Context: an optimization exercise on an open-source flow, tuned for small area, a short achievable clock period and few clock cycles. The choices shown serve that exercise and are no tape-out recipe.
At most, simulation tests tie the RTL to the original design; equivalence was not proved.
The series may have gaps, and a smaller design here may also do less where the tests do not look.
No functional check of the RTL was part of runs 4 to 6, 10 and 11.

## design/flow/design.v

```verilog
module neural ( rst, clk, zero, last_data, isbias, input_data, weight_data, output_data ) ;
	input rst, clk, isbias, zero ;
	input [31:0] last_data ;
	input [31:0] input_data ;
	input [31:0] weight_data ;
	output reg [31:0] output_data ;
	reg a ;
	reg [30:0] b ;
	always@( posedge clk or posedge rst ) begin
		if ( rst ) begin
			output_data <= 0 ;
			a <= 1'b0 ;
			b <= 31'd0 ;
		end
		else
		begin
			if ( zero == 1'b1 ) begin
				output_data <= 0 ;
				a <= 1'b0 ;
				b <= 31'd0 ;
			end
			else if ( isbias == 1'b1 ) begin
				output_data <= last_data+weight_data ;
			end
			else begin
				{ a, output_data, b } <= { {16{input_data[31]}}, input_data }*{ {16{weight_data[31]}}, weight_data }+{ last_data[31], last_data, 31'd0 } ;
			end
		end
	end
endmodule
`timescale 1ns/10ps
module classfier ( rst, clk, enable, data1, data2, category ) ;
	input rst, clk, enable ;
	input signed [31:0] data1, data2 ;
	output reg category ;
	always@( posedge clk or posedge rst ) begin
		if ( rst )
			category <= 1'b0 ;
		else if ( enable )
		begin
			if ( data1 > data2 )
				category <= 1'b0 ;
			else
				category <= 1'b1 ;
		end
	end
endmodule
`timescale 1ns/10ps
module nnctrl ( reset, clk, input_signal, in, category,
                ram_addr, ram_we, ram_wdata, ram_rdata, rom_addr, rom_rdata,
                done, ready, score0, score1 ) ;
	input 		reset, clk ;
	input		input_signal ;
	input[31:0] in ;
	output 		category ;
	output[10:0]	ram_addr ;
	output		ram_we ;
	output[31:0]	ram_wdata ;
	input[31:0]	ram_rdata ;
	output[16:0]	rom_addr ;
	input[31:0]	rom_rdata ;
	output reg	done ;
	output		ready ;
	output[31:0]	score0, score1 ;
	wire[31:0]	doutin ;	 
	reg			wea ;
	reg[10:0]	addrRAM ;
	wire[31:0]	doutweib ;
	reg[16:0]	addrROM ;
	wire[31:0]	curResult ;	 
	reg			isBias ;
	reg 		enClassfy, zero, isInput ;
	reg[31:0]	dataA, dataB ;
	reg[2:0]	layer ;
	reg[6:0]	count ;
	reg[2:0]	delay ;
	assign ram_addr = addrRAM ;
	assign ram_we = wea ;
	assign ram_wdata = dataA ;
	assign doutin = ram_rdata ;
	assign rom_addr = addrROM ;
	assign doutweib = rom_rdata ;
	assign ready = ( layer == 3'd0 ) ;
	assign score0 = dataA ;
	assign score1 = dataB ;
	wire classify = ( layer >= 3'd3 ) && ( count == 7'd2 ) ;
	neural aNeural ( reset, clk, zero, curResult, isBias, doutin, doutweib, curResult ) ;
	classfier classfier ( reset, clk, classify, dataA, dataB, category ) ;
	always@( posedge reset or posedge clk ) begin
		if ( reset ) begin
			wea <= 1'b1 ;		 
			addrRAM <= 11'd0 ;
			addrROM <= 17'd0 ;
			isBias <= 1'b0 ;
			enClassfy <= 1'b0 ;
			zero <= 1'b1 ;
			dataA <= 32'd0 ;
			dataB <= 32'd0 ;
			layer <= 2'd0 ;
			isInput <= 1'b0 ;
			count <= 10'd0 ;
			delay <= 3'b000 ;
			done <= 1'b0 ;
		end
		else begin
		done <= classify ;
		if ( layer == 0 ) begin
			if ( input_signal && isInput == 1'b0 ) begin
				isInput <= 1'b1 ;
				dataA <= in ;
			end
			if ( input_signal == 1'b0 && isInput == 1'b1 ) begin
				isInput <= 1'b0 ;
				addrRAM <= addrRAM+1 ;
			end
			if ( addrRAM == 1000 ) begin
				layer <= 2'd1 ;
				addrRAM <= 11'd0 ;
				addrROM <= 17'd0 ;
				wea <= 1'b0 ;		 
			end
		end
		else if ( layer == 1 ) begin
			if ( addrRAM == 1 )
				zero <= 1'b0 ;
			if ( delay > 0 ) begin
				delay <= delay-1 ;
				if ( delay == 6 || delay == 4 || delay == 2 ) ;
				else if ( delay == 5 )
					isBias <= 1'b1 ;
				else if ( delay == 3 ) begin
					addrRAM <= count+1000 ;
					isInput <= 1'b1 ;
					wea <= 1'b1 ;			 
					dataA <= curResult ;	 
					isBias <= 1'b0 ;
				end
				else begin
					addrRAM <= 0 ;
					wea <= 1'b0 ;
					isInput <= 1'b0 ;
					zero <= 1'b1 ;
					count <= count+1 ;		 
				end
			end
			else if ( count == 100 ) begin
				layer <= 2 ;
				addrRAM <= 1000 ;
				wea <= 1'b0 ;
				count <= 0 ;
			end
			else if ( addrRAM == 999 ) begin
				delay <= 3'b110 ; 
				addrRAM <= addrRAM+1 ;
				addrROM <= addrROM+1 ;
			end
			else begin
				addrRAM <= addrRAM+1 ;
				addrROM <= addrROM+1 ;
			end
		end
		else if ( layer == 2 ) begin
			if ( addrRAM == 1001 )
				zero <= 1'b0 ;
			if ( delay > 0 ) begin
				delay <= delay-1 ;
				if ( delay == 6 || delay == 4 || delay == 2 ) ;
				else if ( delay == 5 )
					isBias <= 1'b1 ;
				else if ( delay == 3 ) begin
					addrRAM <= count ;
					isInput <= 1'b1 ;
					wea <= 1'b1 ;			 
					dataA <= curResult ;	 
					isBias <= 1'b0 ;
				end
				else begin
					addrRAM <= 1000 ;
					wea <= 1'b0 ;
					isInput <= 1'b0 ;
					zero <= 1'b1 ;
					count <= count+1 ;		 
				end
			end
			else if ( count == 2 ) begin
				layer <= 3 ;
				addrRAM <= 0 ;
				addrROM <= 0 ;
				wea <= 1'b0 ;
				count <= 0 ;
				delay <= 3'b100 ;
			end
			else if ( addrRAM == 1099 ) begin
				delay <= 3'b110 ; 
				addrRAM <= addrRAM+1 ;
				addrROM <= addrROM+1 ;
			end
			else begin
				addrRAM <= addrRAM+1 ;
				addrROM <= addrROM+1 ;
			end
		end
		else begin
			if ( count == 0 ) begin
				if ( delay > 0 ) begin
					delay <= delay-1 ;
				end
				else begin
					dataA <= doutin ;
					addrRAM <= 1 ;
					delay <= 3'b100 ;
					count <= 1 ;
				end
			end
			else if ( count == 1 ) begin
				if ( delay > 0 ) begin
					delay <= delay-1 ;
				end
				else begin
					dataB <= doutin ;
					addrRAM <= 1 ;
					delay <= 3'b100 ;
					count <= 2 ;
				end
			end
			else if ( count == 2 ) begin
				enClassfy <= 1'b1 ;
				count <= 3 ;
				delay <= 2 ;
			end
			else begin
				if ( delay > 0 )
					delay <= delay-1 ;
				else begin
					wea <= 1'b1 ;		 
					addrRAM <= 11'd0 ;
					addrROM <= 17'd0 ;
					isBias <= 1'b0 ;
					enClassfy <= 1'b0 ;
					zero <= 1'b1 ;
					dataA <= 32'd0 ;
					dataB <= 32'd0 ;
					layer <= 2'd0 ;
					isInput <= 1'b0 ;
					count <= 10'd0 ;
					delay <= 3'b000 ;
				end
			end
		end
		end
	end
endmodule
```

## design/flow/run.sh

```bash
#!/bin/bash
# synth_recipe.tcl (not shown) runs the flow's synth.tcl, then flattens the netlist and writes it again
# the make line also repeats each setting of config.mk as NAME=value (left out here)
make -C /OpenROAD-flow-scripts/flow DESIGN_CONFIG=/design/flow/config.mk WORK_HOME=/design/flow/orfs CLKGATE_MAP_FILE= SYNTH_SCRIPT=/design/flow/synth_recipe.tcl finish
```

## design/flow/config.mk

```make
export PLATFORM = sky130hd
export DESIGN_NAME = nnctrl
export DESIGN_NICKNAME = nnctrl
export VERILOG_FILES = /design/flow/design.v
export SDC_FILE = /design/flow/constraint.sdc
export NUM_CORES = 4
export LEC_CHECK = 0
export CAP_MARGIN = 20
export CORE_MARGIN = 2
export CORE_UTILIZATION = 40
export SLEW_MARGIN = 20
```

## design/flow/constraint.sdc

```tcl
create_clock -name core_clock -period 11.0 [get_ports {clk}]
set_input_delay 2.2000 -clock core_clock [delete_from_list [all_inputs] [get_ports {clk}]]
set_output_delay 2.2000 -clock core_clock [all_outputs]
set_load 0.01 [all_outputs]
```

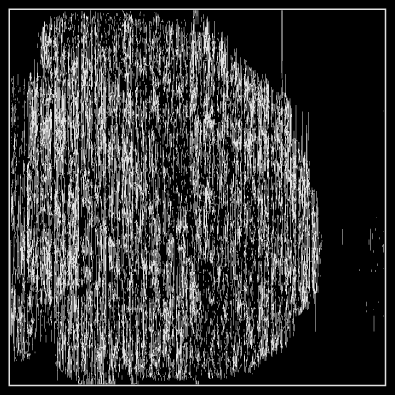
(run_1/m2.png)
(1 px per um)
main direction	vertical
share of all routed wire	45%
wire length on this layer	75.5 mm
nets with wire on the layer	6571

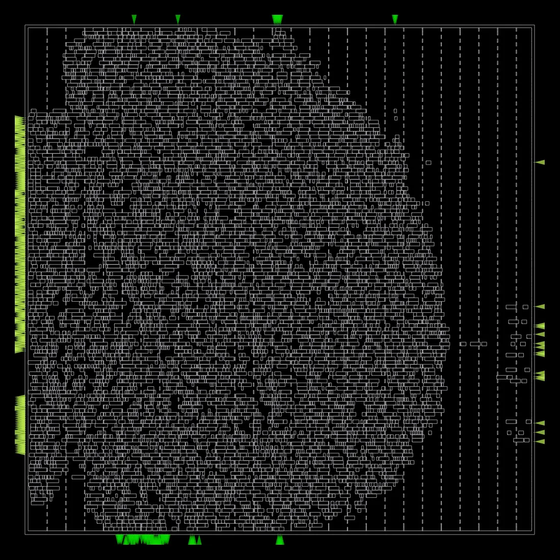
(run_1/placed.png)
row count: 136
filler cell count: 13244
sequential cell area share: 5.83%
Core ar.: 137000 um2
sequential cells: 142

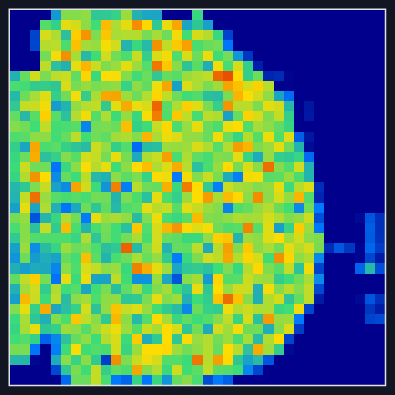
(run_1/util_map.png)
(1 px per um) 37 x 37 tiles, from dark blue (low) to red (high), 0 to 100% covered.
mean over tiles	42%
tiles over 75% full	7.7%
emptiest ninth of the die	upper right
nearly empty tiles	25%
densest ninth of the die	center

==> results.sh, run 1 <==
export IMPL_status="finished clean"
export IMPL_cts_buffers=17
export IMPL_ant_nets=0
export IMPL_min_path_type="reg2reg"
export IMPL_crit_required_ns=11.30
export IMPL_num_vias=40690
export IMPL_numClockSinks=142
export IMPL_grt_overflow=0
export IMPL_setup_viol=0
export IMPL_slew_violations=0
export IMPL_startpoint_type="input port"
export IMPL_clkTransAtPathRegs_ns=0.06
export IMPL_ys_flop_type="dfrtp_1"
export IMPL_worst_pin_slew_ns=1.02
export IMPL_grt_total_usage_pct=24.9
export IMPL_synth_edf_count=0
export IMPL_antenna_found_initial=7
export IMPL_ios=227
export IMPL_ys_ff_latch=142
export IMPL_postCtsHoldBufs=0
export IMPL_synth_nets=7771
export IMPL_cts_max_level=4
export IMPL_clock_root_buffer="clkbuf_16"
export IMPL_slowest_stage="clkdlybuf4s50_1"
export IMPL_cts_tree="yes"
export IMPL_endpoint_kind="flop"
export IMPL_gp_congestion=0.912
export IMPL_reg2regPathDepth=27
export IMPL_slew_headroom_pct=32.1
export IMPL_ys_top_cells_by_count="inv_1 (1515), fa_1 (1355), and2_1 (628)"
export IMPL_wl_per_cell_um=21.4
export IMPL_drt_iter0_markers=2900
export IMPL_hold_ws_ns=0.487
export IMPL_grt_max_degree=90
export IMPL_routed_wl_mm=169
export IMPL_nNetsFinal=7903
export IMPL_arrival_ns=10.92
export IMPL_yosys_area_top_type="fa_1"
export IMPL_die_area_um2=140000
export IMPL_syn_inst=5956
export IMPL_hold_depth=2
export IMPL_cpPeakStageDelay_ns=0.67
export IMPL_fin_crit_ns=10.63
export IMPL_grt_pass1_vias=44456
export IMPL_synth_cell_types=82
export IMPL_ys_seq_area_share_pct=6.47
export IMPL_port_buffers=226
export IMPL_die_w_um=375
export IMPL_rsz0062_at_grt="no"
export IMPL_vias_per_cell=5.15
export IMPL_cts_setup_buffers=0
export IMPL_final_hold_viol_count=0
export IMPL_crit_fanout=20
export IMPL_start_util_pct=40.1
export IMPL_critPathKind="in2reg"
export IMPL_netlist_area_um2=55000
export IMPL_yosysWarnings=3
export IMPL_die_h_um=375
export IMPL_synth_avg_cell_area_um2=9.23
export IMPL_cap_violations=0
export IMPL_drc=0
export IMPL_firstDrtPassIters=6
export IMPL_yosysMostFrequentCell="inv_1"
export IMPL_layout_drive_gt1_share_pct=4.25
export IMPL_clkLatencyLatePin_ns=0.45
export IMPL_area_delta_synth_final_pct=10.9
export IMPL_skew_ns=0.0167
export IMPL_grt_first_pass_wirelength_mm=268
export IMPL_final_util_pct=44.5
export IMPL_max_freq_mhz=94.1
export IMPL_cpMostUsedCell="fa_1"
export IMPL_yosys_top_cells_area="fa_1 (49%), inv_1 (10%), ha_1 (8.2%)"
export IMPL_hpwl_mm=143
export IMPL_clockBufferDepth=2
export IMPL_postSynth_asyncResetShare_pct=100
export IMPL_period_share_pct=96.6
export IMPL_synth_top_cell_area_share_pct=49.4
Testbench counts for the RTL of run 1, summed over its fixed seeds: cycles 1,233,930.
[run 1: metal layers]
metal / track usage [%] / wire, um / share of wire, % / vias to the layer above
met1: 36.0 / 75700 / 45 / 21204
met2: 38.7 / 75500 / 45 / 1523
met4: 6.00 / 4250 / 2.5 / 2
met5: 0 / 11 / 0.0065 / -
li1: - / - / - / 17757
met3: 4.44 / 13300 / 7.9 / 204
[run 1: cell families after synthesis]
group / synth area share (%)
AO/OA/AOI/OAI: 6.40
XOR/XNOR: 1.98
adder cells (fa/ha/maj): 57.6
buffers and inverters: 12.7
flip-flops: 6.47
multiplexers: 0.476
AND/OR/NAND/NOR: 14.4
[run 1: layout by cell type, fill, tap and decap left out, drive strengths merged, types with 20 or more instances in the layout]
master,synthesis,final
buf,47,202
a21o,54,54
nand3,53,53
dfrtp,140,140
inv,1517,1517
nor2,131,131
xnor2,71,71
clkbuf,263,23
a21oi,211,211
clkdlybuf4s50,0,220
o22ai,20,20
xor2,53,53
and3,25,25
o21ai,133,133
and2,629,629
mux2i,25,25
a211oi,32,32
ha,361,361
nand4,22,22
nand2,596,596
fa,1355,1355
[run 1: stage by stage]
stage                     TNS [ns]  cells  instance area (um2)  setup slack (ns)
after floorplan                  0   5956                55000             0.500
after global placement       -3.68   7863                60300            -0.424
after detailed placement     -3.34   7863                60300            -0.409
after CTS                        0   7895                60900            0.0136
after global routing             0   7895                60900            0.0172
final                            0   7898                60900             0.372
[run 1: layout make-up]
type                       instances  area [um2]
inverter                        1517        5700
multi-input combinational       3987       44500
fill                           13244       76000
timing repair buffer             423        4390
sequential                       142        3560
clock inverter                     9         110
tap                             1794        2240
clock buffer                      23         478
antenna                            3        7.51
[run 1: worst paths after layout]
kind	from	end	slack, ns
min in group asynchronous	reset	dataA[27]	2.32
setup reg to reg	aNeural.output_data[1]	aNeural.output_data[28]	3.32
max in group asynchronous	reset	dataB[6]	7.35
hold reg to reg	classfier.category	classfier.category	0.49
setup / recovery	rom_rdata[0]	aNeural.output_data[28]	0.37
hold / removal	classfier.category	classfier.category	0.49
[run 1: worst max-delay path: cells and delay by family]
family                     cells  cell delay [ns]
and+or+nand+nor                3             0.45
buffers and inverters          8             1.55
adders and majority gates     10             4.92
AOI/OAI and AO/OA              7             1.61
xor gates and xnor gates       1             0.17
[run 1: flip-flops by register name, summed over array words and instances (netlist names)]
register,flops
aNeural.output_data,32
addrROM,17
count,7
done,1
isInput,1
delay,3
zero,1
addrRAM,11
classfier.category,1
layer,2
dataA,32
dataB,32
wea,1
isBias,1
[run 1: what timing repair did]
item,4_1_cts,5_1_grt
endpoints found under the setup margin,0,13
endpoints found under the hold margin,0,0
gates resized for setup,0,7
## Run 2: large edit since run 1, in outline
design/flow/design.v: 252 -> 3426 lines; modules unchanged: 1
  neural: edited, 30 -> 3255 lines
  nnctrl: edited, 204 -> 153 lines
==> module nnctrl as of run 2 <==
module nnctrl ( reset, clk, input_signal, in, category,
                ram_addr, ram_we, ram_wdata, ram_rdata, rom_addr, rom_rdata,
                done, ready, score0, score1 ) ;
	input 		reset, clk ;
	input		input_signal ;
	input[31:0] in ;
	output 		category ;
	output[10:0]	ram_addr ;
	output		ram_we ;
	output[31:0]	ram_wdata ;
	input[31:0]	ram_rdata ;
	output[16:0]	rom_addr ;
	input[31:0]	rom_rdata ;
	output reg	done ;
	output reg	ready ;
	output[31:0]	score0, score1 ;
	localparam INIT = 2'd0, IN = 2'd1, COMP = 2'd2, FIN = 2'd3 ;
	reg [1:0]	state ;
	reg [1:0]	icnt ;
	reg		isig_d ;
	reg		we ;
	reg		f0_en, f0_bias ;	 
	reg [3:1]	f_en ;
	reg [5:1]	f_bias ;
	reg [10:0]	addr_ram ;
	reg [16:0]	addr_rom ;
	reg [6:0]	m ;			 
	reg [31:0]	xr, wr ;
	reg [62:0]	sr, cr ;
	reg [31:0]	acc, res ;
	assign ram_addr = addr_ram ;
	assign ram_we = we ;
	assign ram_wdata = res ;
	assign rom_addr = addr_rom ;
	assign score0 = res ;
	assign score1 = acc ;
	wire [62:0]	ts, tc ;
	neural aNeural ( .x(xr), .w(wr), .en(f_en[3]), .bias(f_bias[3]), .s(ts), .c(tc) ) ;
	wire [30:0]	lo_sum ;
	wire		lo_c ;
	assign { lo_c, lo_sum } = { 1'b0, sr[30:0] } + { 1'b0, cr[30:0] } ;
	wire		resolve = f_bias[5] ;
	wire		clr = ( resolve && state != FIN ) || done || state == INIT ;
	wire [31:0]	a0 = clr ? 32'd0 : acc ;
	wire [31:0]	hs = sr[62:31], hc = cr[62:31] ;
	wire [31:0]	x1 = a0 ^ hs ^ hc ;
	wire [31:0]	y1 = ( a0 & hs ) | ( a0 & hc ) | ( hs & hc ) ;
	wire [31:0]	acc_next = x1 + { y1[30:0], lo_c } ;
	classfier classfier ( reset, clk, state == FIN && resolve, res, acc, category ) ;
	wire rise = input_signal & ~isig_d ;
	wire last = f0_en && ( addr_ram == 11'd999 || addr_ram == 11'd1124 ) ;
	always @( posedge clk ) begin
		xr <= ram_rdata ;
		wr <= rom_rdata ;
		sr <= ts ;
		cr <= tc ;
		acc <= acc_next ;
		if ( input_signal )
			res <= in ;
		else if ( resolve && state == COMP )
			res <= acc ;
	end
	always @( posedge clk ) begin
		if ( state == INIT || ( state == FIN && resolve ) ) begin
			addr_ram <= 11'd0 ;
			addr_rom <= 17'd0 ;
			m <= 7'd0 ;
		end
		else if ( state == IN || state == COMP ) begin
			if ( last ) begin
				addr_ram <= { 4'b1000, m } ;
				addr_rom <= addr_rom+1 ;
				m <= m+1 ;
			end
			else if ( f0_bias )
				addr_ram <= ( m >= 7'd100 ) ? 11'd1025 : 11'd0 ;
			else if ( f0_en ) begin
				addr_ram <= addr_ram+1 ;
				addr_rom <= addr_rom+1 ;
			end
		end
	end
	always @( posedge clk or posedge reset ) begin
		if ( reset ) begin
			state <= INIT ;
			icnt <= 2'd0 ;
			isig_d <= 1'b0 ;
			we <= 1'b0 ;
			f0_en <= 1'b0 ;
			f0_bias <= 1'b0 ;
			f_en <= 3'd0 ;
			f_bias <= 5'd0 ;
			done <= 1'b0 ;
			ready <= 1'b0 ;
		end
		else begin
			isig_d <= input_signal ;
			f_en <= { f_en[2:1], f0_en } ;
			f_bias <= { f_bias[4:1], f0_bias } ;
			done <= 1'b0 ;
			case ( state )
			INIT: begin
				icnt <= icnt+1 ;
				if ( icnt == 2'd3 ) begin
					state <= IN ;
					ready <= 1'b1 ;
				end
			end
			IN: begin
				if ( last ) begin
					f0_en <= 1'b0 ;
					f0_bias <= 1'b1 ;
					we <= 1'b1 ;
					state <= COMP ;
					ready <= 1'b0 ;
				end
				else begin
					f0_en <= rise ;
					we <= rise ;
				end
			end
			COMP: begin
				if ( last ) begin
					f0_en <= 1'b0 ;
					f0_bias <= 1'b1 ;
					we <= 1'b1 ;
				end
				else if ( f0_bias ) begin
					f0_bias <= 1'b0 ;
					we <= 1'b0 ;
					if ( m == 7'd102 ) begin
						f0_en <= 1'b0 ;
						state <= FIN ;
					end
					else
						f0_en <= 1'b1 ;
				end
				else begin
					f0_en <= 1'b1 ;
					we <= ( addr_ram == 11'd1123 ) && !m[0] ;
				end
			end
			FIN: begin
				if ( resolve ) begin
					done <= 1'b1 ;
					ready <= 1'b1 ;
					state <= IN ;
				end
			end
			endcase
		end
	end
endmodule
--- a/design/flow/config.mk
+++ b/design/flow/config.mk
@@ -6,6 +6,8 @@
 export NUM_CORES = 4
 export LEC_CHECK = 0
+export ABC_CLOCK_PERIOD_IN_PS = 3000
 export CAP_MARGIN = 20
 export CORE_MARGIN = 2
-export CORE_UTILIZATION = 40
+export CORE_UTILIZATION = 55
+export SETUP_SLACK_MARGIN = 5
 export SLEW_MARGIN = 20
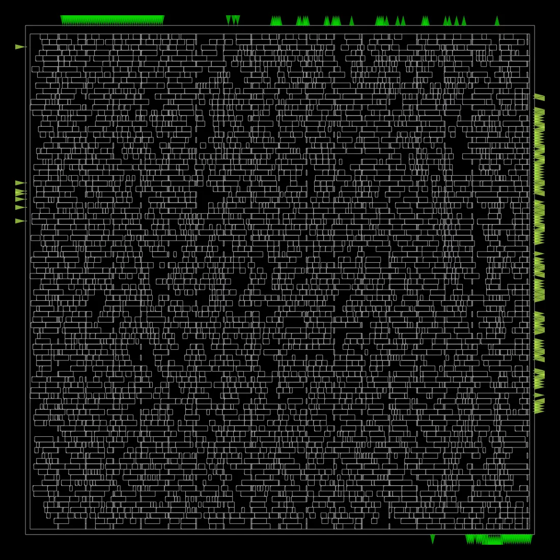
(run_2/placed.png)
Post-Route Utilization: 61.9%
# Taps: 837

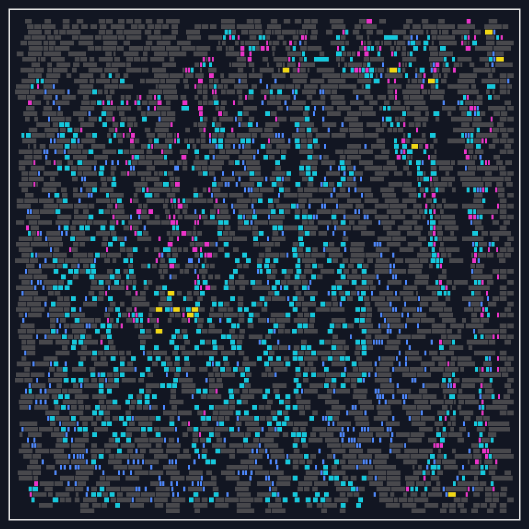
(run_2/gates.png)
(2 px per um)
color	family	cells
blue	inv cells	501
magenta	nand cells	233
cyan	aoi and oai cells	713
yellow	mux cells	13

==> run 2 against run 1 <==
Effect of this change:
- utilization increased by 17 points
- clock skew up 0.035 ns
- fmax rose by 81%
- sequential share of layout area is 11 points higher
- non-clock buffer count down 109
- still clean
- setup slack better by 4.8 ns
==> results.sh, run 2 <==
export IMPL_skew_ns=0.0512
export IMPL_die_w_um=254
export IMPL_slew_violations=0
export IMPL_worst_slack_ns=5.12
export IMPL_min_to="f_bias[3]"
export IMPL_drt_met1_wl_mm=43.5
export IMPL_num_vias=27491
export IMPL_regMostFlops="sr"
export IMPL_port_buffers=226
export IMPL_wl_met3_mm=12.8
export IMPL_drt_iter0_markers=3642
export IMPL_hold_ws_ns=0.347
export IMPL_reg2reg_to="cr[38]"
export IMPL_timing_rr_start="f_en[3]"
export IMPL_hold_depth=0
export IMPL_layout_drive_gt1_share_pct=5.51
export IMPL_startpoint_type="flop"
export IMPL_dr_wl_met2_mm=51.0
export IMPL_synth_avg_cell_area_um2=9.49
export IMPL_clkTransAtPathRegs_ns=0.06
export IMPL_final_common_cell="xnor2_1"
export IMPL_arrival_ns=6.31
export IMPL_die_area_um2=64800
export IMPL_netlist_area_um2=34500
export IMPL_endpoint_kind="flop"
export IMPL_yosysMostFrequentCell="xnor2_1"
export IMPL_ys_flop_type="dfxtp_1"
export IMPL_placementRows=91
export IMPL_clock_root_buffer="clkbuf_16"
export IMPL_max_freq_mhz=170
export IMPL_tns_ns=0
export IMPL_worst_pin_slew_ns=1.05
export IMPL_diodes=0
export IMPL_clockBufferDepth=3
export IMPL_start_util_pct=55.8
export IMPL_wl_per_cell_um=25.5
export IMPL_fin_crit_ns=5.88
export IMPL_syn_inst=3637
export IMPL_min_path_type="reg2reg"
export IMPL_firstDrtPassIters=9
export IMPL_slew_headroom_pct=30.0
export IMPL_grt_pass1_vias=28855
export IMPL_postCtsHoldBufs=0
export IMPL_ios=227
export IMPL_hp_start="f_bias[2]"
export IMPL_grt_first_pass_wirelength_mm=173
export IMPL_synth_cell_types=67
export IMPL_place_inst=4417
export IMPL_area_delta_synth_final_pct=11.0
export IMPL_n_fill_cell=5271
export IMPL_hpwl_mm=78.4
export IMPL_postSynth_asyncResetShare_pct=6.19
export IMPL_cts_max_level=2
export IMPL_critPathKind="reg2reg"
export IMPL_reg_top3="sr (63), cr (62)"
export IMPL_top_layer="met5"
export IMPL_setup_viol=0
export IMPL_grt_max_degree=83
export IMPL_yosysWarnings=2
export IMPL_routed_wl_mm=115
export IMPL_grt_overflow=0
export IMPL_core_um2=61800
export IMPL_drc=0
export IMPL_synth_nets=4392
export IMPL_cts_tree="yes"
export IMPL_synth_edf_count=32
export IMPL_ys_ff_latch=307
export IMPL_reg2regPathDepth=15
export IMPL_dp_slack_ns=5.19
export IMPL_status="finished clean"
export IMPL_yosys_area_top_type="fa_1"
export IMPL_nNetsFinal=4379
export IMPL_ys_seq_area_share_pct=19.0
export IMPL_ys_top_cells_by_count="xnor2_1 (504), inv_1 (493), fa_1 (477)"
export IMPL_grt_total_usage_pct=35.6
export IMPL_gp_congestion=0.909
export IMPL_antenna_found_initial=2
export IMPL_crit_required_ns=11.43
export IMPL_crit_fanout=82
export IMPL_mostFrequentLayoutCells="xnor2_1 (504), inv_1 (492), fa_1 (477), a22oi_1 (469), dfxtp_1 (242)"
export IMPL_largest_reg_flops=63
export IMPL_rsz0062_at_grt="no"
export IMPL_final_cells=4488
export IMPL_die_h_um=254
export IMPL_vias_per_cell=6.13
export IMPL_ant_nets=0
export IMPL_r2r_slack_ns=5.12
export IMPL_synth_top_cell_area_share_pct=27.7
export IMPL_yosys_top_cells_area="fa_1 (28%), dfxtp_1 (15%), xnor2_1 (13%)"
export IMPL_cap_violations=0
export IMPL_cts_buffers=37
export IMPL_clkLatencyLatePin_ns=0.60
export IMPL_final_hold_viol_count=0
export IMPL_numClockSinks=307
export IMPL_period_share_pct=53.4
Testbench counts for the RTL of run 2, summed over its fixed seeds: cycles 1,215,690.
-- run 2: changes by cell type after synthesis, moves of 66 or more --
cell / before / now
inv_1: 1515 / 493
fa_1: 1355 / 477
and2_1: 628 / 60
a22oi_1: 6 / 469
xnor2_1: 71 / 504
nand2_1: 596 / 168
dfxtp_1: 0 / 256
ha_1: 361 / 179
a21oi_1: 210 / 75
dfrtp_1: 140 / 19
nor2_1: 129 / 63
-- run 2: cell type report --
class / count / area [um2] / area share, %
Sequential cell: 307 / 6580 / 17.2
Clock inverter: 19 / 233 / 0.608
Timing Repair Buffer: 314 / 2920 / 7.63
Multi-Input combinational cell: 2463 / 24600 / 64.2
Tap cell: 837 / 1050 / 2.73
Inverter: 501 / 1890 / 4.93
Clock buffer: 47 / 1030 / 2.68
-- run 2: worst max-delay path, stage by stage, from the launching register on --
cell	delay [ns]
dfrtp_2	0.47
buf_4	0.63
nand3b_1	0.78
clkinv_1	0.43
buf_4	0.32
xnor2_1	0.15
fa_1	0.43
fa_1	0.50
inv_1	0.05
fa_1	0.50
inv_1	0.05
fa_1	0.49
inv_1	0.05
fa_1	0.35
inv_1	0.08
fa_1	0.40
-- run 2: what timing repair did --
action / in CTS / in global routing
buffers inserted: 0 / 4
resized for setup: 0 / 3
setup endpoints to repair: 0 / 5
-- run 2: metrics by stage --
stage,area (um2)
after floorplan,34500
after global placement,37000
after detailed placement,37000
after CTS,38200
after global routing,38300
final,38300
-- run 2: logic make-up (layout without fill, tap and decap cells) --
kind of cell | Yosys count | in the layout | share of synthesized area, %
AO/OA/AOI/OAI | 751 | 751 | 15.1
XOR/XNOR | 573 | 573 | 14.5
adder cells (fa/ha/maj) | 656 | 656 | 34.2
buffers and inverters | 867 | 881 | 9.80
flip-flops | 307 | 307 | 19.0
multiplexers | 13 | 13 | 0.392
AND/OR/NAND/NOR | 470 | 470 | 6.94
-- run 2: worst max-delay path by stage --
stage | cells past startpoint | slack [ns] | startpoint | end
4_1_cts | 13 | 5.15 | f_en[3] | cr[34]
3_5_place_dp | 13 | 5.19 | f_en[3] | cr[34]
6_report | 15 | 5.12 | f_en[3] | cr[38]
3_3_place_gp | 18 | 5.13 | f_en[3] | cr[34]
2_1_floorplan | 18 | 5.73 | f_en[3] | cr[38]
5_1_grt | 15 | 5.00 | f_en[3] | cr[38]
-- run 2: layer usage --
layer / GRT usage (%) / up-vias
met5: 0.150 / -
met4: 20.8 / 2
met3: 8.60 / 479
met2: 55.6 / 1814
met1: 45.1 / 13421
li1: - / 11775
--- run 3 (diff from run 2) ---
--- a/design/flow/config.mk
+++ b/design/flow/config.mk
@@ -7,7 +7,5 @@
 export LEC_CHECK = 0
-export ABC_CLOCK_PERIOD_IN_PS = 3000
 export CAP_MARGIN = 20
 export CORE_MARGIN = 2
-export CORE_UTILIZATION = 55
-export SETUP_SLACK_MARGIN = 5
+export CORE_UTILIZATION = 40
 export SLEW_MARGIN = 20
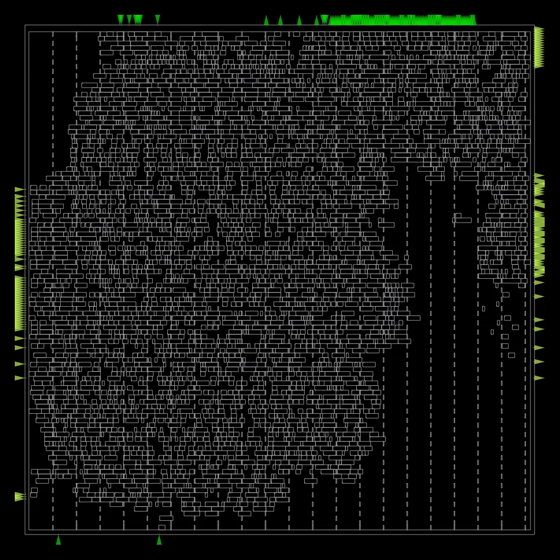
(run_3/placed.png)
fin cells: 4790
Post-Route Utilization: 45.4%
row count: 107
filler cell count: 8241

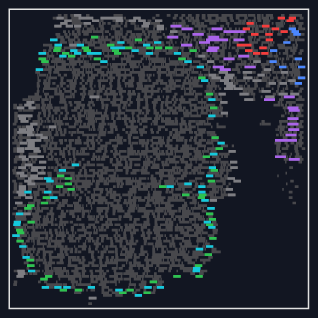
(run_3/ff_map.png)
(1 px per um) Other sequential cells in the stronger gray, the rest of the logic in the fainter gray.
color	name in the netlist	sequential cells
cyan	cr	62
green	sr	63
purple	res	32
blue	addr_ram	11
red	addr_rom	17

==> run 3 against run 2 <==
Effect of this change:
- register-to-register slack lost 0.06 ns
- sequential share of layout area fell by 0.19 points
- clock skew decreased by 0.0087 ns
- global-route usage fell by 9.9 points
- first-iteration DRC count fell by 20%
- hold slack got worse by 0.0069 ns
- count of clock-buffer cells in the layout is 6 higher
- synthesized cell count did not move
- final area increased by 1.1%
==> results.sh, run 3 <==
export IMPL_cts_setup_buffers=0
export IMPL_clockBufferDepth=3
export IMPL_die_h_um=298
export IMPL_start_util_pct=40.5
export IMPL_crit_required_ns=11.47
export IMPL_grt_total_usage_pct=25.6
export IMPL_regMostFlops="sr"
export IMPL_netlist_area_um2=34500
export IMPL_drt_iter0_markers=2909
export IMPL_status="finished clean"
export IMPL_hpwl_mm=76.2
export IMPL_fin_area_um2=38700
export IMPL_dp_slack_ns=5.20
export IMPL_crit_fanout=94
export IMPL_final_hold_viol_count=0
export IMPL_syn_inst=3637
export IMPL_layout_drive_gt1_share_pct=5.29
export IMPL_cts_max_level=2
export IMPL_skew_ns=0.0424
export IMPL_grt_overflow=0
export IMPL_critPathKind="reg2reg"
export IMPL_nNetsFinal=4370
export IMPL_synth_nets=4392
export IMPL_ys_top_cells_by_count="xnor2_1 (504), inv_1 (493), fa_1 (477)"
export IMPL_cts_tree="yes"
export IMPL_clkTransAtPathRegs_ns=0.07
export IMPL_clock_root_buffer="clkbuf_16"
export IMPL_worst_slack_ns=5.06
export IMPL_dpl_cell_area_um2=37300
export IMPL_cts_buffers=40
export IMPL_area_delta_synth_final_pct=12.2
export IMPL_vias_per_cell=5.64
export IMPL_arrival_ns=6.41
export IMPL_antenna_found_initial=1
export IMPL_min_path_type="reg2reg"
export IMPL_tns_ns=0
export IMPL_hold_ws_ns=0.340
export IMPL_cts_resized=0
export IMPL_endpoint_kind="flop"
export IMPL_synth_cell_types=67
export IMPL_startpoint_type="flop"
export IMPL_fin_crit_ns=5.94
export IMPL_reg_top3="sr (63), cr (62)"
export IMPL_drc=0
export IMPL_die_area_um2=88600
export IMPL_port_buffers=226
export IMPL_ios=227
export IMPL_routed_wl_mm=114
export IMPL_yosys_top_cells_area="fa_1 (28%), dfxtp_1 (15%), xnor2_1 (13%)"
export IMPL_numClockSinks=307
export IMPL_ys_flop_type="dfxtp_1"
export IMPL_grt_pass1_vias=27806
export IMPL_num_vias=27014
export IMPL_wl_per_cell_um=23.9
export IMPL_yosysWarnings=2
export IMPL_synth_avg_cell_area_um2=9.49
export IMPL_mostFrequentLayoutCells="xnor2_1 (504), inv_1 (493), fa_1 (477), a22oi_1 (469), dfxtp_1 (241)"
export IMPL_rsz0062_at_grt="no"
export IMPL_yosys_area_top_type="fa_1"
export IMPL_ant_nets=0
export IMPL_slew_violations=0
[run 3: worst paths after layout]
kind / to / cells past startpoint / slack [ns]
setup / recovery: cr[36] / 18 / 5.06
setup reg to reg: cr[36] / 18 / 5.06
hold reg to reg: f_bias[3] / 0 / 0.34
min in group asynchronous: ready / 2 / 2.12
hold / removal: f_bias[3] / 0 / 0.34
max in group asynchronous: f_en[3] / 2 / 8.22
[run 3: final cells by class]
class                      instances  area (um2)  area share, %
clock inverter                    20         295          0.762
timing repair buffer             302        2830           7.30
multi-input combinational       2463       24600           63.5
sequential                       307        6580           17.0
inverter                         501        1880           4.86
tap                             1144        1430           3.70
clock buffer                      53        1110           2.87
[run 3: critical path: stages (launching register included)]
cell and delay [ns]:
dfrtp_2 0.39, buf_4 0.34, nand3b_1 0.21, buf_4 0.45, clkinv_1 0.91, xnor2_1 0.54
fa_1 0.24, inv_1 0.06, fa_1 0.53, inv_1 0.05, fa_1 0.39, inv_1 0.08
fa_1 0.17, inv_1 0.05, fa_1 0.47, inv_1 0.05, fa_1 0.35, inv_1 0.07
fa_1 0.40
[run 3: logic make-up after synthesis]
logic type	count (synthesis)	synth area share, %
buf+inv	867	9.80
compound gates	751	15.1
fa+ha+maj	656	34.2
xor+xnor	573	14.5
simple gates	470	6.94
flops	307	19.0
mux	13	0.392
[run 3: stage by stage]
step	util, %	std cells
2_1_floorplan	-	3637
3_3_place_gp	43.8	4717
3_5_place_dp	43.8	4717
4_1_cts	45.4	4790
5_1_grt	45.4	4790
6_report	45.4	4790
[run 3: routing by layer]
metal | track usage (%) | part of all wire (%)
met2 | 39.0 | 43
met1 | 34.7 | 41
met4 | 10.5 | 4.5
met5 | 0 | 0
met3 | 6.59 | 11
--- run 4: outline of the changes from run 3 ---
design/flow/design.v: 3426 -> 3345 lines; modules unchanged: 1
  neural: edited, 3255 -> 3157 lines
  nnctrl: edited, 153 -> 170 lines
==> module nnctrl as of run 4 <==
module nnctrl ( reset, clk, input_signal, in, category,
                ram_addr, ram_we, ram_wdata, ram_rdata, rom_addr, rom_rdata,
                done, ready, score0, score1 ) ;
	input 		reset, clk ;
	input		input_signal ;
	input[31:0] in ;
	output 		category ;
	output[10:0]	ram_addr ;
	output		ram_we ;
	output[31:0]	ram_wdata ;
	input[31:0]	ram_rdata ;
	output[16:0]	rom_addr ;
	input[31:0]	rom_rdata ;
	output reg	done ;
	output reg	ready ;
	output[31:0]	score0, score1 ;
	localparam INIT = 2'd0, IN = 2'd1, COMP = 2'd2, FIN = 2'd3 ;
	reg [1:0]	state ;
	reg [1:0]	icnt ;
	reg		isig_d ;
	reg		we ;
	reg		f0_en, f0_bias ;	 
	reg [2:1]	f_en ;
	reg [5:1]	f_bias ;
	reg [10:0]	addr_ram ;
	reg [16:0]	addr_rom ;
	reg [6:0]	m ;			 
	reg [15:0]	one_r, two_r, neg_r ;	 
	reg [14:0]	xe_r ;
	reg		sa_r ;
	reg [31:0]	wr ;
	reg [62:0]	sr, cr ;
	reg [31:0]	acc, res ;
	assign ram_addr = addr_ram ;
	assign ram_we = we ;
	assign ram_wdata = res ;
	assign rom_addr = addr_rom ;
	assign score0 = res ;
	assign score1 = acc ;
	wire		en = f_en[2] ;
	wire [32:0]	xb = { ram_rdata, 1'b0 } ;
	wire [15:0]	one_d, two_d, neg_d ;
	genvar j ;
	generate for ( j = 0 ; j < 16 ; j = j+1 ) begin : enc
		wire x1 = xb[2*j+2], x0 = xb[2*j+1], xm = xb[2*j] ;
		assign one_d[j] = en & ( x0 ^ xm ) ;
		assign two_d[j] = ( en & ( ( x1 & ~x0 & ~xm ) | ( ~x1 & x0 & xm ) ) ) | ( j == 15 && f_bias[2] ) ;
		assign neg_d[j] = en & x1 & ~( x0 & xm ) ;
	end endgenerate
	wire [62:0]	ts, tc ;
	neural aNeural ( .one(one_r), .two(two_r), .neg(neg_r), .xe(xe_r), .sa(sa_r), .w(wr), .s(ts), .c(tc) ) ;
	wire [30:0]	lo_sum ;
	wire		lo_c ;
	assign { lo_c, lo_sum } = { 1'b0, sr[30:0] } + { 1'b0, cr[30:0] } ;
	wire		resolve = f_bias[5] ;
	wire		clr = ( resolve && state != FIN ) || done || state == INIT ;
	wire [31:0]	a0 = clr ? 32'd0 : acc ;
	wire [31:0]	hs = sr[62:31], hc = cr[62:31] ;
	wire [31:0]	x1 = a0 ^ hs ^ hc ;
	wire [31:0]	y1 = ( a0 & hs ) | ( a0 & hc ) | ( hs & hc ) ;
	wire [31:0]	acc_next = x1 + { y1[30:0], lo_c } ;
	classfier classfier ( reset, clk, state == FIN && resolve, res, acc, category ) ;
	wire rise = input_signal & ~isig_d ;
	wire last = f0_en && ( addr_ram == 11'd999 || addr_ram == 11'd1124 ) ;
	always @( posedge clk ) begin
		one_r <= one_d ;
		two_r <= two_d ;
		neg_r <= neg_d ;
		xe_r <= en ? ram_rdata[14:0] : 15'd0 ;
		sa_r <= en & ram_rdata[31] ;
		wr <= rom_rdata ;
		sr <= ts ;
		cr <= tc ;
		acc <= acc_next ;
		if ( input_signal )
			res <= in ;
		else if ( resolve && state == COMP )
			res <= acc ;
	end
	always @( posedge clk ) begin
		if ( state == INIT || ( state == FIN && resolve ) ) begin
			addr_ram <= 11'd0 ;
			addr_rom <= 17'd0 ;
			m <= 7'd0 ;
		end
		else if ( state == IN || state == COMP ) begin
			if ( last ) begin
				addr_ram <= { 4'b1000, m } ;
				addr_rom <= addr_rom+1 ;
				m <= m+1 ;
			end
			else if ( f0_bias )
				addr_ram <= ( m >= 7'd100 ) ? 11'd1025 : 11'd0 ;
			else if ( f0_en ) begin
				addr_ram <= addr_ram+1 ;
				addr_rom <= addr_rom+1 ;
			end
		end
	end
	always @( posedge clk or posedge reset ) begin
		if ( reset ) begin
			state <= INIT ;
			icnt <= 2'd0 ;
			isig_d <= 1'b0 ;
			we <= 1'b0 ;
			f0_en <= 1'b0 ;
			f0_bias <= 1'b0 ;
			f_en <= 2'd0 ;
			f_bias <= 5'd0 ;
			done <= 1'b0 ;
			ready <= 1'b0 ;
		end
		else begin
			isig_d <= input_signal ;
			f_en <= { f_en[1], f0_en } ;
			f_bias <= { f_bias[4:1], f0_bias } ;
			done <= 1'b0 ;
			case ( state )
			INIT: begin
				icnt <= icnt+1 ;
				if ( icnt == 2'd3 ) begin
					state <= IN ;
					ready <= 1'b1 ;
				end
			end
			IN: begin
				if ( last ) begin
					f0_en <= 1'b0 ;
					f0_bias <= 1'b1 ;
					we <= 1'b1 ;
					state <= COMP ;
					ready <= 1'b0 ;
				end
				else begin
					f0_en <= rise ;
					we <= rise ;
				end
			end
			COMP: begin
				if ( last ) begin
					f0_en <= 1'b0 ;
					f0_bias <= 1'b1 ;
					we <= 1'b1 ;
				end
				else if ( f0_bias ) begin
					f0_bias <= 1'b0 ;
					we <= 1'b0 ;
					if ( m == 7'd102 ) begin
						f0_en <= 1'b0 ;
						state <= FIN ;
					end
					else
						f0_en <= 1'b1 ;
				end
				else begin
					f0_en <= 1'b1 ;
					we <= ( addr_ram == 11'd1123 ) && !m[0] ;
				end
			end
			FIN: begin
				if ( resolve ) begin
					done <= 1'b1 ;
					ready <= 1'b1 ;
					state <= IN ;
				end
			end
			endcase
		end
	end
endmodule
--- a/design/flow/config.mk
+++ b/design/flow/config.mk
@@ -6,6 +6,8 @@
 export NUM_CORES = 4
 export LEC_CHECK = 0
+export ABC_CLOCK_PERIOD_IN_PS = 3000
 export CAP_MARGIN = 20
 export CORE_MARGIN = 2
-export CORE_UTILIZATION = 40
+export CORE_UTILIZATION = 55
+export SETUP_SLACK_MARGIN = 5
 export SLEW_MARGIN = 20
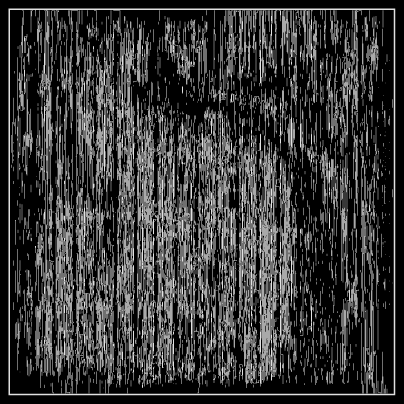
(run_4/m2.png)
(1.5 px per um)
share of all routed wire	45%
longest straight run	89.8 um
nets with wire on the layer	3553
main direction	vertical
wire length on this layer	50.0 mm

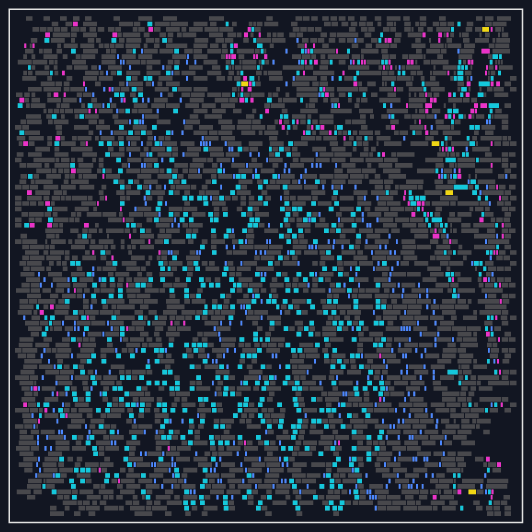
(run_4/gates.png)
(2 px per um)
color	family	cells
yellow	mux cells	5
magenta	nand cells	181
cyan	aoi and oai cells	700
blue	inv cells	466

==> run 4 against run 3 <==
Effect of this change:
- first-iteration DRC count is 14% lower
- utilization is 16 points higher
- synthesized cell count is 2.2% lower
- sequential share of layout area is 1.7 points higher
- critical path depth is 1 higher
- sequential cell count is 31 higher
- wire length is 2.7% lower
- highest routed layer unchanged
==> results.sh, run 4 <==
export IMPL_ios=227
export IMPL_grt_overflow=0
export IMPL_placementRows=92
export IMPL_endpoint_kind="flop"
export IMPL_syn_inst=3557
export IMPL_fin_crit_ns=5.33
export IMPL_synthXorXnorAreaFrac_pct=14.6
export IMPL_skew_ns=0.0244
export IMPL_num_vias=27189
export IMPL_drc=0
export IMPL_arrival_ns=5.84
export IMPL_die_w_um=256
export IMPL_hold_ws_ns=0.349
export IMPL_die_h_um=256
export IMPL_slew_violations=0
export IMPL_cts_setup_buffers=0
export IMPL_hpwl_mm=73.2
export IMPL_synth_nets=4312
export IMPL_clkTransAtPathRegs_ns=0.07
export IMPL_yosys_top_cells_area="fa_1 (27%), dfxtp_1 (17%), a22oi_1 (11%)"
export IMPL_synth_compound_gate_area_share_pct=15.4
export IMPL_synthSimpleGateAreaFrac_pct=6.35
export IMPL_regMostFlops="sr"
export IMPL_tns_ns=0
export IMPL_crit_required_ns=11.50
export IMPL_startpoint_type="flop"
export IMPL_cts_resized=0
export IMPL_numClockSinks=338
export IMPL_largest_reg_flops=63
export IMPL_critPathKind="reg2reg"
export IMPL_yosys_area_top_type="fa_1"
export IMPL_yosysWarnings=2
export IMPL_reg_top3="sr (63), cr (62)"
export IMPL_cap_violations=0
export IMPL_synth_edf_count=32
export IMPL_mostFrequentLayoutCells="a22oi_1 (498), fa_1 (477), inv_1 (463), xor2_1 (300), xnor2_1 (280)"
export IMPL_status="finished clean"
export IMPL_diodes=0
export IMPL_ys_flop_type="dfxtp_1"
export IMPL_firstDrtPassIters=6
export IMPL_grt_total_usage_pct=33.9
export IMPL_vias_per_cell=6.14
export IMPL_place_inst=4357
export IMPL_final_hold_viol_count=0
export IMPL_worst_pin_slew_ns=0.993
export IMPL_synth_top_family_by_area="adder cells"
export IMPL_period_share_pct=48.5
export IMPL_netlist_area_um2=34900
export IMPL_die_area_um2=65500
export IMPL_muxShareOfSynthArea_pct=0.154
export IMPL_nNetsFinal=4307
export IMPL_n_fill_cell=5403
export IMPL_final_cells=4429
export IMPL_synth_top_cell_area_share_pct=27.4
export IMPL_rsz0062_at_grt="no"
export IMPL_grt_first_pass_wirelength_mm=171
export IMPL_final_util_pct=61.6
export IMPL_crit_fanout=3
export IMPL_dp_slack_ns=5.74
export IMPL_cts_max_level=2
export IMPL_clock_root_buffer="clkbuf_16"
export IMPL_gp_congestion=0.880
export IMPL_grt_pass1_vias=28873
export IMPL_grt_max_degree=67
export IMPL_clkLatencyLatePin_ns=0.57
export IMPL_core_um2=62900
export IMPL_wl_per_cell_um=25.1
export IMPL_setup_viol=0
export IMPL_clockBufferDepth=3
export IMPL_slew_headroom_pct=33.8
export IMPL_synth_cell_types=79
export IMPL_routed_wl_mm=111
export IMPL_ys_top_cells_by_count="a22oi_1 (498), fa_1 (477), inv_1 (463)"
export IMPL_cts_buffers=39
export IMPL_final_common_cell="a22oi_1"
export IMPL_cts_tree="yes"
export IMPL_start_util_pct=55.5
export IMPL_antenna_found_initial=2
export IMPL_ys_ff_latch=338
export IMPL_postCtsHoldBufs=0
export IMPL_drt_iter0_markers=2510
export IMPL_max_freq_mhz=187
export IMPL_worst_slack_ns=5.67
export IMPL_yosys_area_share_adder_pct=33.8
export IMPL_min_path_type="reg2reg"
export IMPL_area_delta_synth_final_pct=11.0
export IMPL_synth_avg_cell_area_um2=9.81
export IMPL_yosysMostFrequentCell="a22oi_1"
export IMPL_fin_area_um2=38700
export IMPL_port_buffers=226
export IMPL_postSynth_asyncResetShare_pct=5.33
export IMPL_dpl_cell_area_um2=37400
export IMPL_layout_drive_gt1_share_pct=6.50
export IMPL_ant_nets=0
export IMPL_ys_seq_area_share_pct=20.6
-- run 4: final cells by class --
cell class | instances | area, um2 | area share [%]
multi-input cells | 2400 | 24500 | 63.3
flip-flops and latches | 338 | 7240 | 18.7
repair buffers | 307 | 2870 | 7.40
inverters | 466 | 1750 | 4.52
clock buffers | 55 | 1110 | 2.86
well taps | 846 | 1060 | 2.73
clock inverters | 17 | 193 | 0.497
-- run 4: path summary, 6_finish.rpt --
| kind | depth (start not counted) | startpoint | endpoint | slack [ns] |
|---|---|---|---|---|
| setup / recovery | 19 | sr[2] | acc[26] | 5.67 |
| hold / removal | 0 | f_bias[3] | f_bias[4] | 0.35 |
| setup reg to reg | 19 | sr[2] | acc[26] | 5.67 |
| hold reg to reg | 0 | f_bias[3] | f_bias[4] | 0.35 |
| max in group asynchronous | 2 | reset | f_bias[1] | 8.49 |
| min in group asynchronous | 2 | reset | done | 2.05 |
-- run 4: worst max-delay path, stage by stage, from the launching register on --
cell	delay, ns
dfxtp_1	0.30
ha_1	0.28
a41o_1	0.24
a21oi_1	0.14
nor2b_1	0.06
o211ai_1	0.27
a211oi_1	0.13
o31ai_1	0.35
nand3_1	0.42
a211o_1	0.43
ha_1	0.25
fa_1	0.41
a21o_1	0.21
a221oi_2	0.47
o2111ai_2	0.33
a31o_2	0.35
nand3_1	0.11
a31oi_1	0.13
a21oi_1	0.22
xnor2_1	0.13
-- run 4: cells by family after synthesis --
logic type,Yosys count
adders and majority gates,656
buffers and inverters,819
AOI/OAI and AO/OA,755
xor gates and xnor gates,580
and+or+nand+nor,404
muxes,5
DFF,338
-- run 4: metal layers --
| layer | global-route usage (%) | routed length [um] | vias up |
|---|---|---|---|
| met3 | 9.02 | 12600 | 386 |
| met1 | 44.5 | 43400 | 13514 |
| met5 | 0 | 0 | - |
| li1 | - | - | 11616 |
| met4 | 14.4 | 5160 | 0 |
| met2 | 53.1 | 50000 | 1673 |
--- run 5 (diff from run 4) ---
==> design/flow/flow/run.sh (new file) <==
#!/bin/bash
set -euo pipefail
bash standard.sh synth > synth.log 2>&1
bash standard.sh finish SETUP_SLACK_MARGIN=6.5 TNS_END_PERCENT=100 > layout.log 2>&1
==> design/flow/standard.sh (new file) <==
#!/bin/bash
# synth_recipe.tcl (not shown) runs the flow's synth.tcl, then flattens the netlist and writes it again
# the make line also repeats each setting of config.mk as NAME=value (left out here)
make -C /OpenROAD-flow-scripts/flow DESIGN_CONFIG=/design/flow/config.mk WORK_HOME=/design/flow/orfs CLKGATE_MAP_FILE= SYNTH_SCRIPT=/design/flow/synth_recipe.tcl "${@:-finish}"
--- a/design/flow/config.mk
+++ b/design/flow/config.mk
@@ -11,3 +11,2 @@
 export CORE_UTILIZATION = 55
-export SETUP_SLACK_MARGIN = 5
 export SLEW_MARGIN = 20
removed: design/flow/run.sh
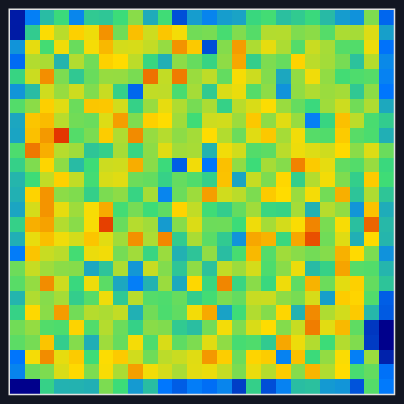
(run_5/util_map.png)
(1.5 px per um) 26 x 26 tiles, from dark blue (low) to red (high), 0 to 100% covered.
fullest tile	94%
tiles over 75% full	15%
mean over tiles	58%
nearly empty tiles	0.60%

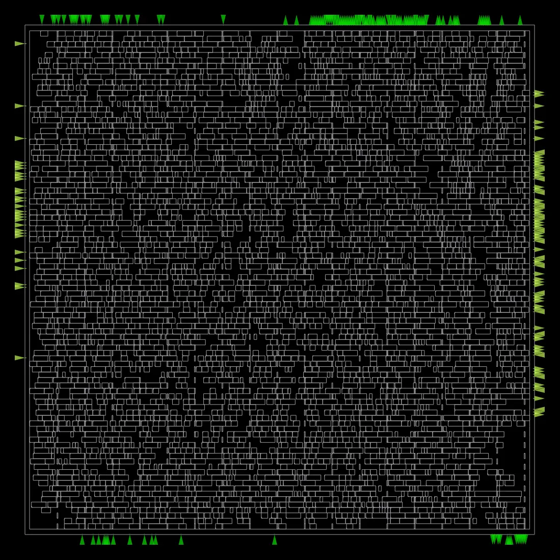
(run_5/placed.png)
sequential cell area share: 18.5%
Post-Route Utilization: 62.4%
fin cells: 4434

==> run 5 against run 4 <==
Effect of this change:
- setup slack improved by 0.75 ns
- die area did not move
- highest routed layer unchanged
==> results.sh, run 5 <==
export IMPL_cts_max_level=2
export IMPL_arrival_ns=5.09
export IMPL_cts_buffers=39
export IMPL_ios=227
export IMPL_skew_ns=0.0237
export IMPL_routed_wl_mm=111
export IMPL_grt_first_pass_wirelength_mm=172
export IMPL_placementRows=92
export IMPL_grt_total_usage_pct=34.0
export IMPL_die_w_um=256
export IMPL_postSynth_asyncResetShare_pct=5.33
export IMPL_fin_crit_ns=4.59
export IMPL_largest_reg_flops=63
export IMPL_layout_drive_gt1_share_pct=7.36
export IMPL_status="finished clean"
export IMPL_synth_avg_cell_area_um2=9.81
export IMPL_grt_pass1_vias=28926
export IMPL_cts_tree="yes"
export IMPL_slowest_stage="a211o_1"
export IMPL_nNetsFinal=4312
export IMPL_synth_cell_types=79
export IMPL_mostFrequentLayoutCells="a22oi_1 (495), fa_1 (476), inv_1 (463), xor2_1 (298), xnor2_1 (280)"
export IMPL_grt_max_degree=67
export IMPL_cap_violations=0
export IMPL_hpwl_mm=73.2
export IMPL_clockBufferDepth=3
export IMPL_ys_seq_area_share_pct=20.6
export IMPL_worst_slack_ns=6.41
export IMPL_endpoint_kind="flop"
export IMPL_ys_ff_latch=338
export IMPL_clkLatencyLatePin_ns=0.57
export IMPL_final_common_cell="a22oi_1"
export IMPL_slew_headroom_pct=44.9
export IMPL_start_util_pct=55.5
export IMPL_crit_required_ns=11.50
export IMPL_rsz0062_at_grt="yes"
export IMPL_wl_per_cell_um=25.1
export IMPL_netlist_area_um2=34900
export IMPL_syn_inst=3557
export IMPL_ys_flop_type="dfxtp_1"
export IMPL_area_delta_synth_final_pct=12.5
export IMPL_final_hold_viol_count=0
export IMPL_cp_cell_sequence="ha_4 -> a41o_1 -> a21oi_2 -> nor2b_1 -> o211ai_1 -> a211oi_2 -> o31ai_2 -> nand3_2 -> a211o_1 -> ha_4 -> fa_2 -> a21o_1 -> a221oi_4 -> o2111ai_4 -> a31o_4 -> nand3_4 -> a31oi_4 -> and4b_1 -> nor3_2"
export IMPL_reg_top3="sr (63), cr (62)"
export IMPL_clkTransAtPathRegs_ns=0.07
export IMPL_grt_overflow=0
export IMPL_diodes=0
export IMPL_die_area_um2=65500
export IMPL_dp_slack_ns=5.74
export IMPL_critPathKind="reg2reg"
export IMPL_synth_top_cell_area_share_pct=27.4
export IMPL_min_path_type="reg2reg"
export IMPL_drc=0
export IMPL_die_h_um=256
export IMPL_crit_fanout=3
export IMPL_vias_per_cell=6.12
export IMPL_synth_nets=4312
export IMPL_worst_pin_slew_ns=0.816
export IMPL_ys_top_cells_by_count="a22oi_1 (498), fa_1 (477), inv_1 (463)"
export IMPL_period_share_pct=41.7
export IMPL_cpPeakStageDelay_ns=0.41
export IMPL_startpoint_type="flop"
export IMPL_tns_ns=0
export IMPL_n_fill_cell=5347
export IMPL_num_vias=27122
export IMPL_yosys_area_top_type="fa_1"
export IMPL_port_buffers=226
export IMPL_yosysMostFrequentCell="a22oi_1"
export IMPL_gp_congestion=0.880
export IMPL_yosys_top_cells_area="fa_1 (27%), dfxtp_1 (17%), a22oi_1 (11%)"
export IMPL_setup_viol=0
export IMPL_cpMostUsedCell="ha_4"
export IMPL_ant_nets=0
export IMPL_synth_edf_count=32
export IMPL_regMostFlops="sr"
export IMPL_clock_root_buffer="clkbuf_16"
export IMPL_max_freq_mhz=218
export IMPL_slew_violations=0
export IMPL_antenna_found_initial=2
export IMPL_firstDrtPassIters=6
export IMPL_drt_iter0_markers=2657
export IMPL_core_um2=62900
export IMPL_yosysWarnings=2
export IMPL_postCtsHoldBufs=0
export IMPL_numClockSinks=338
-- run 5: repair_timing --
item | 4_1_cts | 5_1_grt
buffers inserted | 2 | 3
endpoints found under the setup margin | 55 | 27
resized for setup | 40 | 72
pin swaps | 20 | 12
cloned | 0 | 0
-- run 5: logic make-up (layout without fill, tap and decap cells) --
family	count (synthesis)	count (layout)	share of synthesized area, %
AND/OR/NAND/NOR	404	404	6.35
buffers and inverters	819	850	9.20
adder cells (fa/ha/maj)	656	656	33.8
AO/OA/AOI/OAI	755	755	15.4
multiplexers	5	5	0.154
flip-flops	338	338	20.6
XOR/XNOR	580	580	14.6
-- run 5: layer usage --
metal	track usage (%)	up-vias	part of all wire (%)
li1	-	11629	-
met4	14.1	0	4.9
met3	9.32	410	11
met2	53.3	1681	45
met1	44.4	13402	39
met5	0	-	0
-- run 5: cell type report --
type / count / area [um2] / share of cell area (%)
multi-input cells: 2400 / 24700 / 62.9
inverters: 466 / 1750 / 4.47
repair buffers: 312 / 3180 / 8.09
clock buffers: 55 / 1110 / 2.82
flip-flops and latches: 338 / 7260 / 18.5
well taps: 846 / 1060 / 2.70
clock inverters: 17 / 193 / 0.491
-- run 5: worst paths after layout --
check	from	endpoint	slack, ns	cells past startpoint
worst min-delay path	f_bias[3]	f_bias[4]	0.35	0
worst min register to register	f_bias[3]	f_bias[4]	0.35	0
min in group asynchronous	reset	done	2.05	2
max in group asynchronous	reset	f_bias[1]	8.50	2
worst max register to register	cr[2]	acc[30]	6.41	19
worst max-delay path	cr[2]	acc[30]	6.41	19
-- run 5: per-stage QoR --
step	instance area (um2)	std cells	hold slack, ns	utilization, %
detailed placement	37400	4357	0.338	59.6
global placement	37400	4357	0.333	59.6
global route	39200	4434	0.356	62.4
floorplan	34900	3557	0.329	-
CTS	38900	4431	0.350	61.9
finish	39200	4434	0.349	62.4
-- run 5: worst max-delay path: cells and delay by family (launching register included) --
kind,cells,cell delay (ns)
fa+ha+maj,3,0.76
flops,1,0.33
compound gates,11,2.70
simple gates,5,0.72
--- run 6 (diff from run 5) ---
==> design/flow/flow/run.sh (replaced) <==
#!/bin/bash
set -euo pipefail
bash standard.sh synth > synth.log 2>&1
bash standard.sh finish SETUP_SLACK_MARGIN=7.2 TNS_END_PERCENT=100 > layout.log 2>&1
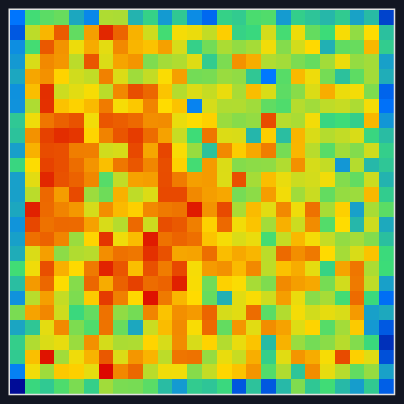
(run_6/util_map.png)
(1.5 px per um) 26 x 26 tiles, from dark blue (low) to red (high), 0 to 100% covered.
fullest tile	99%
mean over tiles	68%
tiles over 75% full	40%

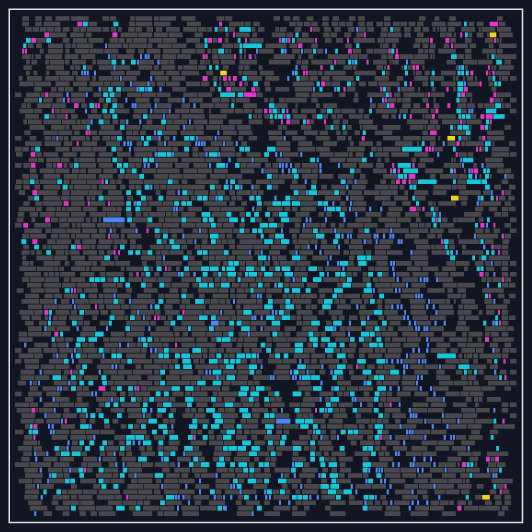
(run_6/gates.png)
(2 px per um)
color	family	cells
magenta	nand cells	181
yellow	mux cells	5
cyan	aoi and oai cells	700
blue	inv cells	466

==> run 6 against run 5 <==
Effect of this change:
- largest cell class unchanged
- synthesized area unchanged
- global-route usage up 8.2 points
- sequential cell count unchanged
- first-iteration DRC count up 50%
- highest routed layer is now met5
- wire length up 26%
- critical path depth up 2
==> results.sh, run 6 <==
export IMPL_status="finished clean"
export IMPL_ant_nets=0
export IMPL_firstDrtPassIters=10
export IMPL_hpwl_mm=75.7
export IMPL_fin_crit_ns=4.48
export IMPL_yosys_top_cells_area="fa_1 (27%), dfxtp_1 (17%), a22oi_1 (11%)"
export IMPL_start_util_pct=55.5
export IMPL_wl_per_cell_um=30.0
export IMPL_slew_headroom_pct=37.0
export IMPL_postSynth_asyncResetShare_pct=5.33
export IMPL_cts_buffers=40
export IMPL_synth_avg_cell_area_um2=9.81
export IMPL_ys_seq_area_share_pct=20.6
export IMPL_routed_wl_mm=140
export IMPL_num_vias=30335
export IMPL_final_hold_viol_count=0
export IMPL_numClockSinks=338
export IMPL_grt_total_usage_pct=42.2
export IMPL_grt_first_pass_wirelength_mm=205
export IMPL_synth_nets=4312
export IMPL_largest_reg_flops=63
export IMPL_ys_flop_type="dfxtp_1"
export IMPL_synth_top_family_by_area="adder cells"
export IMPL_drc=0
export IMPL_startpoint_type="flop"
export IMPL_drt_iter0_markers=3983
export IMPL_cap_violations=0
export IMPL_die_area_um2=65500
export IMPL_ys_top_cells_by_count="a22oi_1 (498), fa_1 (477), inv_1 (463)"
export IMPL_max_freq_mhz=223
export IMPL_yosys_area_share_adder_pct=33.8
export IMPL_placementRows=92
export IMPL_synthSimpleGateAreaFrac_pct=6.35
export IMPL_grt_pass1_vias=31375
export IMPL_reg_top3="sr (63), cr (62)"
export IMPL_grt_overflow=0
export IMPL_ios=227
export IMPL_netlist_area_um2=34900
export IMPL_slowest_stage="a211o_1"
export IMPL_yosysWarnings=2
export IMPL_yosysMostFrequentCell="a22oi_1"
export IMPL_layout_drive_gt1_share_pct=26.7
export IMPL_synth_compound_gate_area_share_pct=15.4
export IMPL_clkLatencyLatePin_ns=0.60
export IMPL_mostFrequentLayoutCells="inv_1 (381), a22oi_1 (346), fa_1 (316), xor2_1 (279), xnor2_1 (236)"
export IMPL_synth_top_cell_area_share_pct=27.4
export IMPL_yosys_area_top_type="fa_1"
export IMPL_cp_cell_sequence="ha_4 -> a41o_1 -> a21oi_2 -> nor2b_1 -> o211ai_1 -> a211oi_2 -> o31ai_2 -> nand3_2 -> a211o_1 -> ha_4 -> buf_4 -> buf_6 -> a211o_1 -> a21oi_4 -> a2111oi_4 -> buf_4 -> a211o_4 -> o21a_1 -> o21ai_2 -> nand3_1 -> o211ai_1"
export IMPL_critPathKind="reg2reg"
export IMPL_cts_max_level=2
export IMPL_tns_ns=0
export IMPL_regMostFlops="sr"
export IMPL_r2r_slack_ns=6.52
export IMPL_postCtsHoldBufs=0
export IMPL_muxShareOfSynthArea_pct=0.154
export IMPL_cts_tree="yes"
export IMPL_skew_ns=0.0567
export IMPL_port_buffers=226
export IMPL_synthXorXnorAreaFrac_pct=14.6
export IMPL_rsz0062_at_grt="yes"
export IMPL_core_um2=62900
export IMPL_min_path_type="reg2reg"
export IMPL_setup_viol=0
export IMPL_nNetsFinal=4548
export IMPL_grt_max_degree=67
export IMPL_crit_required_ns=11.51
export IMPL_clkTransAtPathRegs_ns=0.06
export IMPL_clockBufferDepth=3
export IMPL_cpPeakStageDelay_ns=0.40
export IMPL_vias_per_cell=6.49
export IMPL_syn_inst=3557
export IMPL_ys_ff_latch=338
export IMPL_die_h_um=256
export IMPL_slew_violations=0
export IMPL_antenna_found_initial=4
export IMPL_final_common_cell="inv_1"
export IMPL_area_delta_synth_final_pct=30.8
export IMPL_endpoint_kind="flop"
export IMPL_die_w_um=256
export IMPL_clock_root_buffer="clkbuf_16"
export IMPL_arrival_ns=4.99
export IMPL_period_share_pct=40.7
export IMPL_worst_pin_slew_ns=0.932
export IMPL_gp_congestion=0.879
export IMPL_crit_fanout=4
export IMPL_synth_cell_types=79
export IMPL_synth_edf_count=32
==> run 6: cell counts after synthesis <==
Identical to the previous run, type by type.
==> run 6: kinds of logic (layout without fill, tap and decap cells) <==
kind of cell	count (synthesis)	count (layout)
adder cells (fa/ha/maj)	656	656
XOR/XNOR	580	580
other	0	6
flip-flops	338	338
AND/OR/NAND/NOR	404	404
buffers and inverters	819	1085
multiplexers	5	5
AO/OA/AOI/OAI	755	755
==> run 6: stage by stage <==
step | instances | hold WS, ns | util (%) | cell area, um2 | worst slack (ns)
after floorplan | 3557 | 0.330 | - | 35900 | 7.12
final | 4675 | 0.353 | 72.6 | 45600 | 6.52
after global placement | 4349 | 0.338 | 59.9 | 37600 | 5.97
after CTS | 4622 | 0.342 | 70.3 | 44200 | 6.52
after global routing | 4670 | 0.361 | 72.6 | 45600 | 6.41
after detailed placement | 4349 | 0.336 | 59.9 | 37600 | 5.86
==> run 6: repair_timing <==
| item | CTS | global route |
|---|---|---|
| pin swaps | 163 | 180 |
| setup endpoints to repair | 124 | 98 |
| resized for setup | 593 | 274 |
| setup buffers | 146 | 44 |
| cloned | 55 | 3 |
==> run 6: critical path, delay by kind of cell, from the launching register on <==
| family | cells | cell delay [ns] |
|---|---|---|
| AND/OR/NAND/NOR | 3 | 0.43 |
| AO/OA/AOI/OAI | 13 | 2.81 |
| adder cells (fa/ha/maj) | 2 | 0.40 |
| flip-flops | 1 | 0.33 |
| buffers and inverters | 3 | 0.42 |
==> run 6: path summary, 6_finish.rpt <==
kind                                 endpoint  depth (start not counted)      start
hold reg to reg                     f_bias[4]                          0  f_bias[3]
min in group asynchronous  classfier.category                          2      reset
max in group asynchronous           f_bias[3]                          2      reset
hold / removal                      f_bias[4]                          0  f_bias[3]
setup / recovery                      acc[25]                         21      sr[2]
setup reg to reg                      acc[25]                         21      sr[2]
==> run 6: metal layers <==
metal	wire length [um]	global-route usage, %	vias up
li1	-	-	12140
met1	48800	51.1	14890
met2	58300	61.7	2507
met3	21600	17.8	794
met4	11700	26.9	4
met5	100	0.585	-
==> run 6: area by class of cell <==
cell class | count | area [um2]
Multi-Input combinational cell | 2400 | 26600
Fill cell | 4461 | 17200
Timing Repair Buffer | 547 | 7440
Sequential cell | 338 | 7400
Inverter | 466 | 1800
Clock buffer | 56 | 1120
Tap cell | 846 | 1060
Clock inverter | 16 | 195
Antenna cell | 6 | 15.0
--- run 7 (diff from run 6) ---
--- a/design/flow/design.v
+++ b/design/flow/design.v
@@ -3226,2 +3226,3 @@
 	neural aNeural ( .one(one_r), .two(two_r), .neg(neg_r), .xe(xe_r), .sa(sa_r), .w(wr), .s(ts), .c(tc) ) ;
+	reg		lc ;
 	wire [30:0]	lo_sum ;
@@ -3235,3 +3236,3 @@
 	wire [31:0]	y1 = ( a0 & hs ) | ( a0 & hc ) | ( hs & hc ) ;
-	wire [31:0]	acc_next = x1 + { y1[30:0], lo_c } ;
+	wire [31:0]	acc_next = x1 + { y1[30:0], lc } ;
 	classfier classfier ( reset, clk, state == FIN && resolve, res, acc, category ) ;
@@ -3249,2 +3250,3 @@
 		acc <= acc_next ;
+		lc <= lo_c ;
 		if ( input_signal )
==> design/flow/flow/run.sh (replaced) <==
#!/bin/bash
set -euo pipefail
W=$(pwd)
R=$W/orfs/results/$FLOW_PLATFORM/nnctrl/base
bash standard.sh synth > synth.log 2>&1
cp $R/1_2_yosys.v $W/synth_standard.v
python3 $W/flow/polarity.py $W/synth_standard.v $R/1_2_yosys.v > polarity.log 2>&1
rm -f $R/1_synth.odb
bash standard.sh finish SETUP_SLACK_MARGIN=7.0 TNS_END_PERCENT=100 > layout.log 2>&1
==> design/flow/flow/polarity.py (new file) <==
#!/usr/bin/env python3
"""Inverter removal around full adders in a flat gate-level Verilog netlist.

A full adder is self-dual: FA(~a, ~b, ~c) = (~sum, ~cout).  An XOR2 can be
swapped for an XNOR2 to complement its output.  This script chooses, for every
full adder and XOR/XNOR gate, whether to complement it so that the number of
inverters needed between cells is smallest, then rewrites the netlist.
Registers and every other cell are left as they are.

usage: polarity.py in.v out.v
"""
import re, sys, random, collections

src = open(sys.argv[1]).read()

# ---- parse the module body into cell instances
mod_m = re.search(r'^module\s+(\S+)\s*\((.*?)\);', src, re.S | re.M)
cell_re = re.compile(r'^(\s*)(sky130_fd_sc_hd__\w+)\s+(\S+)\s*\((.*?)\);\s*$', re.S | re.M)
pin_re = re.compile(r'\.(\w+)\(((?:\\\S+\s)|[^()]*?)\)', re.S)

cells = []          # [type, name, {pin: net}, span]
for m in cell_re.finditer(src):
    pins = {}
    for pm in pin_re.finditer(m.group(4)):
        pins[pm.group(1)] = pm.group(2).strip()
    cells.append([m.group(2), m.group(3), pins, m.span()])

OUTPINS = {'X', 'Y', 'SUM', 'COUT', 'Q', 'Q_N', 'HI', 'LO'}

def base(t):
    return t.split('__')[-1].rsplit('_', 1)[0]

def is_inv(c):
    return base(c[0]) in ('inv', 'clkinv')

def is_buf(c):
    return base(c[0]) in ('buf', 'clkbuf')

# nets used outside cell pins (assign statements, ports): frozen
frozen_nets = set()
for a in re.findall(r'^\s*assign\s+(.*?);', src, re.M | re.S):
    for tok in re.findall(r'(\\\S+|[A-Za-z_][\w$]*(?:\[\d+\])?)', a):
        frozen_nets.add(tok)
port_names = set(re.findall(r'(?:input|output|inout)\s+(?:\[[^\]]*\]\s*)?(\S+?)\s*;', src))

def net_frozen(n):
    b = n.split('[')[0] if not n.startswith('\\') else n
    return n in frozen_nets or b in frozen_nets or b in port_names

driver = {}
loads = collections.defaultdict(list)
for i, c in enumerate(cells):
    for p, n in c[2].items():
        if p in OUTPINS:
            driver[n] = (i, p)
        else:
            loads[n].append((i, p))

# ---- root of every net through inverter chains
def root(n):
    par = 0
    seen = 0
    while n in driver and (is_inv(cells[driver[n][0]]) or is_buf(cells[driver[n][0]])):
        par ^= is_inv(cells[driver[n][0]])
        n = cells[driver[n][0]][2]['A']
        seen += 1
        if seen > 50:
            raise SystemExit('inverter loop')
    return n, par

# ---- signals: root net -> consumers (non-inverter pins) with parity
groups = collections.defaultdict(lambda: {'cons': [], 'nets': set(), 'invs': []})
for i, c in enumerate(cells):
    if is_inv(c) or is_buf(c):
        r, par = root(c[2]['A'])
        g = groups[r]
        g['invs'].append(i)
        g['nets'].add(c[2]['Y' if is_inv(c) else 'X'])
        continue
    for p, n in c[2].items():
        if p in OUTPINS:
            continue
        r, par = root(n)
        groups[r]['cons'].append((i, p, par))
        groups[r]['nets'].add(n)

FLIPFA = lambda c: base(c[0]) == 'fa'
FLIPX = lambda c: base(c[0]) in ('xor2', 'xnor2')

flip = {}
for i, c in enumerate(cells):
    if FLIPFA(c) or FLIPX(c):
        flip[i] = 0

opt_groups = {}
for r, g in groups.items():
    if not g['invs'] and not any(cells[i][0] and FLIPFA(cells[i]) for i, p, q in g['cons']) \
            and not (r in driver and driver[r][0] in flip):
        continue
    nets = set(g['nets']) | {r}
    if any(net_frozen(n) for n in nets) or r not in driver:
        # frozen signal: its driver and consumers keep polarity only if we
        # never flip them; mark them unflippable
        for i, p, q in g['cons']:
            flip.pop(i, None)
        if r in driver:
            flip.pop(driver[r][0], None)
        continue
    opt_groups[r] = g

# consumers that are fixed-polarity are fine; flippable driver of a frozen net removed above
cell_groups = collections.defaultdict(set)
for r, g in opt_groups.items():
    d = driver[r][0]
    cell_groups[d].add(r)
    for i, p, q in g['cons']:
        cell_groups[i].add(r)

def gcost(r):
    g = opt_groups[r]
    fd = flip.get(driver[r][0], 0)
    for i, p, q in g['cons']:
        pc = flip.get(i, 0) if FLIPFA(cells[i]) else 0
        if q ^ fd ^ pc:
            return 1
    return 0

before = sum(len(g['invs']) for g in opt_groups.values())
cur = {r: gcost(r) for r in opt_groups}
random.seed(1)
import math
order = list(flip)
best = dict(flip); bestc = sum(cur.values()); total = bestc
T = 2.0
for step in range(400000):
    i = order[random.randrange(len(order))]
    gs = cell_groups[i]
    old = sum(cur[r] for r in gs)
    flip[i] ^= 1
    new = {r: gcost(r) for r in gs}
    d = sum(new.values()) - old
    if d <= 0 or random.random() < math.exp(-d / T):
        cur.update(new)
        total += d
        if total < bestc:
            bestc = total; best = dict(flip)
    else:
        flip[i] ^= 1
    T = max(0.02, 2.0 * (1 - step / 300000.0))
flip = best
cur = {r: gcost(r) for r in opt_groups}
after = sum(cur.values())
sys.stderr.write('polarity: %d signals, inverters %d -> %d, flipped %d cells\n'
                 % (len(opt_groups), before, after, sum(flip.values())))

# ---- rewrite
remove = set()
newpins = {}           # (cell, pin) -> net
newcells = []
newwires = []
k = 0
for r, g in opt_groups.items():
    remove.update(g['invs'])
    fd = flip.get(driver[r][0], 0)
    inv_net = None
    for i, p, q in g['cons']:
        pc = flip.get(i, 0) if FLIPFA(cells[i]) else 0
        if q ^ fd ^ pc:
            if inv_net is None:
                inv_net = '_pol%d_' % k
                k += 1
                newwires.append(inv_net)
                newcells.append('  sky130_fd_sc_hd__inv_1 %s_i (\n    .A(%s),\n    .Y(%s)\n  );\n'
                                % (inv_net, r + (' ' if r.startswith('\\') else ''), inv_net))
            newpins[(i, p)] = inv_net
        else:
            newpins[(i, p)] = r

out = []
pos = 0
for i, c in enumerate(cells):
    s, e = c[3]
    out.append(src[pos:s])
    pos = e
    if i in remove:
        continue
    t = c[0]
    pins = dict(c[2])
    for p in list(pins):
        if (i, p) in newpins:
            pins[p] = newpins[(i, p)]
    if FLIPX(c) and flip.get(i, 0):
        if base(t) == 'xor2':
            t = t.replace('xor2', 'xnor2')
            pins['Y'] = pins.pop('X')
        else:
            t = t.replace('xnor2', 'xor2')
            pins['X'] = pins.pop('Y')
    body = ',\n'.join('    .%s(%s%s)' % (p, n, ' ' if n.startswith('\\') else '') for p, n in pins.items())
    out.append('  %s %s (\n%s\n  );' % (t, c[1], body))
out.append(src[pos:])
res = ''.join(out)
# declare new wires and add new inverters before endmodule
decl = ''.join('  wire %s;\n' % w for w in newwires)
em = res.rfind('endmodule')
res = res[:em] + decl + ''.join(newcells) + res[em:]
open(sys.argv[2], 'w').write(res)
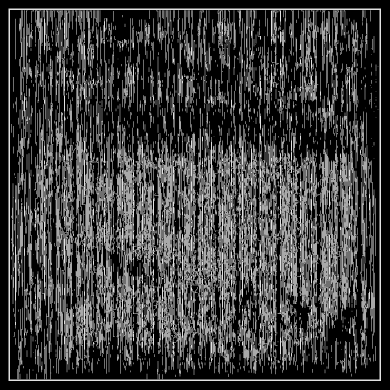
(run_7/m2.png)
(1.5 px per um)
longest straight run	95.4 um
main direction	vertical
share of all routed wire	41%
wire length on this layer	52.1 mm
nets with wire on the layer	3585

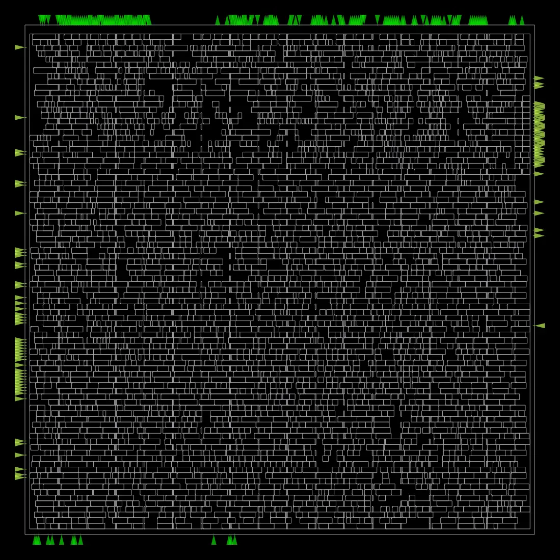
(run_7/placed.png)
sequential cells: 339
fin cells: 4152
sequential cell area share: 18.0%
# Taps: 765
row count: 88

==> run 7 against run 6 <==
Effect of this change:
- setup slack better by 0.38 ns
- wire length is 10% lower
- final cell count is 11% lower
==> results.sh, run 7 <==
export IMPL_layout_drive_gt1_share_pct=16.8
export IMPL_regMostFlops="sr"
export IMPL_die_w_um=246
export IMPL_worst_slack_ns=6.90
export IMPL_hold_depth=0
export IMPL_endpoint_kind="flop"
export IMPL_die_area_um2=60700
export IMPL_final_common_cell="a22oi_1"
export IMPL_port_buffers=226
export IMPL_start_util_pct=55.8
export IMPL_cts_max_level=2
export IMPL_nNetsFinal=4106
export IMPL_worst_pin_slew_ns=0.942
export IMPL_grt_pass1_vias=29049
export IMPL_fin_crit_ns=4.10
export IMPL_grt_first_pass_wirelength_mm=181
export IMPL_gp_congestion=0.887
export IMPL_critPathKind="reg2reg"
export IMPL_vias_per_cell=6.78
export IMPL_hpwl_mm=71.9
export IMPL_hold_ws_ns=0.357
export IMPL_skew_ns=0.0241
export IMPL_final_hold_viol_count=0
export IMPL_cap_violations=0
export IMPL_grt_total_usage_pct=40.3
export IMPL_routed_wl_mm=126
export IMPL_num_vias=28162
export IMPL_status="finished clean"
export IMPL_ant_nets=0
export IMPL_core_um2=57900
export IMPL_syn_inst=2893
export IMPL_yosysWarnings=2
export IMPL_slew_violations=0
export IMPL_die_h_um=246
export IMPL_mostFrequentLayoutCells="a22oi_1 (457), xnor2_1 (411), fa_1 (403), clkdlybuf4s50_1 (225), dfxtp_1 (210)"
export IMPL_min_path_type="reg2reg"
export IMPL_slew_headroom_pct=36.8
export IMPL_drc=0
export IMPL_r2r_slack_ns=6.90
export IMPL_netlist_area_um2=32300
export IMPL_period_share_pct=37.3
export IMPL_synth_avg_cell_area_um2=11.2
export IMPL_clockBufferDepth=3
export IMPL_dp_slack_ns=6.19
export IMPL_cts_tree="yes"
export IMPL_area_delta_synth_final_pct=27.3
export IMPL_wl_per_cell_um=30.4
export IMPL_reg2regPathDepth=11
export IMPL_drt_iter0_markers=4366
export IMPL_cts_buffers=42
export IMPL_ios=227
export IMPL_firstDrtPassIters=13
export IMPL_grt_overflow=0
export IMPL_tns_ns=0
export IMPL_clkTransAtPathRegs_ns=0.06
export IMPL_postCtsHoldBufs=0
export IMPL_reg_top3="sr (63), cr (62)"
export IMPL_clkLatencyLatePin_ns=0.59
export IMPL_numClockSinks=339
export IMPL_crit_fanout=10
export IMPL_arrival_ns=4.57
export IMPL_rsz0062_at_grt="yes"
export IMPL_synth_nets=3648
export IMPL_startpoint_type="flop"
export IMPL_max_freq_mhz=244
export IMPL_antenna_found_initial=5
export IMPL_setup_viol=0
export IMPL_crit_required_ns=11.47
export IMPL_largest_reg_flops=63
export IMPL_grt_max_degree=67
export IMPL_clock_root_buffer="clkbuf_16"
Testbench counts for the RTL of run 7, summed over its fixed seeds: cycles 1,215,690.
[run 7: final timing paths]
path                                 from        end
worst max register to register     wr[14]     cr[36]
worst min-delay path            f_bias[3]  f_bias[4]
worst max-delay path               wr[14]     cr[36]
worst min register to register  f_bias[3]  f_bias[4]
min in group asynchronous           reset  f_bias[4]
max in group asynchronous           reset    f_en[2]
[run 7: critical path, stage by stage (launching register included)]
cell and delay [ns]:
dfxtp_4 0.38, buf_12 0.17, buf_12 0.16, a22oi_1 0.24, xor2_1 0.26, fa_2 0.48
fa_2 0.36, fa_2 0.40, fa_1 0.53, fa_1 0.44, fa_1 0.51, inv_1 0.03
[run 7: final cells by class]
| class | instances | area (um2) |
|---|---|---|
| Timing Repair inverter | 2 | 12.5 |
| Inverter | 109 | 420 |
| Multi-Input combinational cell | 2406 | 25200 |
| Sequential cell | 339 | 7430 |
| Antenna cell | 3 | 7.51 |
| Timing Repair Buffer | 451 | 5700 |
| Fill cell | 4225 | 16800 |
| Clock buffer | 61 | 1270 |
| Clock inverter | 16 | 160 |
| Tap cell | 765 | 957 |
[run 7: stage by stage]
stage               cells  instance area (um2)  util (%)
floorplan            2893                32600         -
global route         4149                41200      71.1
finish               4152                41200      71.1
CTS                  4076                39800      68.7
detailed placement   3900                36000      62.1
global placement     3900                36000      62.1
[run 7: timing repair]
action	CTS	global route
gates resized for setup	208	106
cloned	18	18
endpoints found under the hold margin	0	0
setup buffers	81	54
pin swaps	31	40
setup endpoints to repair	88	47
[run 7: metal layers]
layer	up-vias	global-route usage (%)	share of wire [%]
met4	8	20.4	6.7
met3	720	18.7	16
met1	13822	50.5	36
met5	-	0	0.14
li1	11260	-	-
met2	2352	58.4	41
--- run 8 (diff from run 7) ---
--- a/design/flow/flow/run.sh
+++ b/design/flow/flow/run.sh
@@ -8,2 +8,2 @@
 rm -f $R/1_synth.odb
-bash standard.sh finish SETUP_SLACK_MARGIN=7.0 TNS_END_PERCENT=100 > layout.log 2>&1
+bash standard.sh finish SETUP_SLACK_MARGIN=6.6 TNS_END_PERCENT=100 > layout.log 2>&1
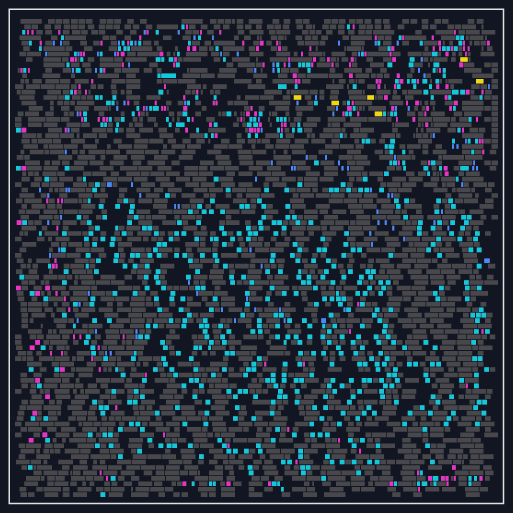
(run_8/gates.png)
(2 px per um)
color	family	cells
magenta	nand cells	201
blue	inv cells	109
yellow	mux cells	6
cyan	aoi and oai cells	695

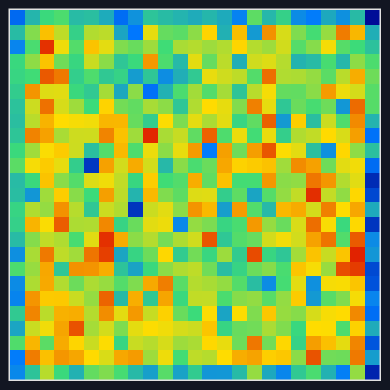
(run_8/util_map.png)
(1.5 px per um) 25 x 25 tiles, from dark blue (low) to red (high), 0 to 100% covered.
fullest tile	96%
mean over tiles	61%
tiles over 75% full	23%

==> run 8 against run 7 <==
Effect of this change:
- critical endpoint is now cr[32]
- sequential share of layout area grew 1.1 points
- clock skew grew 0.0013 ns
- non-clock buffer count decreased by 136
- final area shrank 8.0%
- final cell count down 3.4%
- fmax shrank 5.8%
- critical path type unchanged
- die area unchanged
==> results.sh, run 8 <==
export IMPL_status="finished clean"
export IMPL_final_util_pct=65.4
export IMPL_synth_nets=3648
export IMPL_gp_congestion=0.915
export IMPL_fin_crit_ns=4.35
export IMPL_vias_per_cell=6.60
export IMPL_clkLatencyLatePin_ns=0.59
export IMPL_port_buffers=226
export IMPL_drt_iter0_markers=3161
export IMPL_slew_violations=0
export IMPL_grt_pass1_vias=28587
export IMPL_layout_drive_gt1_share_pct=6.85
export IMPL_cpPeakStageDelay_ns=0.49
export IMPL_reg2regPathDepth=10
export IMPL_clock_root_buffer="clkbuf_16"
export IMPL_cp_startpoint="two_r[3]"
export IMPL_cp_cell_sequence="buf_6 -> a22oi_1 -> xnor2_1 -> fa_1 -> fa_1 -> fa_1 -> fa_1 -> fa_1 -> fa_1 -> fa_1"
export IMPL_grt_overflow=0
export IMPL_num_vias=26468
export IMPL_core_um2=57900
export IMPL_period_share_pct=39.6
export IMPL_arrival_ns=4.82
export IMPL_fin_area_um2=37900
export IMPL_numClockSinks=339
export IMPL_setup_viol=0
export IMPL_clockBufferDepth=3
export IMPL_cap_violations=0
export IMPL_final_common_cell="a22oi_1"
export IMPL_syn_inst=2893
export IMPL_placementRows=88
export IMPL_synth_avg_cell_area_um2=11.2
export IMPL_wl_per_cell_um=28.5
export IMPL_tns_ns=0
export IMPL_grt_first_pass_wirelength_mm=173
export IMPL_area_delta_synth_final_pct=17.2
export IMPL_die_area_um2=60700
export IMPL_yosysWarnings=2
export IMPL_reg2reg_to="cr[32]"
export IMPL_rsz0062_at_grt="yes"
export IMPL_cts_tree="yes"
export IMPL_drc=0
export IMPL_antenna_found_initial=0
export IMPL_netlist_area_um2=32300
export IMPL_skew_ns=0.0254
export IMPL_largest_reg_flops=63
export IMPL_hold_depth=0
export IMPL_n_fill_cell=4655
export IMPL_die_h_um=246
export IMPL_ant_nets=0
export IMPL_routed_wl_mm=114
export IMPL_slew_headroom_pct=26.4
export IMPL_slowest_stage="fa_1"
export IMPL_cts_buffers=41
export IMPL_clkTransAtPathRegs_ns=0.07
export IMPL_endpoint_kind="flop"
export IMPL_cpMostUsedCell="fa_1"
export IMPL_max_freq_mhz=230
export IMPL_final_hold_viol_count=0
[run 8: cell types whose count changed in the layout (fill, tap and decap cells not counted), moves of 42 or more]
cell	delta
buf_4	-75
fa_1	+74
fa_2	-74
buf_12	-68
dfxtp_4	-43
dfxtp_1	+42
[run 8: final cells by class]
class,instances,area [um2],area share [%]
multi-input cells,2406,24500,64.6
flip-flops and latches,339,7270,19.2
repair buffers,315,3380,8.91
clock buffers,56,1200,3.16
well taps,765,957,2.53
inverters,109,422,1.11
clock inverters,18,191,0.505
diodes,2,5.00,0.0132
[run 8: metal layers]
metal	share of wire [%]	vias up	GRT usage (%)
met2	43	1986	56.0
met5	0.035	-	0.817
met1	37	13052	49.6
li1	-	10942	-
met3	14	486	11.3
met4	6.1	2	21.5
[run 8: what timing repair did]
item                       in CTS  in global routing
pin swaps                       0                  2
setup endpoints to repair      57                 22
gates cloned                    0                  1
gates resized for setup        30                 96
hold endpoints to repair        0                  0
buffers inserted                3                  8
[run 8: worst max path at each step]
stage | endpoint | slack (ns) | cells past startpoint
2_1_floorplan | cr[32] | 6.55 | 9
3_3_place_gp | cr[32] | 5.99 | 9
3_5_place_dp | cr[32] | 5.91 | 9
4_1_cts | cr[32] | 6.58 | 9
5_1_grt | cr[32] | 6.54 | 10
6_report | cr[32] | 6.65 | 10
[run 8: metrics by stage]
step	instances	setup WS (ns)	hold WS (ns)
detailed placement	3922	5.91	0.336
floorplan	2893	6.55	0.331
global placement	3922	5.99	0.335
finish	4010	6.65	0.346
global route	4008	6.54	0.356
CTS	3999	6.58	0.350
[run 8: critical path, delay by kind of cell, from the launching register on]
family | cells | cell delay, ns
flip-flops | 1 | 0.33
adder cells (fa/ha/maj) | 7 | 3.12
buffers and inverters | 1 | 0.36
AO/OA/AOI/OAI | 1 | 0.17
XOR/XNOR | 1 | 0.23
--- run 9 (diff from run 8) ---
==> design/flow/flow/run.sh (replaced) <==
#!/bin/bash
set -euo pipefail
W=$(pwd)
R=$W/orfs/results/$FLOW_PLATFORM/nnctrl/base
bash standard.sh synth > synth.log 2>&1
cp $R/1_2_yosys.v $W/synth_standard.v
python3 $W/flow/polarity.py $W/synth_standard.v $W/synth_polarity.v > polarity.log 2>&1
python3 $W/flow/fastfa.py $W/synth_polarity.v $R/1_2_yosys.v 2.8 '^\\?[sc]r\[' > fastfa.log 2>&1
rm -f $R/1_synth.odb
bash standard.sh finish SETUP_SLACK_MARGIN=7.0 TNS_END_PERCENT=100 > layout.log 2>&1
==> design/flow/flow/fastfa.py (new file) <==
#!/usr/bin/env python3
"""Replace timing-critical full adders by a faster equivalent.

A sky130 fa cell is slow from every input (about 0.4-0.5 ns).  With
p = a ^ b, a full adder is also  sum = p ^ c,  cout = maj(a, b, c): the late
input c reaches sum through one XOR2 and cout through one MAJ3.
This script estimates arrival times with a simple delay model, and replaces
the full adders on the slowest paths by that form (with the latest input as
c) until the estimated critical path stops improving or reaches TARGET.

usage: fastfa.py in.v out.v [target_ns [endpoint_regex]] [-v]
"""
import re, sys, collections

src = open(sys.argv[1]).read()
TARGET = float(sys.argv[3]) if len(sys.argv) > 3 else 0.0
cell_re = re.compile(r'^(\s*)(sky130_fd_sc_hd__\w+)\s+(\S+)\s*\((.*?)\);\s*$', re.S | re.M)
pin_re = re.compile(r'\.(\w+)\(((?:\\\S+\s)|[^()]*?)\)', re.S)
cells = []
for m in cell_re.finditer(src):
    pins = {}
    for pm in pin_re.finditer(m.group(4)):
        pins[pm.group(1)] = pm.group(2).strip()
    cells.append([m.group(2), m.group(3), pins, m.span()])

OUTPINS = {'X', 'Y', 'SUM', 'COUT', 'Q', 'Q_N', 'HI', 'LO'}
def base(t):
    return t.split('__')[-1].rsplit('_', 1)[0]
SEQ = lambda t: base(t).startswith(('df', 'edf', 'sdf'))

driver = {}
loads = collections.defaultdict(list)
for i, c in enumerate(cells):
    for p, n in c[2].items():
        if not n:
            continue
        if p in OUTPINS:
            driver[n] = (i, p)
        else:
            loads[n].append((i, p))

DFA = {'SUM': 0.47, 'COUT': 0.40}
def cdelay(t, outpin):
    b = base(t)
    if b == 'fa':
        return DFA[outpin]
    if b == 'ha':
        return 0.30 if outpin == 'SUM' else 0.25
    if b in ('inv', 'clkinv'):
        return 0.06
    if b in ('buf', 'clkbuf'):
        return 0.15
    if b in ('xor2', 'xnor2'):
        return 0.17
    if SEQ(t):
        return 0.40
    return 0.22

def fo_pen(n):
    return 0.015 * max(0, len(loads[n]) - 1)

# fast[i] = name of the input pin used as the late input
fast = {}

def arrivals():
    arr = {}
    order = []
    # topological by DFS from each net
    sys.setrecursionlimit(100000)
    def net_arr(n):
        if n in arr:
            return arr[n]
        arr[n] = 0.0
        if n not in driver:
            arr[n] = 0.3   # primary input (port) or constant
            return arr[n]
        i, p = driver[n]
        t = cells[i][0]
        if SEQ(t):
            arr[n] = cdelay(t, p) + fo_pen(n)
            return arr[n]
        ins = {q: net_arr(m) for q, m in cells[i][2].items() if q not in OUTPINS and m}
        if i in fast:
            L = fast[i]
            others = [q for q in ('A', 'B', 'CIN') if q != L]
            tp = max(ins[q] for q in others) + 0.17
            if p == 'SUM':
                v = max(tp, ins[L]) + 0.17
            else:
                v = max(ins.values()) + 0.33
        else:
            v = (max(ins.values()) if ins else 0.0) + cdelay(t, p)
        arr[n] = v + fo_pen(n)
        return arr[n]
    for n in list(driver):
        net_arr(n)
    return arr

EPRE = re.compile(sys.argv[4] if len(sys.argv) > 4 and not sys.argv[4].startswith('-') else '.')
def endpoints():
    eps = []
    for i, c in enumerate(cells):
        if SEQ(c[0]) and EPRE.search(c[1]):
            for p, n in c[2].items():
                if p not in OUTPINS and p not in ('CLK',) and n:
                    eps.append(n)
    return eps

def crit_fas(arr, tmax, eps):
    # required times backward
    req = collections.defaultdict(lambda: 1e9)
    for n in eps:
        req[n] = min(req[n], tmax)
    # process nets in decreasing arrival order
    nets = sorted(arr, key=lambda n: -arr[n])
    crit = []
    for n in nets:
        if n not in driver or req[n] >= 1e9:
            continue
        i, p = driver[n]
        t = cells[i][0]
        if SEQ(t):
            continue
        r_out = req[n] - fo_pen(n)
        for q, m in cells[i][2].items():
            if q in OUTPINS or not m:
                continue
            if i in fast:
                d = (0.17 if q == fast[i] else 0.34) if p == 'SUM' else 0.33
            else:
                d = cdelay(t, p)
            req[m] = min(req[m], r_out - d)
        if base(t) == 'fa' and i not in fast and arr[n] > r_out - 0.02:
            crit.append(i)
    return crit

eps = endpoints()
arr = arrivals()
t0 = max(arr[n] for n in eps if n in arr)
best = t0
for it in range(40):
    arr = arrivals()
    tmax = max(arr[n] for n in eps if n in arr)
    if tmax <= TARGET:
        break
    crit = crit_fas(arr, tmax, eps)
    if not crit:
        break
    for i in set(crit):
        ins = {q: arr.get(m, 0.0) for q, m in cells[i][2].items() if q in ('A', 'B', 'CIN')}
        fast[i] = max(ins, key=ins.get)
arr = arrivals()
t1 = max(arr[n] for n in eps if n in arr)
sys.stderr.write('fastfa: estimated critical %.2f -> %.2f ns, %d of %d full adders replaced\n'
                 % (t0, t1, len(fast), sum(1 for c in cells if base(c[0]) == 'fa')))

def q(n):
    return n + (' ' if n.startswith('\\') else '')
out = []
pos = 0
k = 0
for i, c in enumerate(cells):
    s, e = c[3]
    out.append(src[pos:s])
    pos = e
    if i not in fast:
        out.append(src[s:e])
        continue
    L = fast[i]
    a1, a2 = [c[2][x] for x in ('A', 'B', 'CIN') if x != L]
    cc = c[2][L]
    pn = '_ffp%d_' % k
    k += 1
    nm = c[1].lstrip('\\').strip()
    txt = '  wire %s;\n' % pn
    txt += '  sky130_fd_sc_hd__xor2_1 \\%s_p  (\n    .A(%s),\n    .B(%s),\n    .X(%s)\n  );\n' % (nm, q(a1), q(a2), pn)
    if c[2].get('SUM'):
        txt += '  sky130_fd_sc_hd__xor2_1 \\%s_s  (\n    .A(%s),\n    .B(%s),\n    .X(%s)\n  );\n' % (nm, pn, q(cc), q(c[2]['SUM']))
    if c[2].get('COUT'):
        txt += '  sky130_fd_sc_hd__maj3_1 \\%s_c  (\n    .A(%s),\n    .B(%s),\n    .C(%s),\n    .X(%s)\n  );' % (nm, q(a1), q(a2), q(cc), q(c[2]['COUT']))
    out.append(txt)
out.append(src[pos:])
open(sys.argv[2], 'w').write(''.join(out))
if '-v' in sys.argv:
    n = max((n for n in eps if n in arr), key=lambda n: arr[n])
    while n in driver:
        i, p = driver[n]
        sys.stderr.write('  %.2f %s %s %s%s\n' % (arr[n], cells[i][0].split('__')[-1], cells[i][1], p, ' FAST' if i in fast else ''))
        if SEQ(cells[i][0]):
            break
        ins = [(arr.get(m, 0), m) for q2, m in cells[i][2].items() if q2 not in OUTPINS and m]
        n = max(ins)[1]
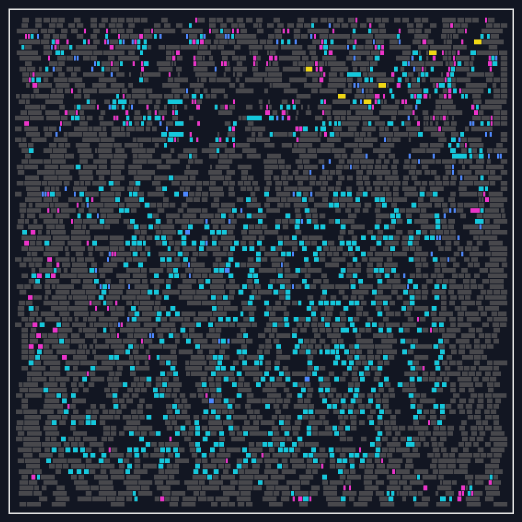
(run_9/gates.png)
(2 px per um)
color	family	cells
magenta	nand cells	201
cyan	aoi and oai cells	695
blue	inv cells	111
yellow	mux cells	6

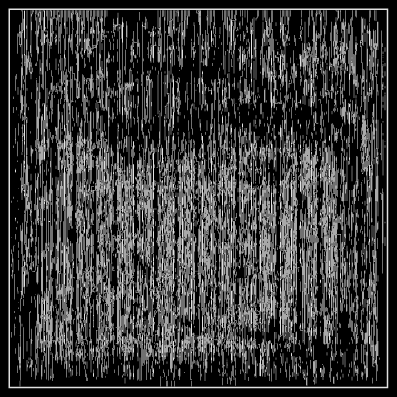
(run_9/m2.png)
(1.5 px per um)
main direction	vertical
nets with wire on the layer	3603
longest straight run	89.8 um

==> run 9 against run 8 <==
Effect of this change:
- synthesized cell count rose by 12%
- final area grew 6.4%
- sequential share of layout area shrank 1.0 points
- global-route usage is 0.43 points lower
- utilization rose by 1.4 points
- largest cell class unchanged
- fmax up 10%
- synthesized area increased by 4.0%
- non-clock buffer count rose by 32
==> results.sh, run 9 <==
export IMPL_fin_crit_ns=3.95
export IMPL_clkTransAtPathRegs_ns=0.06
export IMPL_clock_root_buffer="clkbuf_16"
export IMPL_period_share_pct=35.9
export IMPL_wl_per_cell_um=27.4
export IMPL_cap_violations=0
export IMPL_min_path_type="reg2reg"
export IMPL_gp_congestion=0.919
export IMPL_slowest_stage="fa_1"
export IMPL_cp_top_family="adder cells"
export IMPL_routed_wl_mm=121
export IMPL_arrival_ns=4.41
export IMPL_ant_nets=0
export IMPL_numClockSinks=339
export IMPL_postCtsHoldBufs=0
export IMPL_critPathKind="reg2reg"
export IMPL_firstDrtPassIters=7
export IMPL_tns_ns=0
export IMPL_ios=227
export IMPL_grtUsageMet3_pct=11.4
export IMPL_multi_input_area_um2=26000
export IMPL_skew_ns=0.0361
export IMPL_setup_viol=0
export IMPL_max_freq_mhz=253
export IMPL_rsz0062_at_grt="yes"
export IMPL_largest_reg_flops=63
export IMPL_cts_tree="yes"
export IMPL_n_fill_cell=4808
export IMPL_antenna_found_initial=2
export IMPL_place_inst=4273
export IMPL_drt_iter0_markers=3591
export IMPL_endpoint_kind="flop"
export IMPL_worst_pin_slew_ns=1.16
export IMPL_cp_cell_sequence="buf_6 -> xnor2_1 -> fa_1 -> xor2_1 -> xor2_2 -> maj3_2 -> maj3_1 -> maj3_1 -> maj3_1 -> maj3_1"
export IMPL_syn_inst=3237
export IMPL_die_area_um2=63100
export IMPL_layout_drive_gt1_share_pct=8.92
export IMPL_met2_usage_pct=55.9
export IMPL_grt_overflow=0
export IMPL_grt_pass1_vias=29825
export IMPL_met1_usage_pct=49.7
export IMPL_final_common_cell="xor2_1"
export IMPL_synth_avg_cell_area_um2=10.4
export IMPL_slew_violations=0
export IMPL_num_vias=28798
export IMPL_vias_per_cell=6.54
export IMPL_synth_nets=3820
export IMPL_clkLatencyLatePin_ns=0.61
export IMPL_status="finished clean"
export IMPL_cp_num_buf_inv=1
export IMPL_cpPeakStageDelay_ns=0.50
export IMPL_port_buffers=226
export IMPL_final_cells=4406
export IMPL_netlist_area_um2=33600
export IMPL_clockBufferDepth=3
export IMPL_seqCellArea_um2=7330
export IMPL_drc=0
export IMPL_yosysWarnings=2
export IMPL_slew_headroom_pct=20.8
export IMPL_cts_max_level=2
export IMPL_placementRows=90
export IMPL_cpMostUsedCell="maj3_1"
export IMPL_cts_buffers=42
export IMPL_die_h_um=251
export IMPL_area_delta_synth_final_pct=19.9
export IMPL_start_util_pct=55.7
export IMPL_grt_max_degree=67
export IMPL_gr_max_usage_layer="met2"
export IMPL_final_hold_viol_count=0
export IMPL_grt_first_pass_wirelength_mm=180
export IMPL_core_um2=60400
[run 9: layer usage]
metal | routed length, um | share of wire, %
met2 | 51300 | 43
met3 | 15300 | 13
met4 | 6710 | 5.6
met5 | 0 | 0
met1 | 47400 | 39
[run 9: final cells by class]
type,instances,area share (%)
Clock buffer,54,3.03
Sequential cell,339,18.2
Timing Repair Buffer,347,10.1
Tap cell,782,2.43
Timing Repair inverter,2,0.0372
Inverter,109,1.04
Clock inverter,22,0.611
Antenna cell,1,0.00621
Multi-Input combinational cell,2750,64.5
[run 9: final timing paths]
kind,to,slack (ns),from,cells after the start
setup / recovery,sr[33],7.05,neg_r[9],10
hold / removal,f_bias[2],0.35,f_bias[1],0
setup reg to reg,sr[33],7.05,neg_r[9],10
hold reg to reg,f_bias[2],0.35,f_bias[1],0
max in group asynchronous,classfier.category,8.49,reset,2
min in group asynchronous,done,2.04,reset,2
[run 9: worst reg2reg max path, delay by kind of cell, from the launching register on]
family | cells | cell delay (ns)
xor+xnor | 3 | 0.63
flops | 1 | 0.32
buf+inv | 1 | 0.47
fa+ha+maj | 6 | 2.38
[run 9: what timing repair did]
| item | CTS | global route |
|---|---|---|
| buffers inserted | 29 | 18 |
| gates cloned | 3 | 6 |
| pin swaps | 4 | 18 |
| endpoints found under the setup margin | 86 | 29 |
| resized for setup | 104 | 139 |
[run 9: per-stage QoR]
step	utilization, %	hold slack [ns]	cell area (um2)	worst slack [ns]
global placement	61.6	0.332	37200	6.22
detailed placement	61.6	0.336	37200	6.37
global route	66.8	0.355	40300	6.93
CTS	65.4	0.351	39500	7.00
floorplan	-	0.331	33700	7.00
finish	66.8	0.350	40300	7.05
--- run 10: outline of the changes from run 9 ---
design/flow/design.v: 3347 -> 3499 lines; modules unchanged: 1
  neural: edited, 3157 -> 2760 lines
  accum: new, 548 lines
  nnctrl: edited, 172 -> 173 lines
==> design/flow/flow/run.sh (replaced) <==
#!/bin/bash
set -euo pipefail
W=$(pwd)
R=$W/orfs/results/$FLOW_PLATFORM/nnctrl/base
bash standard.sh synth > synth.log 2>&1
cp $R/1_2_yosys.v $W/synth_standard.v
python3 $W/flow/polarity.py $W/synth_standard.v $W/synth_polarity.v > polarity.log 2>&1
python3 $W/flow/fastfa.py $W/synth_polarity.v $R/1_2_yosys.v 2.8 '^\\?[sctu]r\[' > fastfa.log 2>&1
rm -f $R/1_synth.odb
bash standard.sh finish SETUP_SLACK_MARGIN=7.2 TNS_END_PERCENT=100 > layout.log 2>&1
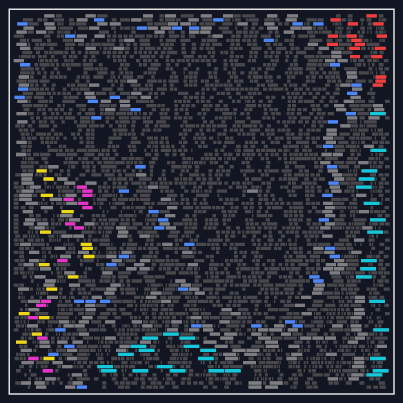
(run_10/ff_map.png)
(1.5 px per um) Other sequential cells in the stronger gray, the rest of the logic in the fainter gray.
color	name in the netlist	sequential cells
yellow	two_r	16
red	addr_rom	17
blue	sr	51
cyan	res	32
magenta	xe_r	15
not colored	288

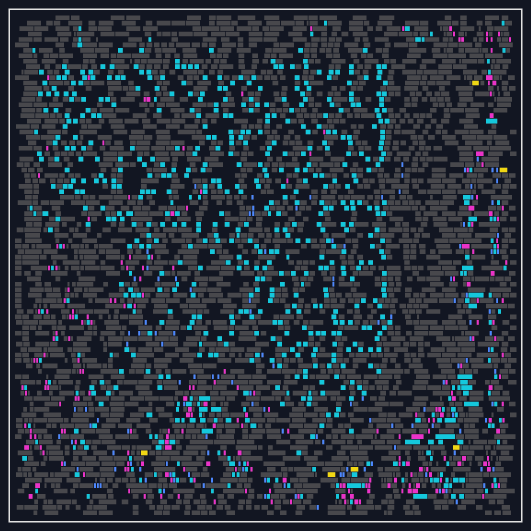
(run_10/gates.png)
(2 px per um)
color	family	cells
yellow	mux cells	6
magenta	nand cells	224
cyan	aoi and oai cells	679
blue	inv cells	131

==> run 10 against run 9 <==
Effect of this change:
- final cell count rose by 1.3%
- via count fell by 2.2%
- hold slack got worse by 0.0021 ns
- die area rose by 3.4%
- wire length fell by 2.8%
- register-to-register slack got worse by 1.0 ns
- synthesized area rose by 3.5%
==> results.sh, run 10 <==
export IMPL_die_h_um=255
export IMPL_clockBufferDepth=3
export IMPL_endpoint_kind="flop"
export IMPL_die_area_um2=65300
export IMPL_grt_max_degree=67
export IMPL_cts_max_level=2
export IMPL_n_fill_cell=5162
export IMPL_status="finished clean"
export IMPL_hpwl_mm=71.5
export IMPL_crit_required_ns=11.52
export IMPL_slew_violations=0
export IMPL_grt_total_usage_pct=35.4
export IMPL_clock_root_buffer="clkbuf_16"
export IMPL_hold_depth=0
export IMPL_skew_ns=0.0635
export IMPL_reg2regPathDepth=21
export IMPL_worst_slack_ns=6.04
export IMPL_synth_avg_cell_area_um2=10.7
export IMPL_cts_buffers=48
export IMPL_firstDrtPassIters=7
export IMPL_mostFrequentLayoutCells="a22oi_1 (495), xnor2_1 (470), xor2_1 (381), fa_1 (342), dfxtp_1 (282)"
export IMPL_placementRows=92
export IMPL_dp_slack_ns=5.50
export IMPL_start_util_pct=55.3
export IMPL_period_share_pct=45.1
export IMPL_area_delta_synth_final_pct=17.0
export IMPL_final_util_pct=64.8
export IMPL_fin_crit_ns=4.96
export IMPL_nNetsFinal=4198
export IMPL_final_common_cell="a22oi_1"
export IMPL_cap_violations=0
export IMPL_grt_pass1_vias=29857
export IMPL_yosysWarnings=2
export IMPL_clkTransAtPathRegs_ns=0.06
export IMPL_worst_pin_slew_ns=1.22
export IMPL_min_path_type="reg2reg"
export IMPL_wl_per_cell_um=26.3
export IMPL_max_freq_mhz=202
export IMPL_synth_nets=3877
export IMPL_hold_ws_ns=0.348
export IMPL_slew_headroom_pct=18.7
export IMPL_tns_ns=0
export IMPL_layout_drive_gt1_share_pct=8.68
export IMPL_drc=0
export IMPL_arrival_ns=5.48
export IMPL_startpoint_type="flop"
export IMPL_ant_nets=0
export IMPL_num_vias=28174
export IMPL_vias_per_cell=6.31
export IMPL_syn_inst=3257
export IMPL_numClockSinks=419
export IMPL_netlist_area_um2=34800
export IMPL_routed_wl_mm=117
export IMPL_port_buffers=226
export IMPL_antenna_found_initial=1
export IMPL_die_w_um=255
export IMPL_rsz0062_at_grt="yes"
export IMPL_critPathKind="reg2reg"
export IMPL_final_hold_viol_count=0
export IMPL_grt_first_pass_wirelength_mm=178
export IMPL_clkLatencyLatePin_ns=0.63
export IMPL_final_cells=4464
export IMPL_crit_fanout=4
export IMPL_drt_iter0_markers=2880
export IMPL_core_um2=62900
export IMPL_setup_viol=0
export IMPL_place_inst=4343
export IMPL_grt_overflow=0
export IMPL_ios=227
export IMPL_gp_congestion=0.876
export IMPL_cts_tree="yes"
run 10: metrics by stage:
step	area [um2]
finish	40700
floorplan	34900
global route	40700
global placement	38400
CTS	40400
detailed placement	38400
run 10: routing by layer:
metal  vias to the layer above  track usage (%)  share of wire [%]
li1                      12079                -                  -
met1                     13831             46.3                 39
met3                       474             9.38                 12
met4                         0             16.1                5.1
met2                      1790             55.2                 44
met5                         -                0                  0
run 10: critical path, stage by stage, from the launching register on:
cell	delay, ns
dfrtp_1	0.40
ha_2	0.21
inv_2	0.05
a211oi_4	0.27
buf_12	0.17
nand2_4	0.04
inv_2	0.05
fa_1	0.40
fa_2	0.37
fa_2	0.45
fa_2	0.39
a211oi_2	0.26
o21bai_2	0.12
o41a_1	0.35
a221o_2	0.43
a21oi_4	0.18
buf_12	0.14
buf_6	0.09
buf_6	0.08
o21a_1	0.14
o21ai_1	0.10
xor2_1	0.16
run 10: cell type report:
cell class,instances,area (um2),area share (%)
multi-input cells,2667,25500,62.8
flip-flops and latches,419,8940,22.0
repair buffers,311,3040,7.46
clock buffers,71,1370,3.36
well taps,846,1060,2.60
inverters,131,492,1.21
clock inverters,18,251,0.618
diodes,1,2.50,0.00615
run 10: final timing paths:
kind / start / end / slack, ns
min reg2reg: f_bias[4] / f_bias[5] / 0.35
min in group asynchronous: reset / isig_d / 1.98
max reg2reg: state[1] / acc[26] / 6.04
max in group asynchronous: reset / f0_en / 8.59
max: state[1] / acc[26] / 6.04
min: f_bias[4] / f_bias[5] / 0.35
run 10: timing repair:
item | in CTS | in global routing
endpoints found under the hold margin | 0 | 0
endpoints found under the setup margin | 74 | 59
pin swaps | 19 | 26
hold buffers | 0 | 0
setup buffers | 17 | 13
gates cloned | 1 | 0
resized for setup | 88 | 57
--- run 11 (diff from run 10) ---
--- a/design/flow/design.v
+++ b/design/flow/design.v
@@ -3381,3 +3381,7 @@
 	wire		resolve = f_bias[5] ;
-	wire		clr = ( resolve && state != FIN ) || done || state == INIT ;
+	reg		clr ;
+	wire		init_next = state == INIT && icnt != 2'd3 ;
+	wire		fin_next = ( state == COMP && f0_bias && m == 7'd102 ) || ( state == FIN && !resolve ) ;
+	wire		done_next = state == FIN && resolve ;
+	wire		clr_next = ( f_bias[4] && !fin_next ) || done_next || init_next ;
 	wire [31:0]	a0 = clr ? 32'd0 : acc ;
@@ -3440,2 +3444,3 @@
 			ready <= 1'b0 ;
+			clr <= 1'b1 ;
 		end
@@ -3443,2 +3448,3 @@
 			isig_d <= input_signal ;
+			clr <= clr_next ;
 			f_en <= { f_en[1], f0_en } ;
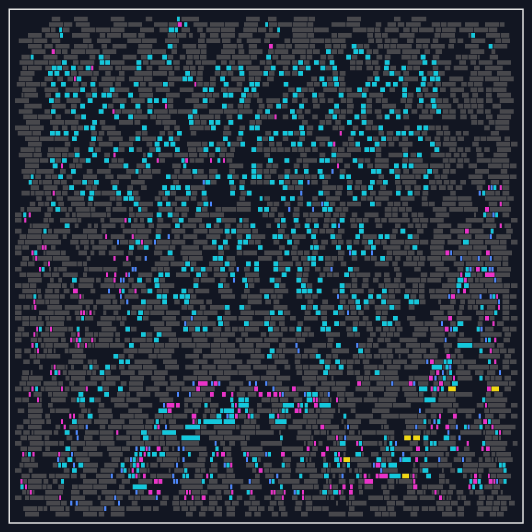
(run_11/gates.png)
(2 px per um)
color	family	cells
cyan	aoi and oai cells	701
magenta	nand cells	219
blue	inv cells	130
yellow	mux cells	6

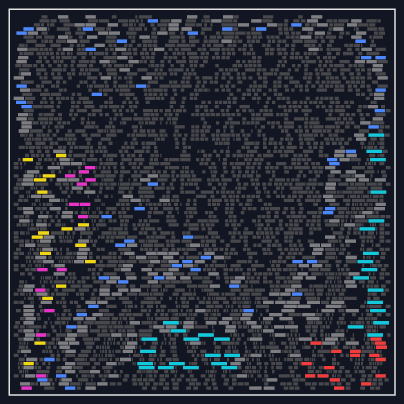
(run_11/ff_map.png)
(1.5 px per um) Other sequential cells in the stronger gray, the rest of the logic in the fainter gray.
color	name in the netlist	sequential cells
cyan	res	32
magenta	xe_r	15
blue	sr	51
red	addr_rom	17
yellow	two_r	16
not colored	289

==> run 11 against run 10 <==
Effect of this change:
- still clean on timing, DRC and antenna
- count of clock-buffer cells in the layout down 5
- die area up 0.51%
- wire length up 0.50%
==> results.sh, run 11 <==
export IMPL_reg2reg_to="acc[30]"
export IMPL_setup_viol=0
export IMPL_tns_ns=0
export IMPL_r2r_slack_ns=6.84
export IMPL_crit_required_ns=11.55
export IMPL_skew_ns=0.0355
export IMPL_startpoint_type="flop"
export IMPL_firstDrtPassIters=6
export IMPL_cts_max_level=2
export IMPL_critPathKind="reg2reg"
export IMPL_netlist_area_um2=35000
export IMPL_dr_wl_met2_mm=53.4
export IMPL_drt_iter0_markers=3062
export IMPL_final_cells=4486
export IMPL_slew_headroom_pct=22.9
export IMPL_cts_tree="yes"
export IMPL_placementRows=92
export IMPL_top_layer="met4"
export IMPL_die_h_um=256
export IMPL_routed_wl_mm=118
export IMPL_port_buffers=226
export IMPL_numClockSinks=420
export IMPL_vias_per_cell=6.40
export IMPL_yosysWarnings=2
export IMPL_timing_rr_start="clr"
export IMPL_grt_total_usage_pct=35.5
export IMPL_area_delta_synth_final_pct=16.7
export IMPL_grt_first_pass_wirelength_mm=179
export IMPL_max_freq_mhz=240
export IMPL_clkTransAtPathRegs_ns=0.06
export IMPL_rsz0062_at_grt="yes"
export IMPL_core_um2=63000
export IMPL_antenna_found_initial=3
export IMPL_fin_crit_ns=4.16
export IMPL_status="finished clean"
export IMPL_syn_inst=3268
export IMPL_place_inst=4367
export IMPL_synth_nets=3893
export IMPL_hold_depth=0
export IMPL_cts_buffers=47
export IMPL_clock_root_buffer="clkbuf_16"
export IMPL_final_common_cell="a22oi_1"
export IMPL_arrival_ns=4.71
export IMPL_slew_violations=0
export IMPL_mostFrequentLayoutCells="a22oi_1 (497), xnor2_1 (488), xor2_1 (355), fa_1 (346), dfxtp_1 (291)"
export IMPL_grt_overflow=0
export IMPL_crit_fanout=8
export IMPL_nNetsFinal=4228
export IMPL_grt_pass1_vias=30238
export IMPL_dp_slack_ns=6.18
export IMPL_min_path_type="reg2reg"
export IMPL_clockBufferDepth=3
export IMPL_drt_met1_wl_mm=45.2
export IMPL_worst_slack_ns=6.84
export IMPL_wl_met3_mm=13.6
export IMPL_fin_area_um2=40800
export IMPL_final_hold_viol_count=0
export IMPL_drc=0
export IMPL_reg2regPathDepth=15
export IMPL_gp_congestion=0.866
export IMPL_num_vias=28723
export IMPL_dpl_cell_area_um2=38600
export IMPL_clkLatencyLatePin_ns=0.62
export IMPL_endpoint_kind="flop"
export IMPL_start_util_pct=55.5
export IMPL_grt_max_degree=67
export IMPL_period_share_pct=37.8
export IMPL_hpwl_mm=74.8
export IMPL_wl_per_cell_um=26.3
export IMPL_die_area_um2=65600
export IMPL_hp_start="f_bias[3]"
export IMPL_synth_avg_cell_area_um2=10.7
export IMPL_layout_drive_gt1_share_pct=8.55
export IMPL_die_w_um=256
export IMPL_worst_pin_slew_ns=1.16
export IMPL_ant_nets=0
export IMPL_cap_violations=0
export IMPL_ios=227
export IMPL_min_to="f_bias[4]"
==> run 11: area by class of cell <==
class	count	area [um2]
diodes	3	7.51
clock buffers	66	1350
clock inverters	17	218
fillers	5099	22200
inverters	130	488
multi-input cells	2679	25700
flip-flops and latches	420	8950
well taps	846	1060
repair buffers	325	3080
==> run 11: worst max path at each step <==
stage / startpoint / end / cells after the start
global placement: clr / acc[26] / 13
finish: clr / acc[30] / 15
global route: clr / acc[30] / 14
floorplan: clr / acc[27] / 13
detailed placement: clr / acc[27] / 13
CTS: clr / acc[29] / 15
==> run 11: through the flow <==
step / utilization [%] / hold WS, ns
finish: 64.8 / 0.350
global route: 64.8 / 0.358
CTS: 64.3 / 0.345
detailed placement: 61.3 / 0.336
global placement: 61.3 / 0.334
floorplan: - / 0.331
==> run 11: layer usage <==
metal / vias up / track usage (%)
li1: 12179 / -
met1: 14218 / 45.5
met2: 1875 / 55.8
met3: 451 / 9.83
met4: 0 / 16.0
met5: - / 0
==> run 11: timing repair <==
item | 4_1_cts | 5_1_grt
endpoints found under the hold margin | 0 | 0
pin swaps | 25 | 23
endpoints found under the setup margin | 75 | 48
gates resized for setup | 92 | 57
hold buffers | 0 | 0
setup buffers | 21 | 12
==> run 11: worst max-delay path, cell delays in order, from the launching register on <==
cell and delay (ns):
dfstp_4 0.67, nand2b_4 0.13, inv_2 0.03, fa_1 0.45, fa_2 0.35, fa_1 0.50, fa_2 0.41, a21oi_2 0.17
o211ai_1 0.10, buf_4 0.16, a211oi_2 0.16, buf_4 0.16, and3b_2 0.26, o221ai_4 0.23, o41a_1 0.19, xnor2_1 0.11

==> layout pictures side by side <==
Placed standard cells.
picture 1
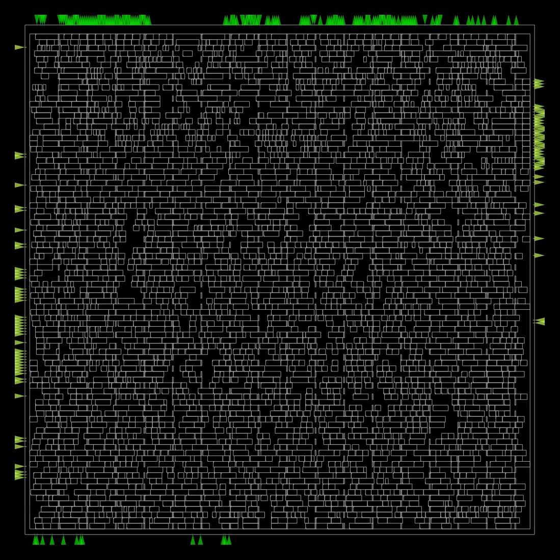
picture 2
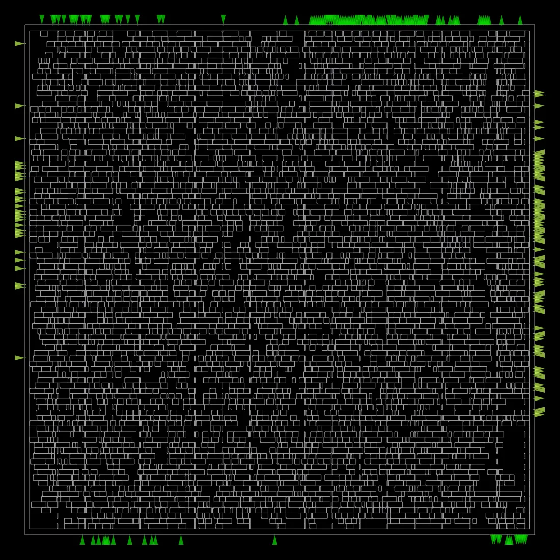
picture 3
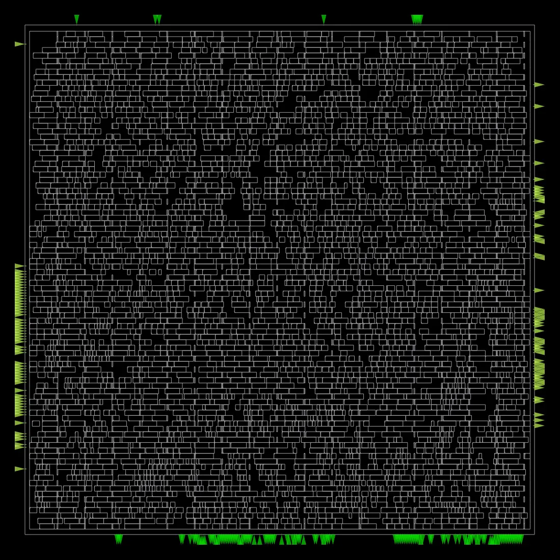
Run 4 is picture 2.
Run 11 is picture 3.
Run 8 is picture 1.
The one with the most sequential cells is picture 3.


==> gallery <==
Cell area per tile.
image #1
(1.5 px per um) 25 x 25 tiles, from dark blue (low) to red (high), 0 to 100% covered.
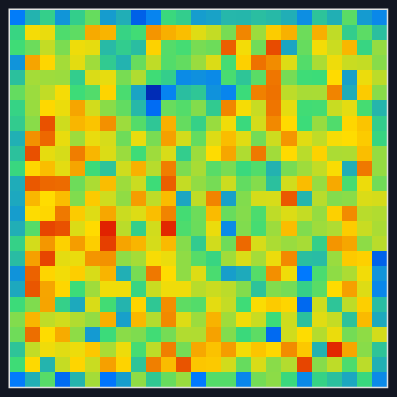
image #2
(1.5 px per um) 25 x 25 tiles, from dark blue (low) to red (high), 0 to 100% covered.
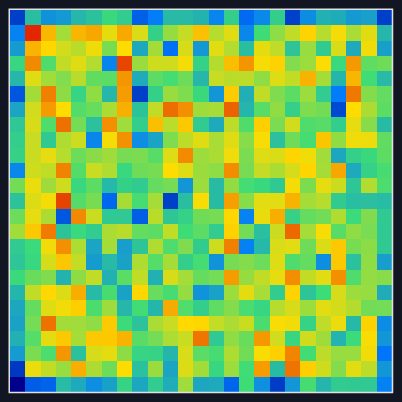
image #3
(1.5 px per um) 26 x 26 tiles, from dark blue (low) to red (high), 0 to 100% covered.
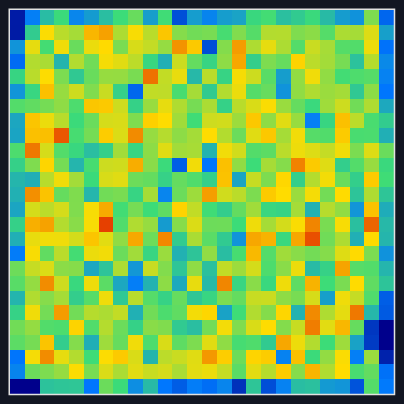
image #4
(1 px per um) 30 x 30 tiles, from dark blue (low) to red (high), 0 to 100% covered.
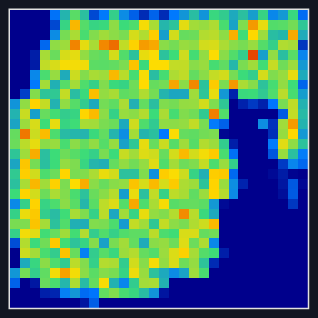
image #5
(1.5 px per um) 26 x 26 tiles, from dark blue (low) to red (high), 0 to 100% covered.
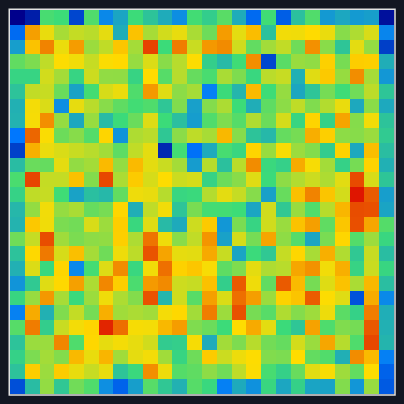
image #6
(1.5 px per um) 26 x 26 tiles, from dark blue (low) to red (high), 0 to 100% covered.
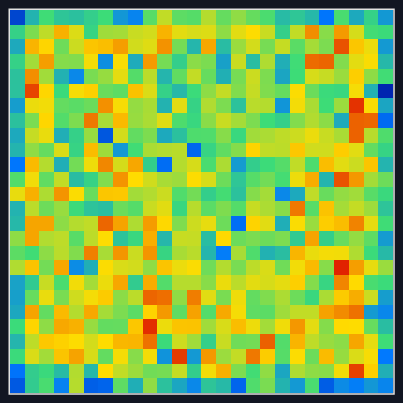
- run 11 = image #5
- run 9 = image #1
- run 4 = image #3
- run 3 = image #4
- run 2 = image #2
- run 10 = image #6
Of these, largest die: image #4
Of these, lowest utilization: image #4

Key to image #6:
fullest tile	96%
tiles over 75% full	18%
mean over tiles	61%

## static timing again, ports no longer ideal
The results above use ideal ports. As a check the final layouts listed here were re-extracted and re-timed, cells and wires unchanged. Step 1 (the two cells are an assumption about what drives the block):
set clk [get_ports {clk}]
set_driving_cell -lib_cell sky130_fd_sc_hd__clkbuf_16 $clk
set_driving_cell -lib_cell sky130_fd_sc_hd__buf_2 [delete_from_list [all_inputs] $clk]
Step 2, shift: input delay + t, output delay - t, t = (earliest + latest rising clock arrival at the registers) / 2. This alone moves slack from input paths to output paths. a / b / c = ideal ports / drivers / drivers and shift; a / b = the first two.
| run | t, ns | setup WS [ns] | slew at the worst register clock pin (ns) |
|---|---|---|---|
| run 1 | 0.484 | 0.372 / 0.379 / -0.106 | 0.07 / 0.07 |
| run 2 | 0.633 | 5.124 / 5.124 / 5.124 | 0.07 / 0.07 |
| run 3 | 0.647 | 5.059 / 5.059 / 5.059 | 0.07 / 0.07 |
| run 4 | 0.625 | 5.666 / 5.666 / 5.666 | 0.07 / 0.07 |
| run 5 | 0.629 | 6.413 / 6.413 / 6.413 | 0.07 / 0.07 |
| run 6 | 0.641 | 6.522 / 6.522 / 6.522 | 0.08 / 0.08 |
| run 7 | 0.639 | 6.900 / 6.900 / 6.900 | 0.07 / 0.07 |
| run 8 | 0.642 | 6.649 / 6.649 / 6.649 | 0.07 / 0.07 |
| run 9 | 0.661 | 7.051 / 7.046 / 7.051 | 0.07 / 0.07 |
| run 10 | 0.668 | 6.043 / 6.043 / 6.043 | 0.07 / 0.07 |
| run 11 | 0.669 | 6.839 / 6.839 / 6.839 | 0.07 / 0.07 |
Met with ideal ports but missed after step 2: setup timing in run 1. For run 1, which loses most, drivers alone change the setup slack by +0.007 ns; drivers and shift together by -0.478 ns.
